Context: an optimization exercise on an open-source flow, tuned for small area, a short achievable clock period and few clock cycles. The choices shown serve that exercise and are no tape-out recipe. The RTL was checked by simulation tests, not by an equivalence proof against the original design. The series may have gaps, and a smaller design here may also do less where the tests do not look.

==> constraint.sdc <==
create_clock -name core_clock -period 11.0 [get_ports {clock}]
set_input_delay 2.2000 -clock core_clock [delete_from_list [all_inputs] [get_ports {clock}]]
set_output_delay 2.2000 -clock core_clock [all_outputs]
set_load 0.01 [all_outputs]
==> run.sh <==
#!/bin/bash
# synth_recipe.tcl (not shown) runs the flow's synth.tcl, then flattens the netlist and writes it again
# the make line also repeats each setting of config.mk as NAME=value (left out here)
make -C /OpenROAD-flow-scripts/flow DESIGN_CONFIG=/design/flow/config.mk WORK_HOME=/design/flow/orfs CLKGATE_MAP_FILE= SYNTH_SCRIPT=/design/flow/synth_recipe.tcl finish
==> config.mk <==
export PLATFORM = sky130hd
export DESIGN_NAME = milestone1
export DESIGN_NICKNAME = milestone1
export VERILOG_FILES = /design/flow/design.v
export SDC_FILE = /design/flow/constraint.sdc
export NUM_CORES = 4
export LEC_CHECK = 0
export CAP_MARGIN = 20
export CORE_MARGIN = 2
export CORE_UTILIZATION = 40
export SLEW_MARGIN = 20
==> design.v <==
typedef enum logic [1:0] {
    S_IDLE,
    S_UART_RX,
    S_MILESTONE_1,
	 S_MILESTONE_2
} top_state_type;
typedef enum logic [1:0] {
    S_RXC_IDLE,
    S_RXC_SYNC,
    S_RXC_ASSEMBLE_DATA,
    S_RXC_STOP_BIT
} RX_Controller_state_type;
typedef enum logic [2:0] {
    S_US_IDLE,
    S_US_STRIP_FILE_HEADER_1,
    S_US_STRIP_FILE_HEADER_2,
    S_US_START_FIRST_BYTE_RECEIVE,
    S_US_WRITE_FIRST_BYTE,
    S_US_START_SECOND_BYTE_RECEIVE,
    S_US_WRITE_SECOND_BYTE
} UART_SRAM_state_type;
typedef enum logic [3:0] {
    S_VS_WAIT_NEW_PIXEL_ROW,
    S_VS_NEW_PIXEL_ROW_DELAY_1,
    S_VS_NEW_PIXEL_ROW_DELAY_2,
    S_VS_NEW_PIXEL_ROW_DELAY_3,
    S_VS_NEW_PIXEL_ROW_DELAY_4,
    S_VS_NEW_PIXEL_ROW_DELAY_5,
    S_VS_FETCH_PIXEL_DATA_0,
    S_VS_FETCH_PIXEL_DATA_1,
    S_VS_FETCH_PIXEL_DATA_2,
    S_VS_FETCH_PIXEL_DATA_3
} VGA_SRAM_state_type;
parameter 
   VIEW_AREA_LEFT = 160,
   VIEW_AREA_RIGHT = 480,
   VIEW_AREA_TOP = 120,
   VIEW_AREA_BOTTOM = 360;
typedef enum logic [4:0] {
    S_MS1_IDLE,
    S_MS1_LEAD_IN_0,
    S_MS1_LEAD_IN_1,
    S_MS1_LEAD_IN_2,
    S_MS1_LEAD_IN_3,
    S_MS1_LEAD_IN_4,
    S_MS1_LEAD_IN_5,
    S_MS1_LEAD_IN_6,
    S_MS1_LEAD_IN_7,
    S_MS1_COMMON_CASE_0,
    S_MS1_COMMON_CASE_1,
    S_MS1_COMMON_CASE_2,
    S_MS1_COMMON_CASE_3,
    S_MS1_COMMON_CASE_4,
    S_MS1_COMMON_CASE_5,
    S_MS1_COMMON_CASE_6,
    S_MS1_COMMON_CASE_7,
    S_MS1_COMMON_CASE_8,
    S_MS1_COMMON_CASE_9,
    S_MS1_COMMON_CASE_10,
    S_MS1_COMMON_CASE_11,
    S_MS1_COMMON_CASE_12,
    S_MS1_COMMON_CASE_13,
    S_MS1_LEAD_OUT_0,
    S_MS1_LEAD_OUT_1,
    S_MS1_LEAD_OUT_2,
    S_MS1_LEAD_OUT_3,
    S_MS1_LEAD_OUT_4,
    S_MS1_LEAD_OUT_5,
    S_MS1_LEAD_OUT_6,
    S_MS1_LEAD_OUT_7
} MS1_state_type;
typedef enum logic [4:0] {
   S_MS2_IDLE,
	S_MS2_FSP_LEAD_IN_0,
	S_MS2_FSP_LEAD_IN_1,
	S_MS2_FSP_LEAD_IN_2,
	S_MS2_FSP_LEAD_IN_3,
	S_MS2_FSP_COMMON_CASE,
	S_MS2_FSP_COMMON_CASE_1,
	S_MS2_FSP_LEAD_OUT_0,
	S_MS2_FSP_LEAD_OUT_1,
	S_MS2_FSP_LEAD_OUT_2,
	S_MS2_FSP_LEAD_OUT_3,
	S_MS2_COMPUTE_T,
	S_MS2_FSP_LEAD_IN_4,
	S_MS2_FSP_LEAD_IN_5,
	S_MS2_FSP_LEAD_IN_6,
	S_MS2_COMPUTE_T_LI_0,
	S_MS2_COMPUTE_T_LI_1,
	S_MS2_COMPUTE_T0,
	S_MS2_COMPUTE_T1,
	S_MS2_COMPUTE_T2,
	S_MS2_COMPUTE_T3,
	S_MS2_COMPUTE_S_LI0,
	S_MS2_COMPUTE_S_LI1,
	S_MS2_COMPUTE_S0,
	S_MS2_COMPUTE_S1,
	S_MS2_COMPUTE_S2,
	S_MS2_COMPUTE_S3,
	S_MS2_COMPUTE_S4,
	S_MS2_COMPUTE_S5
} MS2_state_type;
`timescale 1ns/100ps
`default_nettype none
module milestone1(
   input logic clock,
   input logic resetn,
   input logic [15:0] SRAM_read_data,
	output logic [17:0] SRAM_address,
   output logic [15:0] SRAM_write_data,
   output logic SRAM_we_n,
	input logic M1_start,
   output logic M1_end
);
logic [17:0] even_pixel_counter;
logic [17:0] red_counter;
logic [17:0] odd_pixel_counter;
MS1_state_type MS1_state;
logic [3:0] PB_pushed;
logic [7:0] VGA_red, VGA_green, VGA_blue;
logic [9:0] pixel_X_pos;
logic [9:0] pixel_Y_pos;
logic [15:0] VGA_sram_data[5:0];
logic [2:0] rect_row_count;      
logic [2:0] rect_col_count;      
logic [5:0] rect_width_count;    
logic [4:0] rect_height_count;   
logic [2:0] color;
logic [15:0] VGA_sram_data_green [5:0];
logic [15:0] VGA_sram_data_blue [5:0];
logic [15:0] VGA_sram_data_red [5:0];
logic [15:0] u_buffer, v_buffer;
parameter signed a = 32'h129FC;  
parameter signed c = 32'h19893;  
parameter signed e = 32'hFFFF9BE8;  
parameter signed f = 32'hFFFF2FDF;  
parameter signed h = 32'h2049B;  
logic [17:0] y_counter, uv_counter, rgb_counter, row_counter;
logic signed [8:0] u_plus_5, u_minus_5, u_plus_3, u_minus_3, u_plus_1, u_minus_1;
logic signed [8:0] v_plus_5, v_minus_5, v_plus_3, v_minus_3, v_plus_1, v_minus_1;
logic signed [31:0] u_even_prime, v_even_prime, u_odd_prime, v_odd_prime;
logic [17:0] y_address;
logic [17:0] u_address;
logic [17:0] v_address;
logic [17:0] rgb_address;
logic signed [31:0] r_even, r_odd, g_even, g_odd, b_even, b_odd;
logic [7:0] clipped_r_even, clipped_r_odd, clipped_g_even, clipped_g_odd, clipped_b_even, clipped_b_odd; 
logic unsigned [7:0] y_even, y_odd;
logic signed [31:0] adder1, adder2, adder3;
logic signed [63:0] long_res1, long_res2, long_res3, long_res4, long_res5;
logic [31:0] Multi_op_1, Multi_op_2, Multi_op_3, Multi_op_4, Multi_op_5, Multi_op_6, Multi_result_1, Multi_result_2, Multi_result_3;
logic [63:0] Multi_result_long_1, Multi_result_long_2, Multi_result_long_3;
assign Multi_result_long_1 = $signed(Multi_op_1) * $signed(Multi_op_2);
assign Multi_result_long_2 = $signed(Multi_op_3) * $signed(Multi_op_4);
assign Multi_result_long_3 = $signed(Multi_op_5) * $signed(Multi_op_6);
assign Multi_result_1 = Multi_result_long_1[31:0];
assign Multi_result_2 = Multi_result_long_2[31:0];
assign Multi_result_3 = Multi_result_long_3[31:0];
always_comb begin
	if (r_even[31]) begin  
		clipped_r_even = 8'd0;  
		end else if (|r_even[30:24]) begin  
			clipped_r_even = 8'd255;	
		end else begin 
			clipped_r_even = r_even[23:16]; 
		end
	if (g_even[31]) begin 
		clipped_g_even = 8'd0;
		end else if (|g_even[30:24]) begin
			clipped_g_even = 8'd255;
		end else begin
			clipped_g_even = g_even[23:16];	
	end
	if (b_even[31]) begin
		clipped_b_even = 8'd0;
	end else if (|b_even[30:24]) begin
		clipped_b_even = 8'd255;
	end else begin
		clipped_b_even = b_even[23:16];	
	end
	if (r_odd[31]) begin
		clipped_r_odd = 8'd0;
	end else if (|r_odd[30:24]) begin
		clipped_r_odd = 8'd255;
	end else begin
		clipped_r_odd = r_odd[23:16];	
	end
	if (g_odd[31]) begin 
		clipped_g_odd = 8'd0;
	end else if (|g_odd[30:24]) begin
		clipped_g_odd = 8'd255;	
	end else begin
		clipped_g_odd = g_odd[23:16];	
	end
	if (b_odd[31]) begin
		clipped_b_odd = 8'd0;
	end else if (|b_odd[30:24]) begin
		clipped_b_odd = 8'd255;
	end else begin
		clipped_b_odd = b_odd[23:16];		
	end
end
always_ff @ (posedge clock or negedge resetn) begin
	if (resetn == 1'b0) begin
		rect_row_count <= 3'd0;
		rect_col_count <= 3'd0;
		rect_width_count <= 6'd0;
		rect_height_count <= 5'd0;			
		SRAM_we_n <= 1'b1;
		SRAM_write_data <= 16'd0;
		SRAM_address <= 18'd0;
		y_counter <= 18'd0;
		uv_counter <= 18'd0;
		rgb_counter <= 18'd0;
		y_address <= 18'd0;
		u_address <= 18'd38400;
		v_address <= 18'd57600;
		rgb_address <= 18'd146944;
		row_counter <= 18'd0;
		M1_end <= 1'b0;
		MS1_state <= S_MS1_IDLE;
	end else begin
		case (MS1_state)
				S_MS1_IDLE: begin
						y_address <= y_address + y_counter;
						u_address <= u_address + uv_counter;
						v_address <= v_address + uv_counter;
						rgb_address <= rgb_address + rgb_counter;
						adder1 <= 32'd0;
						adder2 <= 32'd0;
						adder3 <= 32'd0;
						y_counter <= 18'd0;
						uv_counter <= 18'd0;
						rgb_counter <= 18'd0;
						u_plus_5 <= 9'd0;
						u_minus_5 <= 9'd0;
						u_plus_3 <= 9'd0;
						u_minus_3 <= 9'd0;
						u_plus_1 <= 9'd0;
						u_minus_1 <= 9'd0;
						v_plus_5 <= 9'd0;
						v_minus_5 <= 9'd0;
						v_plus_3 <= 9'd0;
						v_minus_3 <= 9'd0;
						v_plus_1 <= 9'd0;
						v_minus_1 <= 9'd0;
						u_even_prime <= 32'd0;
						v_even_prime <= 32'd0;
						u_odd_prime <= 32'd0;
						v_odd_prime <= 32'd0;
						y_even <= 8'd0;
						y_odd <= 8'd0;
						if (M1_start == 1'b1) begin
							if (M1_end == 1'b1) begin
								M1_end <= 1'b1;  
							end else begin
								M1_end <= 1'b0;
							end
							MS1_state <= S_MS1_LEAD_IN_0;
						end
            end
            S_MS1_LEAD_IN_0: begin
						  row_counter <= row_counter + 18'd1;
                    SRAM_we_n <= 1'b1;
                    SRAM_address <= y_address + y_counter;  
						  y_counter <= y_counter + 2'd1;
                    MS1_state <= S_MS1_LEAD_IN_1;
            end
            S_MS1_LEAD_IN_1: begin
                    SRAM_address <= u_address + uv_counter;
                    MS1_state <= S_MS1_LEAD_IN_2;
            end
            S_MS1_LEAD_IN_2: begin
                    SRAM_address <= v_address + uv_counter;
                    uv_counter <= uv_counter + 2'd1;  
						  MS1_state <= S_MS1_LEAD_IN_3;
            end
            S_MS1_LEAD_IN_3: begin
               SRAM_address <= u_address + uv_counter;  
					y_even <= SRAM_read_data[15:8];
					y_odd <= SRAM_read_data[7:0];
               MS1_state <= S_MS1_LEAD_IN_4;
            end
            S_MS1_LEAD_IN_4: begin
               SRAM_address <= v_address + uv_counter;  
					uv_counter <= uv_counter + 2'd1;
					u_even_prime <= SRAM_read_data[15:8];
					u_minus_5 <= SRAM_read_data[15:8];
					u_minus_3 <= SRAM_read_data[15:8];
					u_plus_1 <= SRAM_read_data[7:0];
					u_minus_1 <= SRAM_read_data[15:8];
               MS1_state <= S_MS1_LEAD_IN_5;
				end	
            S_MS1_LEAD_IN_5: begin
					v_even_prime <= SRAM_read_data[15:8];
					v_minus_5 <= SRAM_read_data[15:8];
					v_minus_3 <= SRAM_read_data[15:8];
					v_plus_1 <= SRAM_read_data[7:0];
					v_minus_1 <= SRAM_read_data[15:8];
               MS1_state <= S_MS1_LEAD_IN_6;
            end
            S_MS1_LEAD_IN_6: begin
					u_plus_5 <= SRAM_read_data[7:0];
					u_plus_3 <= SRAM_read_data[15:8];
               MS1_state <= S_MS1_LEAD_IN_7;
            end
            S_MS1_LEAD_IN_7: begin
					v_plus_5 <= SRAM_read_data[7:0];
					v_plus_3 <= SRAM_read_data[15:8];
					adder1 <= u_plus_5 + u_minus_5;
					adder2 <= u_plus_3 + u_minus_3;
					adder3 <= u_plus_1 + u_minus_1;
					MS1_state <= S_MS1_COMMON_CASE_0;
            end
				S_MS1_COMMON_CASE_0: begin  
					SRAM_we_n <= 1'b1;
					SRAM_address <= y_address + y_counter;  
					if (y_counter < 18'd159) begin  
						y_counter <= y_counter + 2'd1;
					end
					Multi_op_1 <= adder1;
					Multi_op_2 <= 32'd21;
					Multi_op_3 <= adder2;
					Multi_op_4 <= 32'd52;
					Multi_op_5 <= adder3;
					Multi_op_6 <= 32'd159;
					adder1 <= v_plus_5 + v_minus_5;
					adder2 <= v_plus_3 + v_minus_3;
					adder3 <= v_plus_1 + v_minus_1;
					MS1_state <= S_MS1_COMMON_CASE_1;
            end
            S_MS1_COMMON_CASE_1: begin
					SRAM_address <= u_address + uv_counter;
					u_odd_prime <= $signed(Multi_result_1 - Multi_result_2 + Multi_result_3 + 32'd128) >>> 32'd8;  
					Multi_op_1 <= adder1;
					Multi_op_2 <= 32'd21;
					Multi_op_3 <= adder2;
					Multi_op_4 <= 32'd52;
					Multi_op_5 <= adder3;
					Multi_op_6 <= 32'd159;
					adder1 <= y_even-8'd16;  
					adder2 <= v_even_prime-32'h80;  
					adder3 <= $signed(u_even_prime)-32'h80;
					MS1_state <= S_MS1_COMMON_CASE_2;
            end
            S_MS1_COMMON_CASE_2: begin
					SRAM_address <= v_address + uv_counter;
					if (y_counter < 18'd155) begin  
						uv_counter <= uv_counter + 2'd1;
					end
					v_odd_prime <= $signed(Multi_result_1 - Multi_result_2 + Multi_result_3 + 32'd128) >>> 32'd8;
					Multi_op_1 <= a;
					Multi_op_2 <= adder1;
					Multi_op_3 <= c;
					Multi_op_4 <= adder2;
					Multi_op_5 <= e;
					Multi_op_6 <= adder3;
					MS1_state <= S_MS1_COMMON_CASE_3;
            end
            S_MS1_COMMON_CASE_3: begin
					if (y_counter > 18'd3) begin 
						SRAM_we_n <= 1'b0;
						SRAM_address <= rgb_address + rgb_counter;
						rgb_counter <= rgb_counter + 1'd1;
					   SRAM_write_data <= {clipped_g_odd[7:0], clipped_b_odd[7:0]};
					end
					y_even <= SRAM_read_data[15:8];
					y_odd <= SRAM_read_data[7:0];
					r_even <= (Multi_result_1 + Multi_result_2);  
					g_even <= Multi_result_3;  
					Multi_op_3 <= f;
					Multi_op_4 <= adder2;
					Multi_op_5 <= h;
					Multi_op_6 <= adder3;
					adder1 <= y_odd-32'd16;
					adder2 <= v_odd_prime-32'd128;
					adder3 <= u_odd_prime-32'd128;
					MS1_state <= S_MS1_COMMON_CASE_4;
            end
            S_MS1_COMMON_CASE_4: begin  
					u_buffer <= SRAM_read_data;  
					SRAM_we_n <= 1'b1;
					g_even <= (Multi_result_1 + Multi_result_2 + g_even) ;  
					b_even <= (Multi_result_1 + Multi_result_3) ;
					Multi_op_1 <= a;
					Multi_op_2 <= adder1;
					Multi_op_3 <= c;
					Multi_op_4 <= adder2;
					Multi_op_5 <= e;
					Multi_op_6 <= adder3;
               MS1_state <= S_MS1_COMMON_CASE_5;
            end
            S_MS1_COMMON_CASE_5: begin
					v_buffer <= SRAM_read_data;
					SRAM_we_n <= 1'b0;
					SRAM_address <= rgb_address + rgb_counter;
					rgb_counter <= rgb_counter + 1'd1;
					SRAM_write_data <= {clipped_r_even[7:0], clipped_g_even[7:0]};
					r_odd <= (Multi_result_1 + Multi_result_2) ;
					g_odd <= Multi_result_3;  
					Multi_op_3 <= f;
					Multi_op_4 <= adder2;
					Multi_op_5 <= h;
					Multi_op_6 <= adder3;
						u_even_prime <= u_plus_1;  
						if (y_counter > 18'd157) begin
							u_plus_5 <= u_buffer[7:0];  
						end else begin
							u_plus_5 <= u_buffer[15:8];
					MS1_state <= S_MS1_COMMON_CASE_13;
						end 
						u_minus_5 <= u_minus_3;
						u_plus_3 <= u_plus_5;
						u_minus_3 <= u_minus_1;
						u_plus_1 <= u_plus_3;
						u_minus_1 <= u_plus_1;
					MS1_state <= S_MS1_COMMON_CASE_6;
            end
            S_MS1_COMMON_CASE_6: begin
						SRAM_we_n <= 1'b0;
						SRAM_address <= rgb_address + rgb_counter;
						rgb_counter <= rgb_counter + 1'd1;
						SRAM_write_data <= {clipped_b_even[7:0], clipped_r_odd[7:0]};
						g_odd <= (Multi_result_1 + Multi_result_2 + g_odd);
						b_odd <= (Multi_result_1 + Multi_result_3);
							v_even_prime <= v_plus_1;
							if (y_counter > 18'd157) begin
								v_plus_5 <= v_buffer[7:0];  
							end else begin
								v_plus_5 <= v_buffer[15:8];
							end 
							v_minus_5 <= v_minus_3;
							v_plus_3 <= v_plus_5;
							v_minus_3 <= v_minus_1;
							v_plus_1 <= v_plus_3;
							v_minus_1 <= v_plus_1;
							adder1 <= u_plus_5 + u_minus_5;
							adder2 <= u_plus_3 + u_minus_3;
							adder3 <= u_plus_1 + u_minus_1;
						MS1_state <= S_MS1_COMMON_CASE_7;
            end
            S_MS1_COMMON_CASE_7: begin
					SRAM_we_n <= 1'b1;
					SRAM_address <= y_address + y_counter;
					y_counter <= y_counter + 2'd1;
					Multi_op_1 <= adder1;
					Multi_op_2 <= 32'd21;
					Multi_op_3 <= adder2;
					Multi_op_4 <= 32'd52;
					Multi_op_5 <= adder3;
					Multi_op_6 <= 32'd159;
					adder1 <= v_plus_5 + v_minus_5;
					adder2 <= v_plus_3 + v_minus_3;
					adder3 <= v_plus_1 + v_minus_1;
					MS1_state <= S_MS1_COMMON_CASE_8;
            end
            S_MS1_COMMON_CASE_8: begin
					u_odd_prime <= $signed(Multi_result_1 - Multi_result_2 + Multi_result_3 + 32'd128) >>> 32'd8;  
					Multi_op_1 <= adder1;
					Multi_op_2 <= 32'd21;
					Multi_op_3 <= adder2;
					Multi_op_4 <= 32'd52;
					Multi_op_5 <= adder3;
					Multi_op_6 <= 32'd159;
					adder1 <= y_even-32'd16;
					adder2 <= v_even_prime-32'd128;
					adder3 <= u_even_prime-32'd128;
					MS1_state <= S_MS1_COMMON_CASE_9;
            end
            S_MS1_COMMON_CASE_9: begin
					v_odd_prime <= $signed(Multi_result_1 - Multi_result_2 + Multi_result_3 + 32'd128) >>> 32'd8;
					Multi_op_1 <= a;
					Multi_op_2 <= adder1;
					Multi_op_3 <= c;
					Multi_op_4 <= adder2;
					Multi_op_5 <= e;
					Multi_op_6 <= adder3;
					MS1_state <= S_MS1_COMMON_CASE_10;
            end
            S_MS1_COMMON_CASE_10: begin
					SRAM_we_n <= 1'b0;
					SRAM_address <= rgb_address + rgb_counter;
					rgb_counter <= rgb_counter + 1'd1;
					SRAM_write_data <= {clipped_g_odd[7:0], clipped_b_odd[7:0]};
					y_even <= SRAM_read_data[15:8];
					y_odd <= SRAM_read_data[7:0];
					r_even <= (Multi_result_1 + Multi_result_2) ;
					g_even <= Multi_result_3;  
					Multi_op_3 <= f;
					Multi_op_4 <= adder2;
					Multi_op_5 <= h;
					Multi_op_6 <= adder3;
					adder1 <= y_odd-32'd16;
					adder2 <= v_odd_prime-32'd128;  
					adder3 <= u_odd_prime-32'd128;
					MS1_state <= S_MS1_COMMON_CASE_11;
            end
            S_MS1_COMMON_CASE_11: begin
					SRAM_we_n <= 1'b1;
					g_even <= (Multi_result_1 + Multi_result_2 + g_even);
					b_even <= (Multi_result_1 + Multi_result_3);
					Multi_op_1 <= a;
					Multi_op_2 <= adder1;
					Multi_op_3 <= c;
					Multi_op_4 <= adder2;
					Multi_op_5 <= e;
					Multi_op_6 <= adder3;
               MS1_state <= S_MS1_COMMON_CASE_12;
            end
            S_MS1_COMMON_CASE_12: begin
					SRAM_we_n <= 1'b0;
					SRAM_address <= rgb_address + rgb_counter;
					rgb_counter <= rgb_counter + 1'd1;
					SRAM_write_data <= {clipped_r_even[7:0], clipped_g_even[7:0]};
					r_odd <= (Multi_result_1 + Multi_result_2) ;
					g_odd <= Multi_result_3;  
					Multi_op_3 <= f;
					Multi_op_4 <= adder2;
					Multi_op_5 <= h;
					Multi_op_6 <= adder3;
					u_even_prime <= u_plus_1;
					u_plus_5 <= u_buffer[7:0];
					u_minus_5 <= u_minus_3;
					u_plus_3 <= u_plus_5;
					u_minus_3 <= u_minus_1;
					u_plus_1 <= u_plus_3;
					u_minus_1 <= u_plus_1;
					MS1_state <= S_MS1_COMMON_CASE_13;
            end
            S_MS1_COMMON_CASE_13: begin
					SRAM_we_n <= 1'b0;
					SRAM_address <= rgb_address + rgb_counter;
					SRAM_write_data <= {clipped_b_even[7:0], clipped_r_odd[7:0]};
					g_odd <= (Multi_result_1 + Multi_result_2 + g_odd);
					b_odd <= (Multi_result_1 + Multi_result_3) ;
					v_even_prime <= v_plus_1;
					v_plus_5 <= v_buffer[7:0];
					v_minus_5 <= v_minus_3;
					v_plus_3 <= v_plus_5;
					v_minus_3 <= v_minus_1;
					v_plus_1 <= v_plus_3;
					v_minus_1 <= v_plus_1;
					adder1 <= u_plus_5 + u_minus_5;
					adder2 <= u_plus_3 + u_minus_3;
					adder3 <= u_plus_1 + u_minus_1;
				   if (rgb_counter > 18'd477) begin  
						rgb_counter <= rgb_counter + 18'd1;
						MS1_state <= S_MS1_LEAD_OUT_0;
					end else begin
						rgb_counter <= rgb_counter + 18'd1;
						MS1_state <= S_MS1_COMMON_CASE_0;
					end
            end
				S_MS1_LEAD_OUT_0: begin
					SRAM_address <= rgb_address + rgb_counter;
					SRAM_write_data <= {clipped_g_odd[7:0], clipped_b_odd[7:0]};  
					rgb_counter <= rgb_counter + 18'd1;  
					uv_counter <= uv_counter + 18'd1;
					SRAM_we_n <= 1'b0;  
					MS1_state <= S_MS1_LEAD_OUT_1;
            end
				S_MS1_LEAD_OUT_1: begin
					SRAM_we_n <= 1'b1;
					if (row_counter > 18'd239) begin  
						M1_end <= 1'b1;
						MS1_state <= S_MS1_IDLE;
					end else begin
						MS1_state <= S_MS1_IDLE;
					end
            end
				default: MS1_state <= S_MS1_IDLE;
				endcase
		end
	end
endmodule
run_1/routed.png
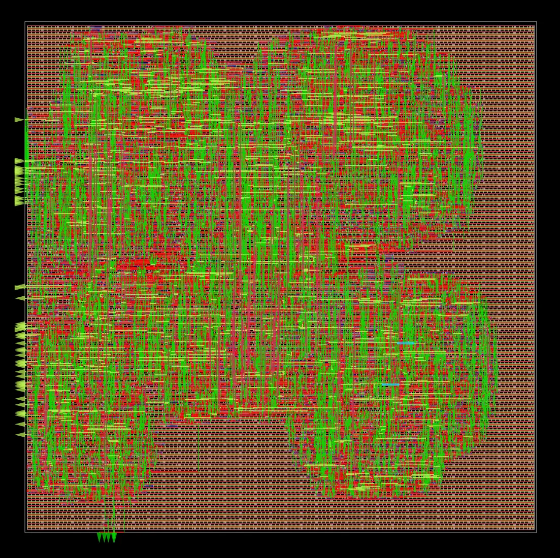
M1 WL: 107,000 µm
Met3 Wirelength: 12,700 µm

run_1/route_heat.png
The die is cut into 23 by 23 equal tiles; white is low, dark blue is high, scaled to the fullest tile. Values are wire area over tile area, all layers added.
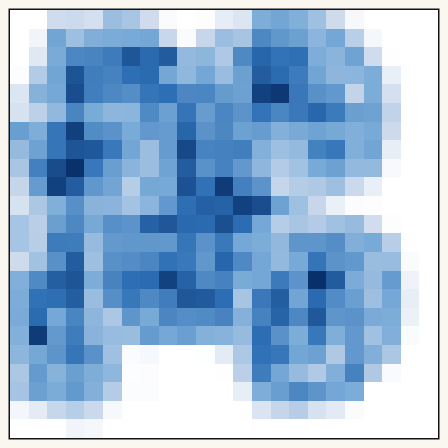
The fullest tile reaches 0.44. The mean over all tiles is 0.19. 19% of the tiles are nearly empty. The densest ninth of the die: centre. 45% of the tiles are over half the peak.
WL final: 248,000 µm
Tot GR Track Use: 0.232
Via Count: 61,400
DR WL/cell: 21.2 µm

run_1/gates.png
Bar = 100 µm.
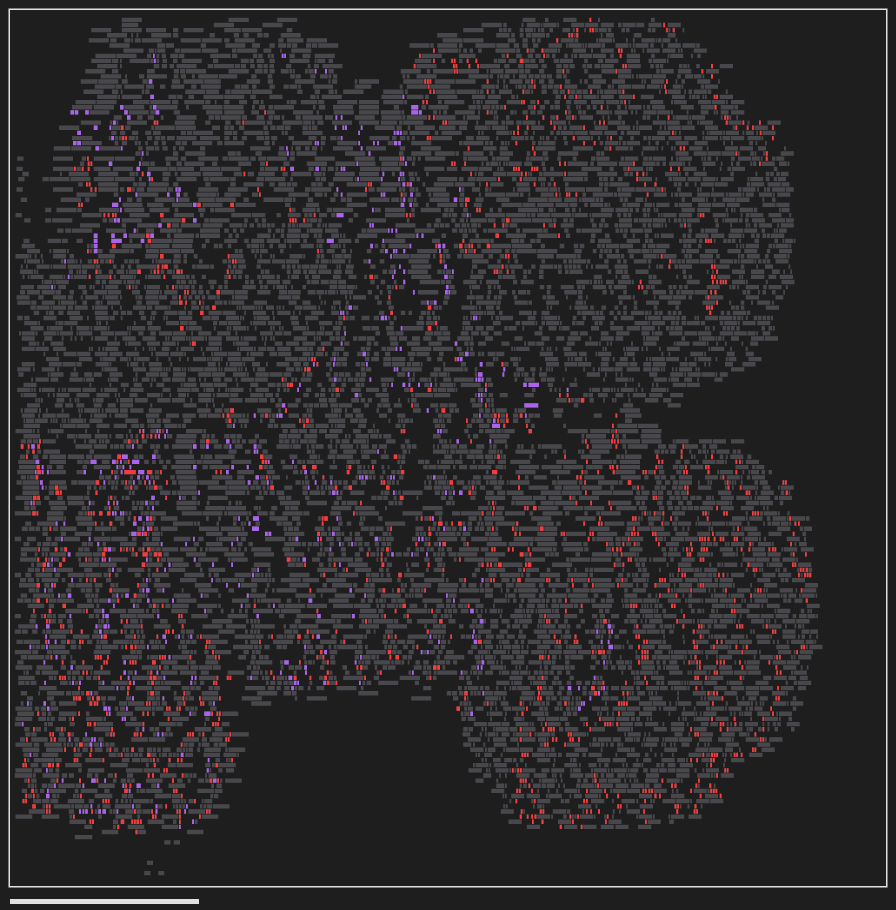
nand cells: shown in red, cells 1,256, most used nand2_1, where all over the die. nor cells: shown in purple, cells 524, most used nor2_1.
Finished Layout Cells: 11,700
most common cell after layout, fill and taps aside: inv_1
multi-input logic portion of the cell area: 0.612

run_1/critical_path.png
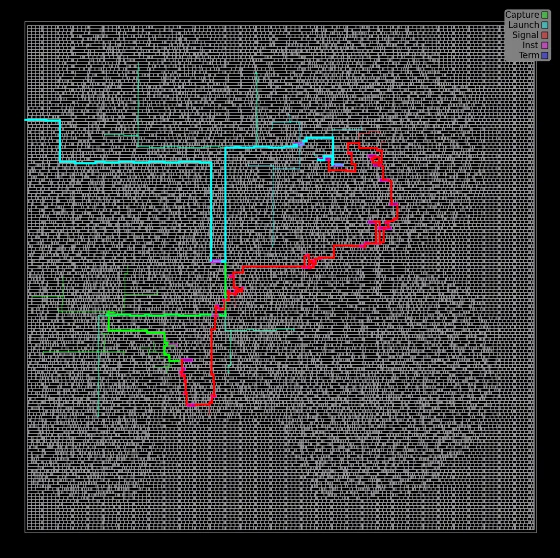
final setup slack of the worst path: 435 ps
setup TNS: 0 ps
final core utilization: 0.447
Final min period: 10,570 ps

==> impl_metrics.json, run 1 <==
{
  "setup_violations": 0,
  "final-clk-cell-share": 0.0308,
  "sequential_cell_total": 728,
  "worst-endpoint-required_ps": 11420,
  "fill_cells": 20100,
  "netlist_area_um2": 84500,
  "fin_crit_sh": 0.960,
  "synth_area_per_cell_um2": 9.76,
  "synthToLayoutAreaGrowth_pct": 11.1,
  "outcome": "finished clean",
  "port_buffers": 54,
  "antenna_found_initial": 3,
  "sh_seq_area": 0.223,
  "rows": 168,
  "synth_enable_flop_cells": 543,
  "num-nonclk-inverters": 1407,
  "root_buffer": "clkbuf_16",
  "synth_sequential_area_ratio": 0.248,
  "tightest_slew_ps": 1240,
  "clkbuf_count": 93,
  "synth_top_area_cell": "fa_1",
  "multiInputGateArea_um2": 57400,
  "fin_nets": 10700,
  "yosysTopAreaCellShare": 0.268,
  "start_util": 0.403,
  "grt_first_pass_wirelength_um": 386000,
  "synth_flop_cell": "edfxtp_1",
  "drtIter0Drc": 4372,
  "clock-sinks": 728,
  "finClkSkew_ps": 60.6,
  "multi_input_gates": 6182,
  "bufAreaShareNonClock": 0.0399,
  "taps": 2805,
  "synthXorXnorAreaFrac": 0.0566,
  "timing_worst_setup_path_type": "flop to flop",
  "synthTopCellsByArea": "fa_1 (27%), edfxtp_1 (19%), ha_1 (11%), inv_1 (6.2%), and2_1 (5.1%)",
  "cp_slowest_cell": "fa_1",
  "ant_nets": 0,
  "dp_slack_ps": 149,
  "cpPeakStageDelay_ps": 560,
  "drcViolationCount": 0
}
Testbench counts for the RTL of run 1, summed over its fixed seeds: cycles 1,628,640.
[run 1: worst max-delay path, delay by kind of cell (launching register included)]
family,cells,cell delay (ps)
compound gates,15,3110
xor+xnor,4,600
fa+ha+maj,11,4610
buf+inv,5,440
flops,1,470
mux,1,90
simple gates,6,950
[run 1: repair_timing]
action                     4_1_cts  5_1_grt
hold buffers                     0        0
resized for setup                0       67
setup endpoints to repair        0       16
buffers inserted                 0       73
[run 1: how the worst max path moves through the flow]
stage / start / endpoint / slack [ps] / depth (start not counted)
2_1_floorplan: Multi_op_2[30] / g_odd[31] / 860 / 41
3_3_place_gp: Multi_op_5[8] / u_odd_prime[30] / 150 / 39
3_5_place_dp: Multi_op_4[6] / g_odd[31] / 150 / 41
4_1_cts: Multi_op_6[2] / v_odd_prime[30] / 9 / 39
5_1_grt: Multi_op_2[2] / g_even[31] / -30 / 43
6_report: Multi_op_4[2] / g_odd[31] / 430 / 42
[run 1: per-layer routing]
metal  up-vias  GRT usage
met4         4     0.0796
met3       382     0.0249
met2      1725      0.387
met5         -          0
li1      28200          -
met1     31200      0.313
run_1/util_map.png
Bar = 100 µm. The die is cut into 23 by 23 equal tiles; white is low, dark blue is high, 0 to 100% covered.
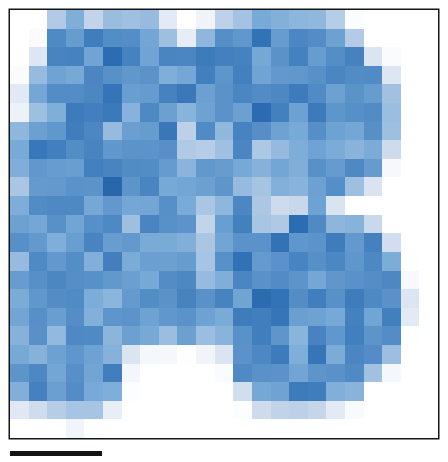

--- run 2 (changed files replaced; the others as in run 1) ---
==> design.v <==
`timescale 1ns/100ps
`default_nettype none
module milestone1(
   input  logic        clock,
   input  logic        resetn,
   input  logic [15:0] SRAM_read_data,
   output logic [17:0] SRAM_address,
   output logic [15:0] SRAM_write_data,
   output logic        SRAM_we_n,
   input  logic        M1_start,
   output logic        M1_end
);
logic [4:0]  t;
logic        run;         
logic [6:0]  gr;          
logic [15:0] yaddr;       
logic [14:0] caddr;       
logic [17:0] waddr;       
logic        first;       
wire last_grp  = (gr == 7'd79);
wire img_done  = yaddr[15] & yaddr[12] & yaddr[10] & yaddr[9];  
logic [7:0]  win [1:11];    
logic [7:0]  st_u, st_v;    
logic [15:0] ybuf;
logic signed [9:0] cu, cv;  
logic [7:0]  h1, h2;        
wire [8:0] s1 = win[5] + win[7];
wire [8:0] s3 = win[3] + win[9];
wire [8:0] s5 = win[1] + win[11];
wire signed [17:0] isum = $signed({9'd0, s1}) * 18'sd159 - $signed({9'd0, s3}) * 18'sd52
                        + $signed({9'd0, s5}) * 18'sd21 + 18'sd128;
wire signed [9:0] ival = isum[17:8];
wire odd_px = (t == 5'd1) || (t == 5'd4);
wire [7:0] px_y = odd_px ? ybuf[7:0] : ybuf[15:8];
wire signed [9:0] px_u = odd_px ? cu : $signed({2'b00, win[4]});
wire signed [9:0] px_v = odd_px ? cv : $signed({2'b00, win[5]});
wire signed [27:0] yy = $signed({20'd0, px_y}) * 28'sd76284;
wire signed [27:0] r_x = yy + px_v * 28'sd104595 - 28'sd14608704;
wire signed [27:0] g_x = yy - px_u * 28'sd25624 - px_v * 28'sd53281 + 28'sd8879296;
wire signed [27:0] b_x = yy + px_u * 28'sd132251 - 28'sd18148672;
function automatic [7:0] clip(input logic signed [27:0] x);
   if (x[27])            clip = 8'd0;
   else if (|x[26:24])   clip = 8'd255;
   else                  clip = x[23:16];
endfunction
wire [7:0] r8 = clip(r_x);
wire [7:0] g8 = clip(g_x);
wire [7:0] b8 = clip(b_x);
logic       sh;            
logic [1:0] shsrc;         
always_comb begin
   sh = 1'b0; shsrc = 2'd3;
   case (t)
      5'd0:  begin sh = 1'b1; shsrc = (gr >= 7'd78) ? 2'd3 : 2'd0; end
      5'd1:  begin sh = 1'b1; shsrc = (gr >= 7'd78) ? 2'd3 : 2'd0; end
      5'd9, 5'd10, 5'd17: begin sh = 1'b1; shsrc = 2'd0; end
      5'd18: begin sh = last_grp; shsrc = 2'd0; end
      5'd11, 5'd12, 5'd13, 5'd14: begin sh = 1'b1; shsrc = 2'd3; end
      5'd15: begin sh = 1'b1; shsrc = 2'd1; end
      5'd16: begin sh = 1'b1; shsrc = 2'd2; end
      5'd19: begin sh = 1'b1; shsrc = (gr == 7'd78) ? 2'd3 : 2'd1; end
      5'd20: begin sh = 1'b1; shsrc = (gr == 7'd78) ? 2'd3 : 2'd2; end
      default: ;
   endcase
end
logic [7:0] sh_in;
always_comb begin
   case (shsrc)
      2'd0: sh_in = SRAM_read_data[15:8];
      2'd1: sh_in = st_u;
      2'd2: sh_in = st_v;
      default: sh_in = win[10];
   endcase
end
always_ff @(posedge clock) begin
   if (run && sh) begin
      for (int i = 1; i < 11; i++) win[i] <= win[i+1];
      win[11] <= sh_in;
   end
   if (run && (t == 5'd0 || t == 5'd9 || t == 5'd17)) st_u <= SRAM_read_data[7:0];
   if (run && (t == 5'd1 || t == 5'd10 || (t == 5'd18 && last_grp))) st_v <= SRAM_read_data[7:0];
   if (run && (t == 5'd2 || t == 5'd21)) ybuf <= SRAM_read_data;
   if (run && (t == 5'd1 || t == 5'd20)) cu <= ival;
   if (run && (t == 5'd2 || t == 5'd21)) cv <= ival;
   case (t)
      5'd0, 5'd3: h1 <= b8;
      5'd1, 5'd4: begin h1 <= g8; h2 <= b8; end
      default: ;
   endcase
end
wire wr_slot = (t <= 5'd5);
always_ff @(posedge clock or negedge resetn) begin
   if (!resetn) begin
      t <= 5'd6;
      run <= 1'b0;
      gr <= 7'd79;
      yaddr <= 16'd0;
      caddr <= 15'd0;
      waddr <= 18'd146944;
      SRAM_address <= 18'd0;
      SRAM_we_n <= 1'b1;
      M1_end <= 1'b0;
   end else begin
      if (!run) begin
         SRAM_we_n <= 1'b1;
         if (M1_start && !M1_end) run <= 1'b1;
      end else begin
         if (t == 5'd6 && last_grp && img_done) begin
            run <= 1'b0;
            M1_end <= 1'b1;
         end
         if (t == 5'd21) begin
            t <= 5'd0;
            gr <= last_grp ? 7'd0 : gr + 7'd1;
         end else if (t == 5'd5 && !last_grp)
            t <= 5'd18;
         else
            t <= t + 5'd1;
         SRAM_we_n <= 1'b1;
         case (t)
            5'd0, 5'd1, 5'd2, 5'd3, 5'd4, 5'd5: begin
               SRAM_we_n <= 1'b0;
               SRAM_address <= waddr;
               waddr <= waddr + 18'd1;
            end
            5'd18, 5'd21: begin
               SRAM_address <= {2'b00, yaddr};
               yaddr <= yaddr + 16'd1;
            end
            5'd6, 5'd14, 5'd19: SRAM_address <= 18'd38400 + caddr;
            5'd7, 5'd15, 5'd20: SRAM_address <= 18'd57600 + caddr;
            default: ;
         endcase
         if ((t == 5'd7 || t == 5'd15) || (t == 5'd20 && gr < 7'd77) || (t == 5'd20 && gr == 7'd79))
            caddr <= caddr + 15'd1;
      end
   end
end
always_ff @(posedge clock) begin
   case (t)
      5'd0, 5'd3: SRAM_write_data <= {r8, g8};
      5'd1, 5'd4: SRAM_write_data <= {h1, r8};
      5'd2, 5'd5: SRAM_write_data <= {h1, h2};
      default: ;
   endcase
end
endmodule
run_2/util_map.png
Bar = 100 µm. The die is cut into 27 by 27 equal tiles; white is low, dark blue is high, 0 to 100% covered.
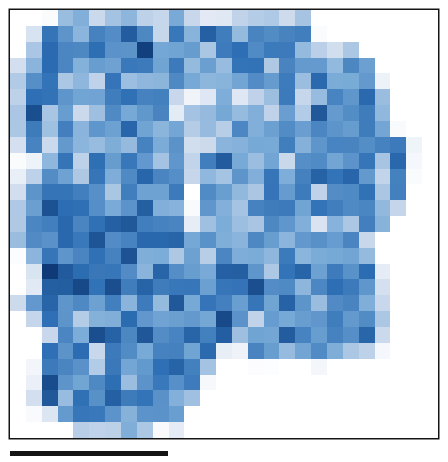
The emptiest ninth of the die: lower right. The densest ninth of the die: middle left. The mean over all tiles is 41%. The fullest tile reaches 96%.
initial core utilization: 0.405
final core utilization: 0.448
core area: 70,300 µm²

run_2/routed.png
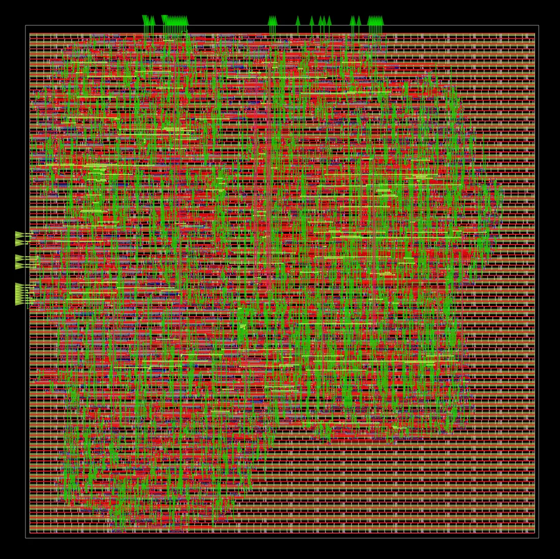
WL final: 69,000 µm
uppermost routed layer: met4
Via Count: 19,100
wire length on met2: 32,500 µm

==> impl_metrics.json, run 2 <==
{
  "netlist_area_um2": 28500,
  "synth_compound_area_frac": 0.0976,
  "ant_nets": 0,
  "cts_tree": "yes",
  "setup_violations": 0,
  "final_common_cell": "ha_1",
  "avgRoutedWirePerCell_um": 18.3,
  "stdcell_count": 3767,
  "clock.fmax_ghz": 0.0955,
  "cts_buffers": 27,
  "synth_area_per_cell_um2": 10.5,
  "fin_crit_ps": 10470,
  "ys_seq_elements": 254,
  "timing_worst_setup_path_type": "flop to flop",
  "tightest_slew_ps": 1020,
  "clock-sinks": 254,
  "synthAdderAreaFrac": 0.427,
  "grt_first_pass_wirelength_um": 111000,
  "fin_crit_sh": 0.952,
  "fin_nets": 3645,
  "worst-endpoint-required_ps": 11380,
  "path_buf_inv": 6,
  "globalplace.congestion": 0.940,
  "cpLargestDelayFamily": "adder cells",
  "synth_enable_flop_cells": 172,
  "synthXorXnorAreaFrac": 0.0514,
  "synth_top_area_cell": "ha_1",
  "drcViolationCount": 0,
  "die_w_um": 271,
  "synth_flop_cell": "edfxtp_1",
  "rows": 97,
  "synthToLayoutAreaGrowth_pct": 10.6,
  "cpPeakStageDelay_ps": 560,
  "synthTopCellsByArea": "ha_1 (25%), edfxtp_1 (18%), fa_1 (18%), inv_1 (7.4%), dfrtp_1 (6.0%)",
  "yosysTopAreaCellShare": 0.249,
  "synth_sequential_area_ratio": 0.254,
  "grt_usage": 0.191,
  "fin_ws_ps": 528,
  "outcome": "finished clean",
  "finClkSkew_ps": 27.6,
  "fin_tns_setup_ps": 0,
  "root_buffer": "clkbuf_16",
  "antenna_found_initial": 1,
  "fill_cells": 6620,
  "drtIter0Drc": 994,
  "cp_slowest_cell": "dfstp_2",
  "port_buffers": 54,
  "dp_slack_ps": 331
}
Testbench counts for the RTL of run 2, summed over its fixed seeds: cycles 1,169,292.
==> run 2: repair_timing <==
item,4_1_cts,5_1_grt
hold buffers,0,0
resized for setup,0,19
setup buffers,0,6
endpoints found under the setup margin,0,30
==> run 2: per-layer routing <==
layer	global-route usage	vias up	share of wire
li1	-	9325	-
met1	0.272	9405	0.48
met2	0.322	298	0.47
met3	0.0107	45	0.029
met4	0.0409	0	0.020
met5	0	-	0
==> run 2: worst paths after layout <==
check	startpoint	to	slack [ps]	depth (start not counted)
max in group asynchronous	resetn	t[3]	8770	1
worst min register to register	win[8][2]	win[7][2]	410	0
min in group asynchronous	resetn	SRAM_address[2]	1680	1
worst max register to register	t[1]	SRAM_write_data[1]	530	40
worst max-delay path	t[1]	SRAM_write_data[1]	530	40
worst min-delay path	win[8][2]	win[7][2]	410	0
==> run 2: cell type report <==
cell class	count	area, µm²	area share
clock inverter	18	205	0.00651
inverter	562	2110	0.0669
clock buffer	32	714	0.0227
tap	940	1180	0.0373
multi-input combinational	1859	19100	0.607
timing repair buffer	102	943	0.0299
sequential	254	7230	0.230
run_2/route_heat.png
The die is cut into 27 by 27 equal tiles; white is low, dark blue is high, scaled to the fullest tile. Values are wire area over tile area, all layers added.
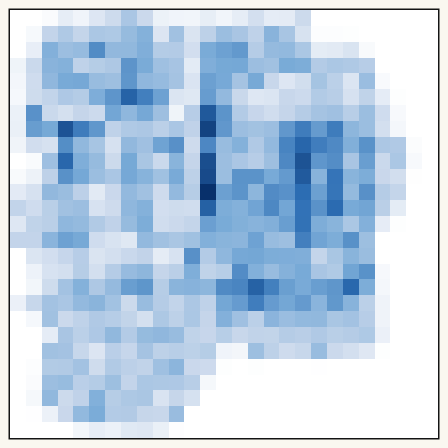

## Run 3: large edit since run 2, in outline
design.v: 147 -> 705 lines; modules unchanged: 0
  milestone1: edited, 145 -> 703 lines
run_3/route_heat.png
The die is cut into 24 by 24 equal tiles; white is low, dark blue is high, scaled to the fullest tile. Values are wire area over tile area, all layers added.
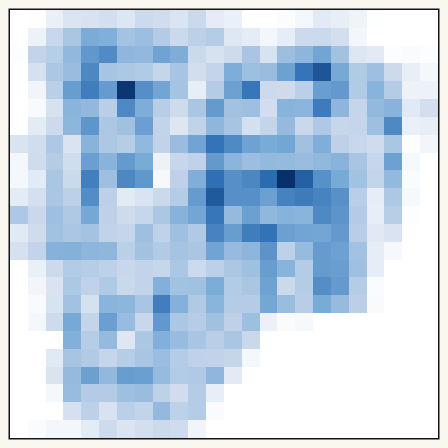
The mean over all tiles is 0.14. The emptiest ninth of the die: lower right. 15% of the tiles are over half the peak. The densest ninth of the die: centre. 23% of the tiles are nearly empty.
Tot GR Track Use: 0.180
Via Count: 14,500
WL final: 51,700 µm
DR WL/cell: 17.9 µm

run_3/util_map.png
Bar = 50 µm. The die is cut into 24 by 24 equal tiles; white is low, dark blue is high, 0 to 100% covered.
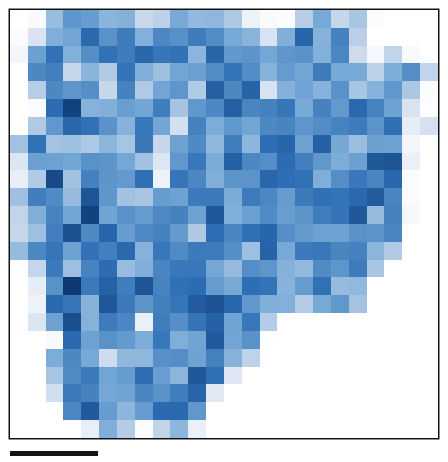
The mean over all tiles is 42%. 9.0% of the tiles are over 75% full. The emptiest ninth of the die: lower right. 23% of the tiles are nearly empty. The densest ninth of the die: centre.
final core utilization: 0.453
initial core utilization: 0.404

==> impl_metrics.json, run 3 <==
{
  "cpLargestDelayFamily": "adder cells",
  "synthTopCellsByArea": "fa_1 (16%), edfxtp_1 (16%), dfxtp_1 (15%), ha_1 (12%), dfrtp_1 (7.4%)",
  "rr_endpoint": "ip_ha[2]",
  "worst-endpoint-required_ps": 11430,
  "min_from": "win[8][2]",
  "netlist_area_um2": 22700,
  "ys_seq_elements": 368,
  "r2r_start": "win[5][0]",
  "synth_top_area_cell": "fa_1",
  "outcome": "finished clean",
  "seqCellArea_um2": 9000,
  "synth_sequential_area_ratio": 0.396,
  "highest_layer": "met4",
  "cts_repair_resize_count": 0,
  "cp_slowest_cell": "fa_1",
  "fin_tns_setup_ps": 0,
  "fin_crit_ps": 4550,
  "crit_path_end": "ip_ha[2]",
  "met3_usage": 0.0335,
  "root_buffer": "clkbuf_16",
  "synthToLayoutAreaGrowth_pct": 12.1,
  "cts_tree": "yes",
  "port_buffers": 54,
  "die_w_um": 242,
  "drtIter0Drc": 939,
  "tightest_slew_ps": 1110,
  "clock-sinks": 368,
  "wl_met2_um": 24100,
  "crit_start": "win[5][0]",
  "setup_violations": 0,
  "use_met2": 0.295,
  "yosysTopAreaCellShare": 0.165,
  "fin_nets": 2526,
  "drt-met1-wl_um": 23800,
  "grt.busiest_layer": "met2",
  "synth_flop_cell": "dfxtp_1"
}
Testbench counts for the RTL of run 3, summed over its fixed seeds: cycles 1,170,732.
==> run 3: kinds of logic (layout without fill, tap and decap cells) <==
| logic type | Yosys count | after routing | share of synthesized area |
|---|---|---|---|
| DFF | 368 | 368 | 0.396 |
| muxes | 42 | 42 | 0.0200 |
| buffers and inverters | 375 | 473 | 0.0637 |
| AOI/OAI and AO/OA | 342 | 342 | 0.103 |
| xor gates and xnor gates | 128 | 128 | 0.0502 |
| and+or+nand+nor | 371 | 371 | 0.0813 |
| adders and majority gates | 409 | 409 | 0.286 |
==> run 3: worst register-to-register path: cells and delay by family (launching register included) <==
family,cells,cell delay [ps]
AND/OR/NAND/NOR,2,330
flip-flops,1,380
adder cells (fa/ha/maj),6,2610
buffers and inverters,3,170
AO/OA/AOI/OAI,5,930
==> run 3: through the flow <==
step                cells  worst slack, ps
floorplan            2035             2570
global placement     2812             6590
detailed placement   2813             6450
CTS                  2889             6440
global route         2889             6080
finish               2889             6450
==> run 3: cell type report <==
cell class	instances	share of cell area
tap	756	0.0371
clock buffer	53	0.0457
inverter	335	0.0493
sequential	368	0.353
multi-input combinational	1292	0.483
clock inverter	23	0.00800
timing repair buffer	62	0.0236
run_3/sizing.png
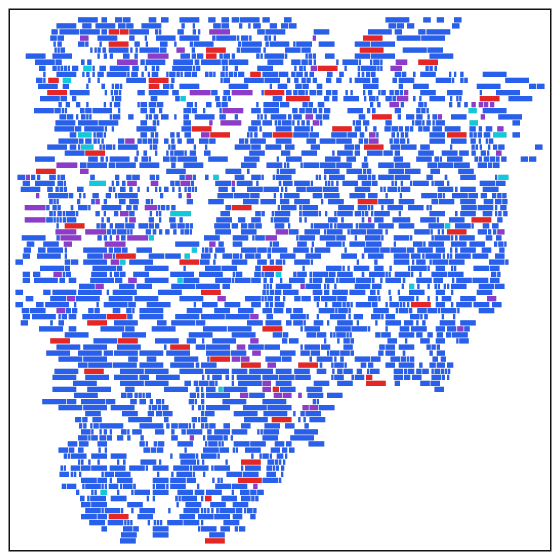

## Run 4: what changed since run 3
--- a/design.v
+++ b/design.v
@@ -12,12 +12,13 @@
 );
 logic [4:0]  t;
 logic        run;
+logic        st;          
 logic [6:0]  gr;          
 logic [15:0] yaddr;       
-logic [14:0] caddr;       
 logic [17:0] waddr;       
 wire last_grp = (gr == 7'd79);
-wire img_done = yaddr[15] & yaddr[12] & yaddr[10] & yaddr[9];  
+wire g78      = (gr == 7'd78);
+wire img_done = yaddr[15] & yaddr[12] & yaddr[10] & yaddr[9] & yaddr[1];  
 logic [7:0]  win [1:11];   
 logic [7:0]  st_u, st_v;   
 logic [7:0]  yl;           
@@ -25,7 +26,9 @@
 logic [7:0]  py;           
 logic [8:0]  pu, pv;
 logic [7:0]  h1, h2;       
-wire [7:0] tp0 = win[1], tp1 = win[3], tp2 = win[5], tp3 = win[7], tp4 = win[9], tp5 = win[11];
+wire clamp5 = last_grp && (t <= 5'd1);
+wire [7:0] tp0 = win[1], tp1 = win[3], tp2 = win[5], tp3 = win[7], tp4 = win[9];
+wire [7:0] tp5 = clamp5 ? win[9] : win[11];
 wire [8:0] s1 = tp2 + tp3;
 wire [8:0] s3 = tp1 + tp4;
 wire [8:0] s5 = tp0 + tp5;
@@ -613,23 +616,22 @@
 always_ff @(posedge clock) begin ub_ha <= ub_a[26:12]; ub_hb <= ub_b[26:12]; ub_c <= ub_lo[12]; end
 wire [14:0] ub_s = ub_ha + ub_hb + {14'd0, ub_c};
 wire [7:0] ub8 = ub_s[14] ? 8'd0 : (|ub_s[13:12]) ? 8'd255 : ub_s[11:4];
-wire t_we    = (t <= 5'd4) || (t == 5'd9) || (t == 5'd10);
-wire t_yrd   = (t == 5'd5) || (t == 5'd8) || (t == 5'd23) || (t == 5'd26);
-wire t_urd   = (t == 5'd6) || (t == 5'd11) || (t == 5'd19) || (t == 5'd24);
-wire t_vrd   = (t == 5'd7) || (t == 5'd12) || (t == 5'd20) || (t == 5'd25);
-wire t_le    = (t == 5'd1) || (t == 5'd8) || (t == 5'd26);
+wire t_we    = !st && ((t <= 5'd4) || (t == 5'd9));
+wire t_yrd   = (t == 5'd5) || (t == 5'd8 && !(st && g78)) || (t == 5'd14);
+wire t_crd   = (t == 5'd6) || (t == 5'd7) || (t == 5'd10) || (t == 5'd11) || (t == 5'd15);
+wire t_le    = (t == 5'd1) || (t == 5'd8);
 logic sh, sh_bus, sh_stu, sh_stv;    
 always_comb begin
    sh = 1'b0; sh_bus = 1'b0; sh_stu = 1'b0; sh_stv = 1'b0;
    case (t)
-      5'd0:  begin sh = 1'b1; sh_bus = (gr < 7'd78); end
-      5'd4:  begin sh = 1'b1; sh_stu = (gr != 7'd78); end
-      5'd7:  begin sh = 1'b1; sh_stv = (gr != 7'd78); end
-      5'd9:  begin sh = 1'b1; sh_bus = (gr != 7'd77) && (gr != 7'd78); end
-      5'd14, 5'd15, 5'd22, 5'd23, 5'd27: begin sh = 1'b1; sh_bus = 1'b1; end
-      5'd16, 5'd17, 5'd18, 5'd19: sh = 1'b1;
-      5'd20, 5'd24: begin sh = 1'b1; sh_stu = 1'b1; end
-      5'd21, 5'd25: begin sh = 1'b1; sh_stv = 1'b1; end
+      5'd0:  begin sh = 1'b1; sh_bus = !g78; end
+      5'd1, 5'd2, 5'd3: sh = last_grp;
+      5'd4:  begin sh = 1'b1; sh_stu = !g78 && !last_grp; end
+      5'd7:  begin sh = 1'b1; sh_stv = !g78; end
+      5'd9:  begin sh = 1'b1; sh_bus = (gr != 7'd77); end
+      5'd13, 5'd14: begin sh = 1'b1; sh_bus = 1'b1; end
+      5'd10, 5'd15: begin sh = 1'b1; sh_stu = 1'b1; end
+      5'd11: begin sh = 1'b1; sh_stv = 1'b1; end
       default: ;
    endcase
 end
@@ -639,8 +641,8 @@
       for (int i = 1; i < 11; i++) win[i] <= win[i+1];
       win[11] <= sh_in;
    end
-   if ((t == 5'd9) || (t == 5'd14) || (t == 5'd22) || (t == 5'd27)) st_u <= SRAM_read_data[7:0];
-   if ((t == 5'd0) || (t == 5'd15) || (t == 5'd23)) st_v <= SRAM_read_data[7:0];
+   if ((t == 5'd9) || (t == 5'd13)) st_u <= SRAM_read_data[7:0];
+   if ((t == 5'd0) || (t == 5'd14)) st_v <= SRAM_read_data[7:0];
    cu <= ival;
    yl <= SRAM_read_data[7:0];
    if (t_le) begin
@@ -661,45 +663,54 @@
       default: ;
    endcase
 end
+logic [16:0] cbase;
+always_comb begin
+   case (t)
+      5'd6:    cbase = g78 ? (st ? 17'd38400 : 17'd38401) : 17'd38402;
+      5'd7:    cbase = g78 ? (st ? 17'd57600 : 17'd57601) : 17'd57602;
+      5'd10:   cbase = 17'd38401;
+      5'd11:   cbase = 17'd57601;
+      default: cbase = 17'd38402;
+   endcase
+end
+wire [17:0] caddr = {3'b000, yaddr[15:1]} + {1'b0, cbase};
+wire fin = (t == 5'd0) && img_done;    
 always_ff @(posedge clock or negedge resetn) begin
    if (!resetn) begin
-      t <= 5'd11;
+      t <= 5'd6;
       run <= 1'b0;
-      gr <= 7'd79;
+      st <= 1'b1;
+      gr <= 7'd78;
       yaddr <= 16'd0;
-      caddr <= 15'd0;
       waddr <= 18'd146944;
-      SRAM_address <= 18'd0;
       SRAM_we_n <= 1'b1;
       M1_end <= 1'b0;
    end else if (!run) begin
       SRAM_we_n <= 1'b1;
       if (M1_start && !M1_end) run <= 1'b1;
    end else begin
-      if (t == 5'd11 && last_grp && img_done) begin
+      if (fin) begin
          run <= 1'b0;
          M1_end <= 1'b1;
       end
-      if (t == 5'd9 || t == 5'd27) begin
+      if (t == 5'd9) begin
          t <= 5'd0;
          gr <= last_grp ? 7'd0 : gr + 7'd1;
+         if (last_grp) st <= 1'b0;
       end else if (t == 5'd4)
          t <= last_grp ? 5'd10 : 5'd5;
+      else if (t == 5'd15)
+         t <= 5'd7;
       else
          t <= t + 5'd1;
-      SRAM_we_n <= ~t_we;
-      if (t_we) begin
-         SRAM_address <= waddr;
-         waddr <= waddr + 18'd1;
-      end else if (t_yrd) begin
-         SRAM_address <= {2'b00, yaddr};
-         yaddr <= yaddr + 16'd1;
-      end else if (t_urd)
-         SRAM_address <= 18'd38400 + caddr;
-      else if (t_vrd)
-         SRAM_address <= 18'd57600 + caddr;
-      if ((t == 5'd12) || (t == 5'd20) || (t == 5'd25) || (t == 5'd7 && gr != 7'd77 && gr != 7'd78))
-         caddr <= caddr + 15'd1;
+      SRAM_we_n <= ~t_we | fin;
+      if (t_we) waddr <= waddr + 18'd1;
+      if (t_yrd) yaddr <= yaddr + 16'd1;
    end
 end
+always_ff @(posedge clock) begin
+   if (t_we)       SRAM_address <= waddr;
+   else if (t_yrd) SRAM_address <= {2'b00, yaddr};
+   else            SRAM_address <= caddr;
+end
 endmodule
run_4/sizing.png
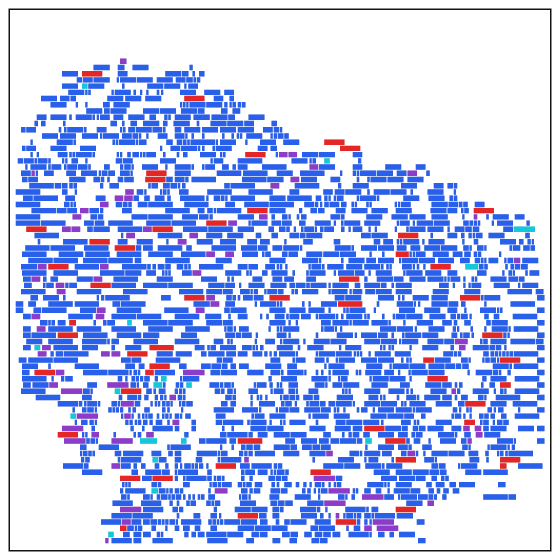
x2: shown in purple, cells 83, share 4.1%. x6 and larger: shown in red, cells 54, share 2.7%. x1 and smaller: shown in blue, cells 1,851, share 92%. x3 and x4: shown in cyan, cells 17, share 0.85%.
Non-CTS buffers: 61
final instance area: 24,200 µm²
Area Growth Syn to Fin: 12.7%
final setup slack of the worst path: 4780 ps

run_4/gates.png
Bar = 50 µm.
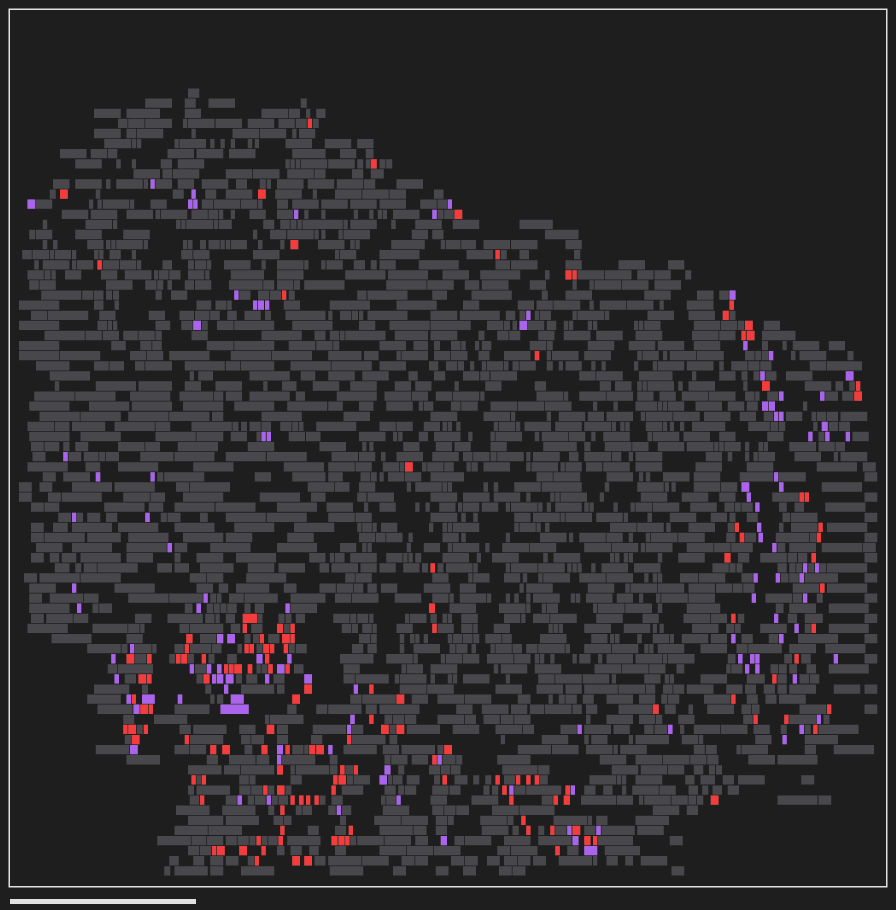
nor cells: shown in purple, cells 118, most used nor2_1. nand cells: shown in red, cells 145, most used nand2_1.
multi-input logic portion of the cell area: 0.479
Finished Layout Cells: 2,693

==> impl_metrics.json, run 4 <==
{
  "outcome": "finished clean",
  "min_from": "win[6][2]",
  "synthAdderAreaFrac": 0.308,
  "cts_repair_resize_count": 0,
  "rr_endpoint": "ip_ha[3]",
  "avgRoutedWirePerCell_um": 17.3,
  "synthMuxAreaShare": 0.0300,
  "fin_nets": 2408,
  "synthXorXnorAreaFrac": 0.0452,
  "grt.busiest_layer": "met2",
  "cts_tree": "yes",
  "grt_usage": 0.175,
  "worst-endpoint-required_ps": 11440,
  "final_util": 0.458,
  "synth_flop_cell": "dfxtp_1",
  "use_met2": 0.282,
  "setup_violations": 0,
  "drtIter0Drc": 742,
  "dieArea_um2": 55600,
  "clock-sinks": 354,
  "synth_compound_area_frac": 0.0955,
  "drt-met1-wl_um": 22000,
  "synth_top_family_by_area": "adder cells",
  "netlist_area_um2": 21500,
  "root_buffer": "clkbuf_16",
  "wl_met2_um": 21500,
  "dp_cells": 2618,
  "met3_usage": 0.0290,
  "fin_tns_setup_ps": 0,
  "slew_headroom": 0.281,
  "synth_sequential_area_ratio": 0.398,
  "vias": 13300,
  "start_util": 0.407,
  "drt_wl_total_um": 46700,
  "port_buffers": 54,
  "ys_seq_elements": 354,
  "yosysTopAreaCellShare": 0.174,
  "dp_slack_ps": 4800,
  "tightest_slew_ps": 1080,
  "r2r_start": "gr[6]",
  "fin_crit_ps": 6220
}
Testbench counts for the RTL of run 4, summed over its fixed seeds: cycles 1,157,880.
## run 4: critical path: stages (launching register included)
cell and delay (ps):
dfstp_2 530, nand2b_1 100, nor3_2 350, nand2_1 170
nor4_1 330, o21ai_1 400, mux2_2 400, ha_1 270
a21o_1 170, a21o_1 200, a21o_1 190, a21oi_1 240
o21bai_1 100, a21oi_1 180, xor2_1 600, ha_1 360
fa_1 470, fa_1 540, inv_1 50, fa_1 430
## run 4: worst max-delay path by stage
stage / from / cells past startpoint / slack, ps / end
global placement: gr[6] / 19 / 4930 / ip_ha[3]
detailed placement: gr[6] / 19 / 4800 / ip_ha[3]
finish: gr[6] / 19 / 4780 / ip_ha[3]
floorplan: gr[6] / 19 / 5580 / ip_ha[3]
CTS: gr[6] / 19 / 4800 / ip_ha[3]
global route: gr[6] / 19 / 4410 / ip_ha[3]
## run 4: layout make-up
type                    count  area [µm²]
fillers                  4825       28600
multi-input cells        1181       11600
flip-flops and latches    354        8560
inverters                 335        1260
clock buffers              56        1150
well taps                 688         861
repair buffers             61         592
clock inverters            18         205
run_4/routed.png
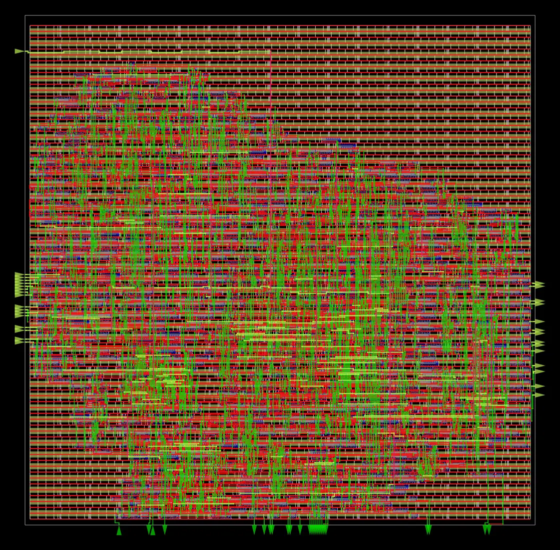

## Run 5: large edit since run 4, in outline
design.v: 716 -> 830 lines; modules unchanged: 0
  milestone1: edited, 714 -> 828 lines
run_5/routed.png
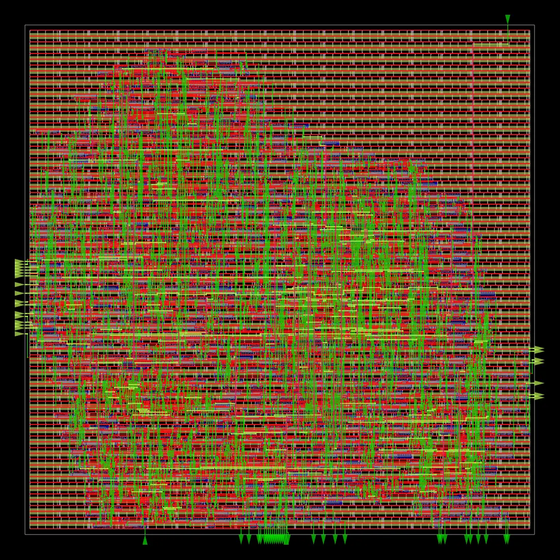
Met3 Wirelength: 2430 µm
WL final: 50,200 µm
DR WL/cell: 18.6 µm

run_5/sizing.png
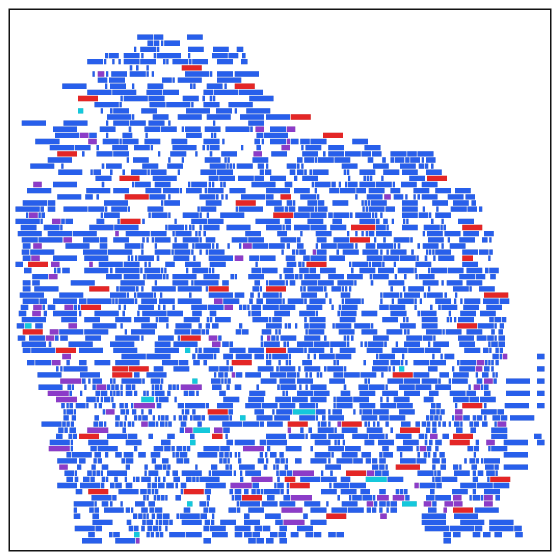
x3 and x4: shown in cyan, cells 14, share 0.70%. x6 and larger: shown in red, cells 53, share 2.7%. x1 and smaller: shown in blue, cells 1,841, share 92%. x2: shown in purple, cells 83, share 4.2%.
final instance area: 24,900 µm²
Non-CTS buffers: 59
final setup slack of the worst path: 6620 ps
Area Growth Syn to Fin: 12.6%

==> impl_metrics.json, run 5 <==
{
  "outcome": "finished clean",
  "yosysMostFrequentCell": "inv_1",
  "layout_common_cells": "inv_1 (422), fa_1 (289), dfxtp_1 (200)",
  "cts_repair_resize_count": 0,
  "final_util": 0.454,
  "root_buffer": "clkbuf_16",
  "core_um2": 54900,
  "synthMuxAreaShare": 0.0266,
  "synth-simple-area-share": 0.0592,
  "fin_tns_setup_ps": 0,
  "dp_slack_ps": 6600,
  "synthXorXnorAreaFrac": 0.0313,
  "setup_violations": 0,
  "synthAdderAreaFrac": 0.328,
  "vias": 13200,
  "drtIter0Drc": 745,
  "synth_compound_area_frac": 0.0765,
  "synth_top_family_by_area": "adder cells",
  "netlist_area_um2": 22100,
  "tightest_slew_ps": 1100,
  "yosys_warnings": 2,
  "dp_cells": 2615,
  "stdcell_count": 2695,
  "dieArea_um2": 57200,
  "grt_usage": 0.184,
  "dp_hpwl_um": 40400,
  "start_util": 0.403,
  "synth_flop_cell": "dfxtp_1",
  "slew_headroom": 0.265,
  "synth_sequential_area_ratio": 0.401,
  "port_buffers": 54,
  "fin_crit_ps": 4380,
  "worst-endpoint-required_ps": 11470,
  "fin_nets": 2381,
  "yosysTopAreaCellShare": 0.262,
  "clock-sinks": 370,
  "cts_tree": "yes",
  "ys_seq_elements": 370
}
Testbench counts for the RTL of run 5, summed over its fixed seeds: cycles 1,157,880.
-- run 5: critical path, stage by stage, from the launching register on --
cell	delay [ps]
edfxtp_1	430
inv_1	140
fa_1	520
fa_1	550
inv_1	60
fa_1	520
inv_1	50
fa_1	460
fa_1	400
fa_1	420
inv_1	90
fa_1	170
inv_1	50
fa_1	420
-- run 5: routing by layer --
metal | up-vias | track usage | wire, µm
met5 | - | 0 | 0
met4 | 0 | 0.0593 | 1370
met3 | 88 | 0.0336 | 2430
met2 | 315 | 0.303 | 23900
met1 | 6647 | 0.246 | 22500
li1 | 6173 | - | -
-- run 5: final timing paths --
path / from / endpoint / slack (ps)
max: win[5][7] / ip_ha[4] / 6620
min in group asynchronous: resetn / yaddr[6] / 1740
min: pv3[9] / ur_ha[16] / 400
min reg2reg: pv3[9] / ur_ha[16] / 400
max reg2reg: win[5][7] / ip_ha[4] / 6620
max in group asynchronous: resetn / gr[0] / 8800
-- run 5: cell type report --
type / instances / area [µm²]
Timing Repair Buffer: 59 / 573
Tap cell: 704 / 881
Clock inverter: 18 / 216
Sequential cell: 370 / 8880
Multi-Input combinational cell: 1059 / 11600
Inverter: 423 / 1590
Fill cell: 5025 / 30000
Clock buffer: 62 / 1210

[port drivers added, routing unchanged]
In the flow no input, the clock included, has a driving cell. The finished layouts below were timed again as built, in two steps. Step 1, drivers: a clkbuf_16 drives clock and a buf_2 each remaining input, both assumed. Step 2 also shifts input and output timing later by t, the mid clock arrival at the registers, as if the neighbouring blocks saw the same clock. Three values: no drivers, after step 1, after step 2; two values: the first two.
| run | t (ns) | slack for setup (ns) | worst setup path at the end | clock arrival spread, ns | slew at the worst register clock pin (ns) |
|---|---|---|---|---|---|
| run 1 | 0.781 | 0.435 / 0.435 / 0.435 | register to register | 0.061 / 0.062 | 0.08 / 0.08 |
| run 2 | 0.588 | 0.528 / 0.528 / 0.528 | register to register | 0.027 / 0.028 | 0.08 / 0.08 |
| run 3 | 0.611 | 6.454 / 6.454 / 6.454 | register to register | 0.013 / 0.013 | 0.07 / 0.07 |
| run 4 | 0.607 | 4.780 / 4.780 / 4.780 | register to register | 0.027 / 0.026 | 0.07 / 0.07 |
| run 5 | 0.645 | 6.617 / 6.617 / 6.617 | register to register | 0.027 / 0.027 | 0.06 / 0.06 |
After both steps setup and hold are still met in every run listed.
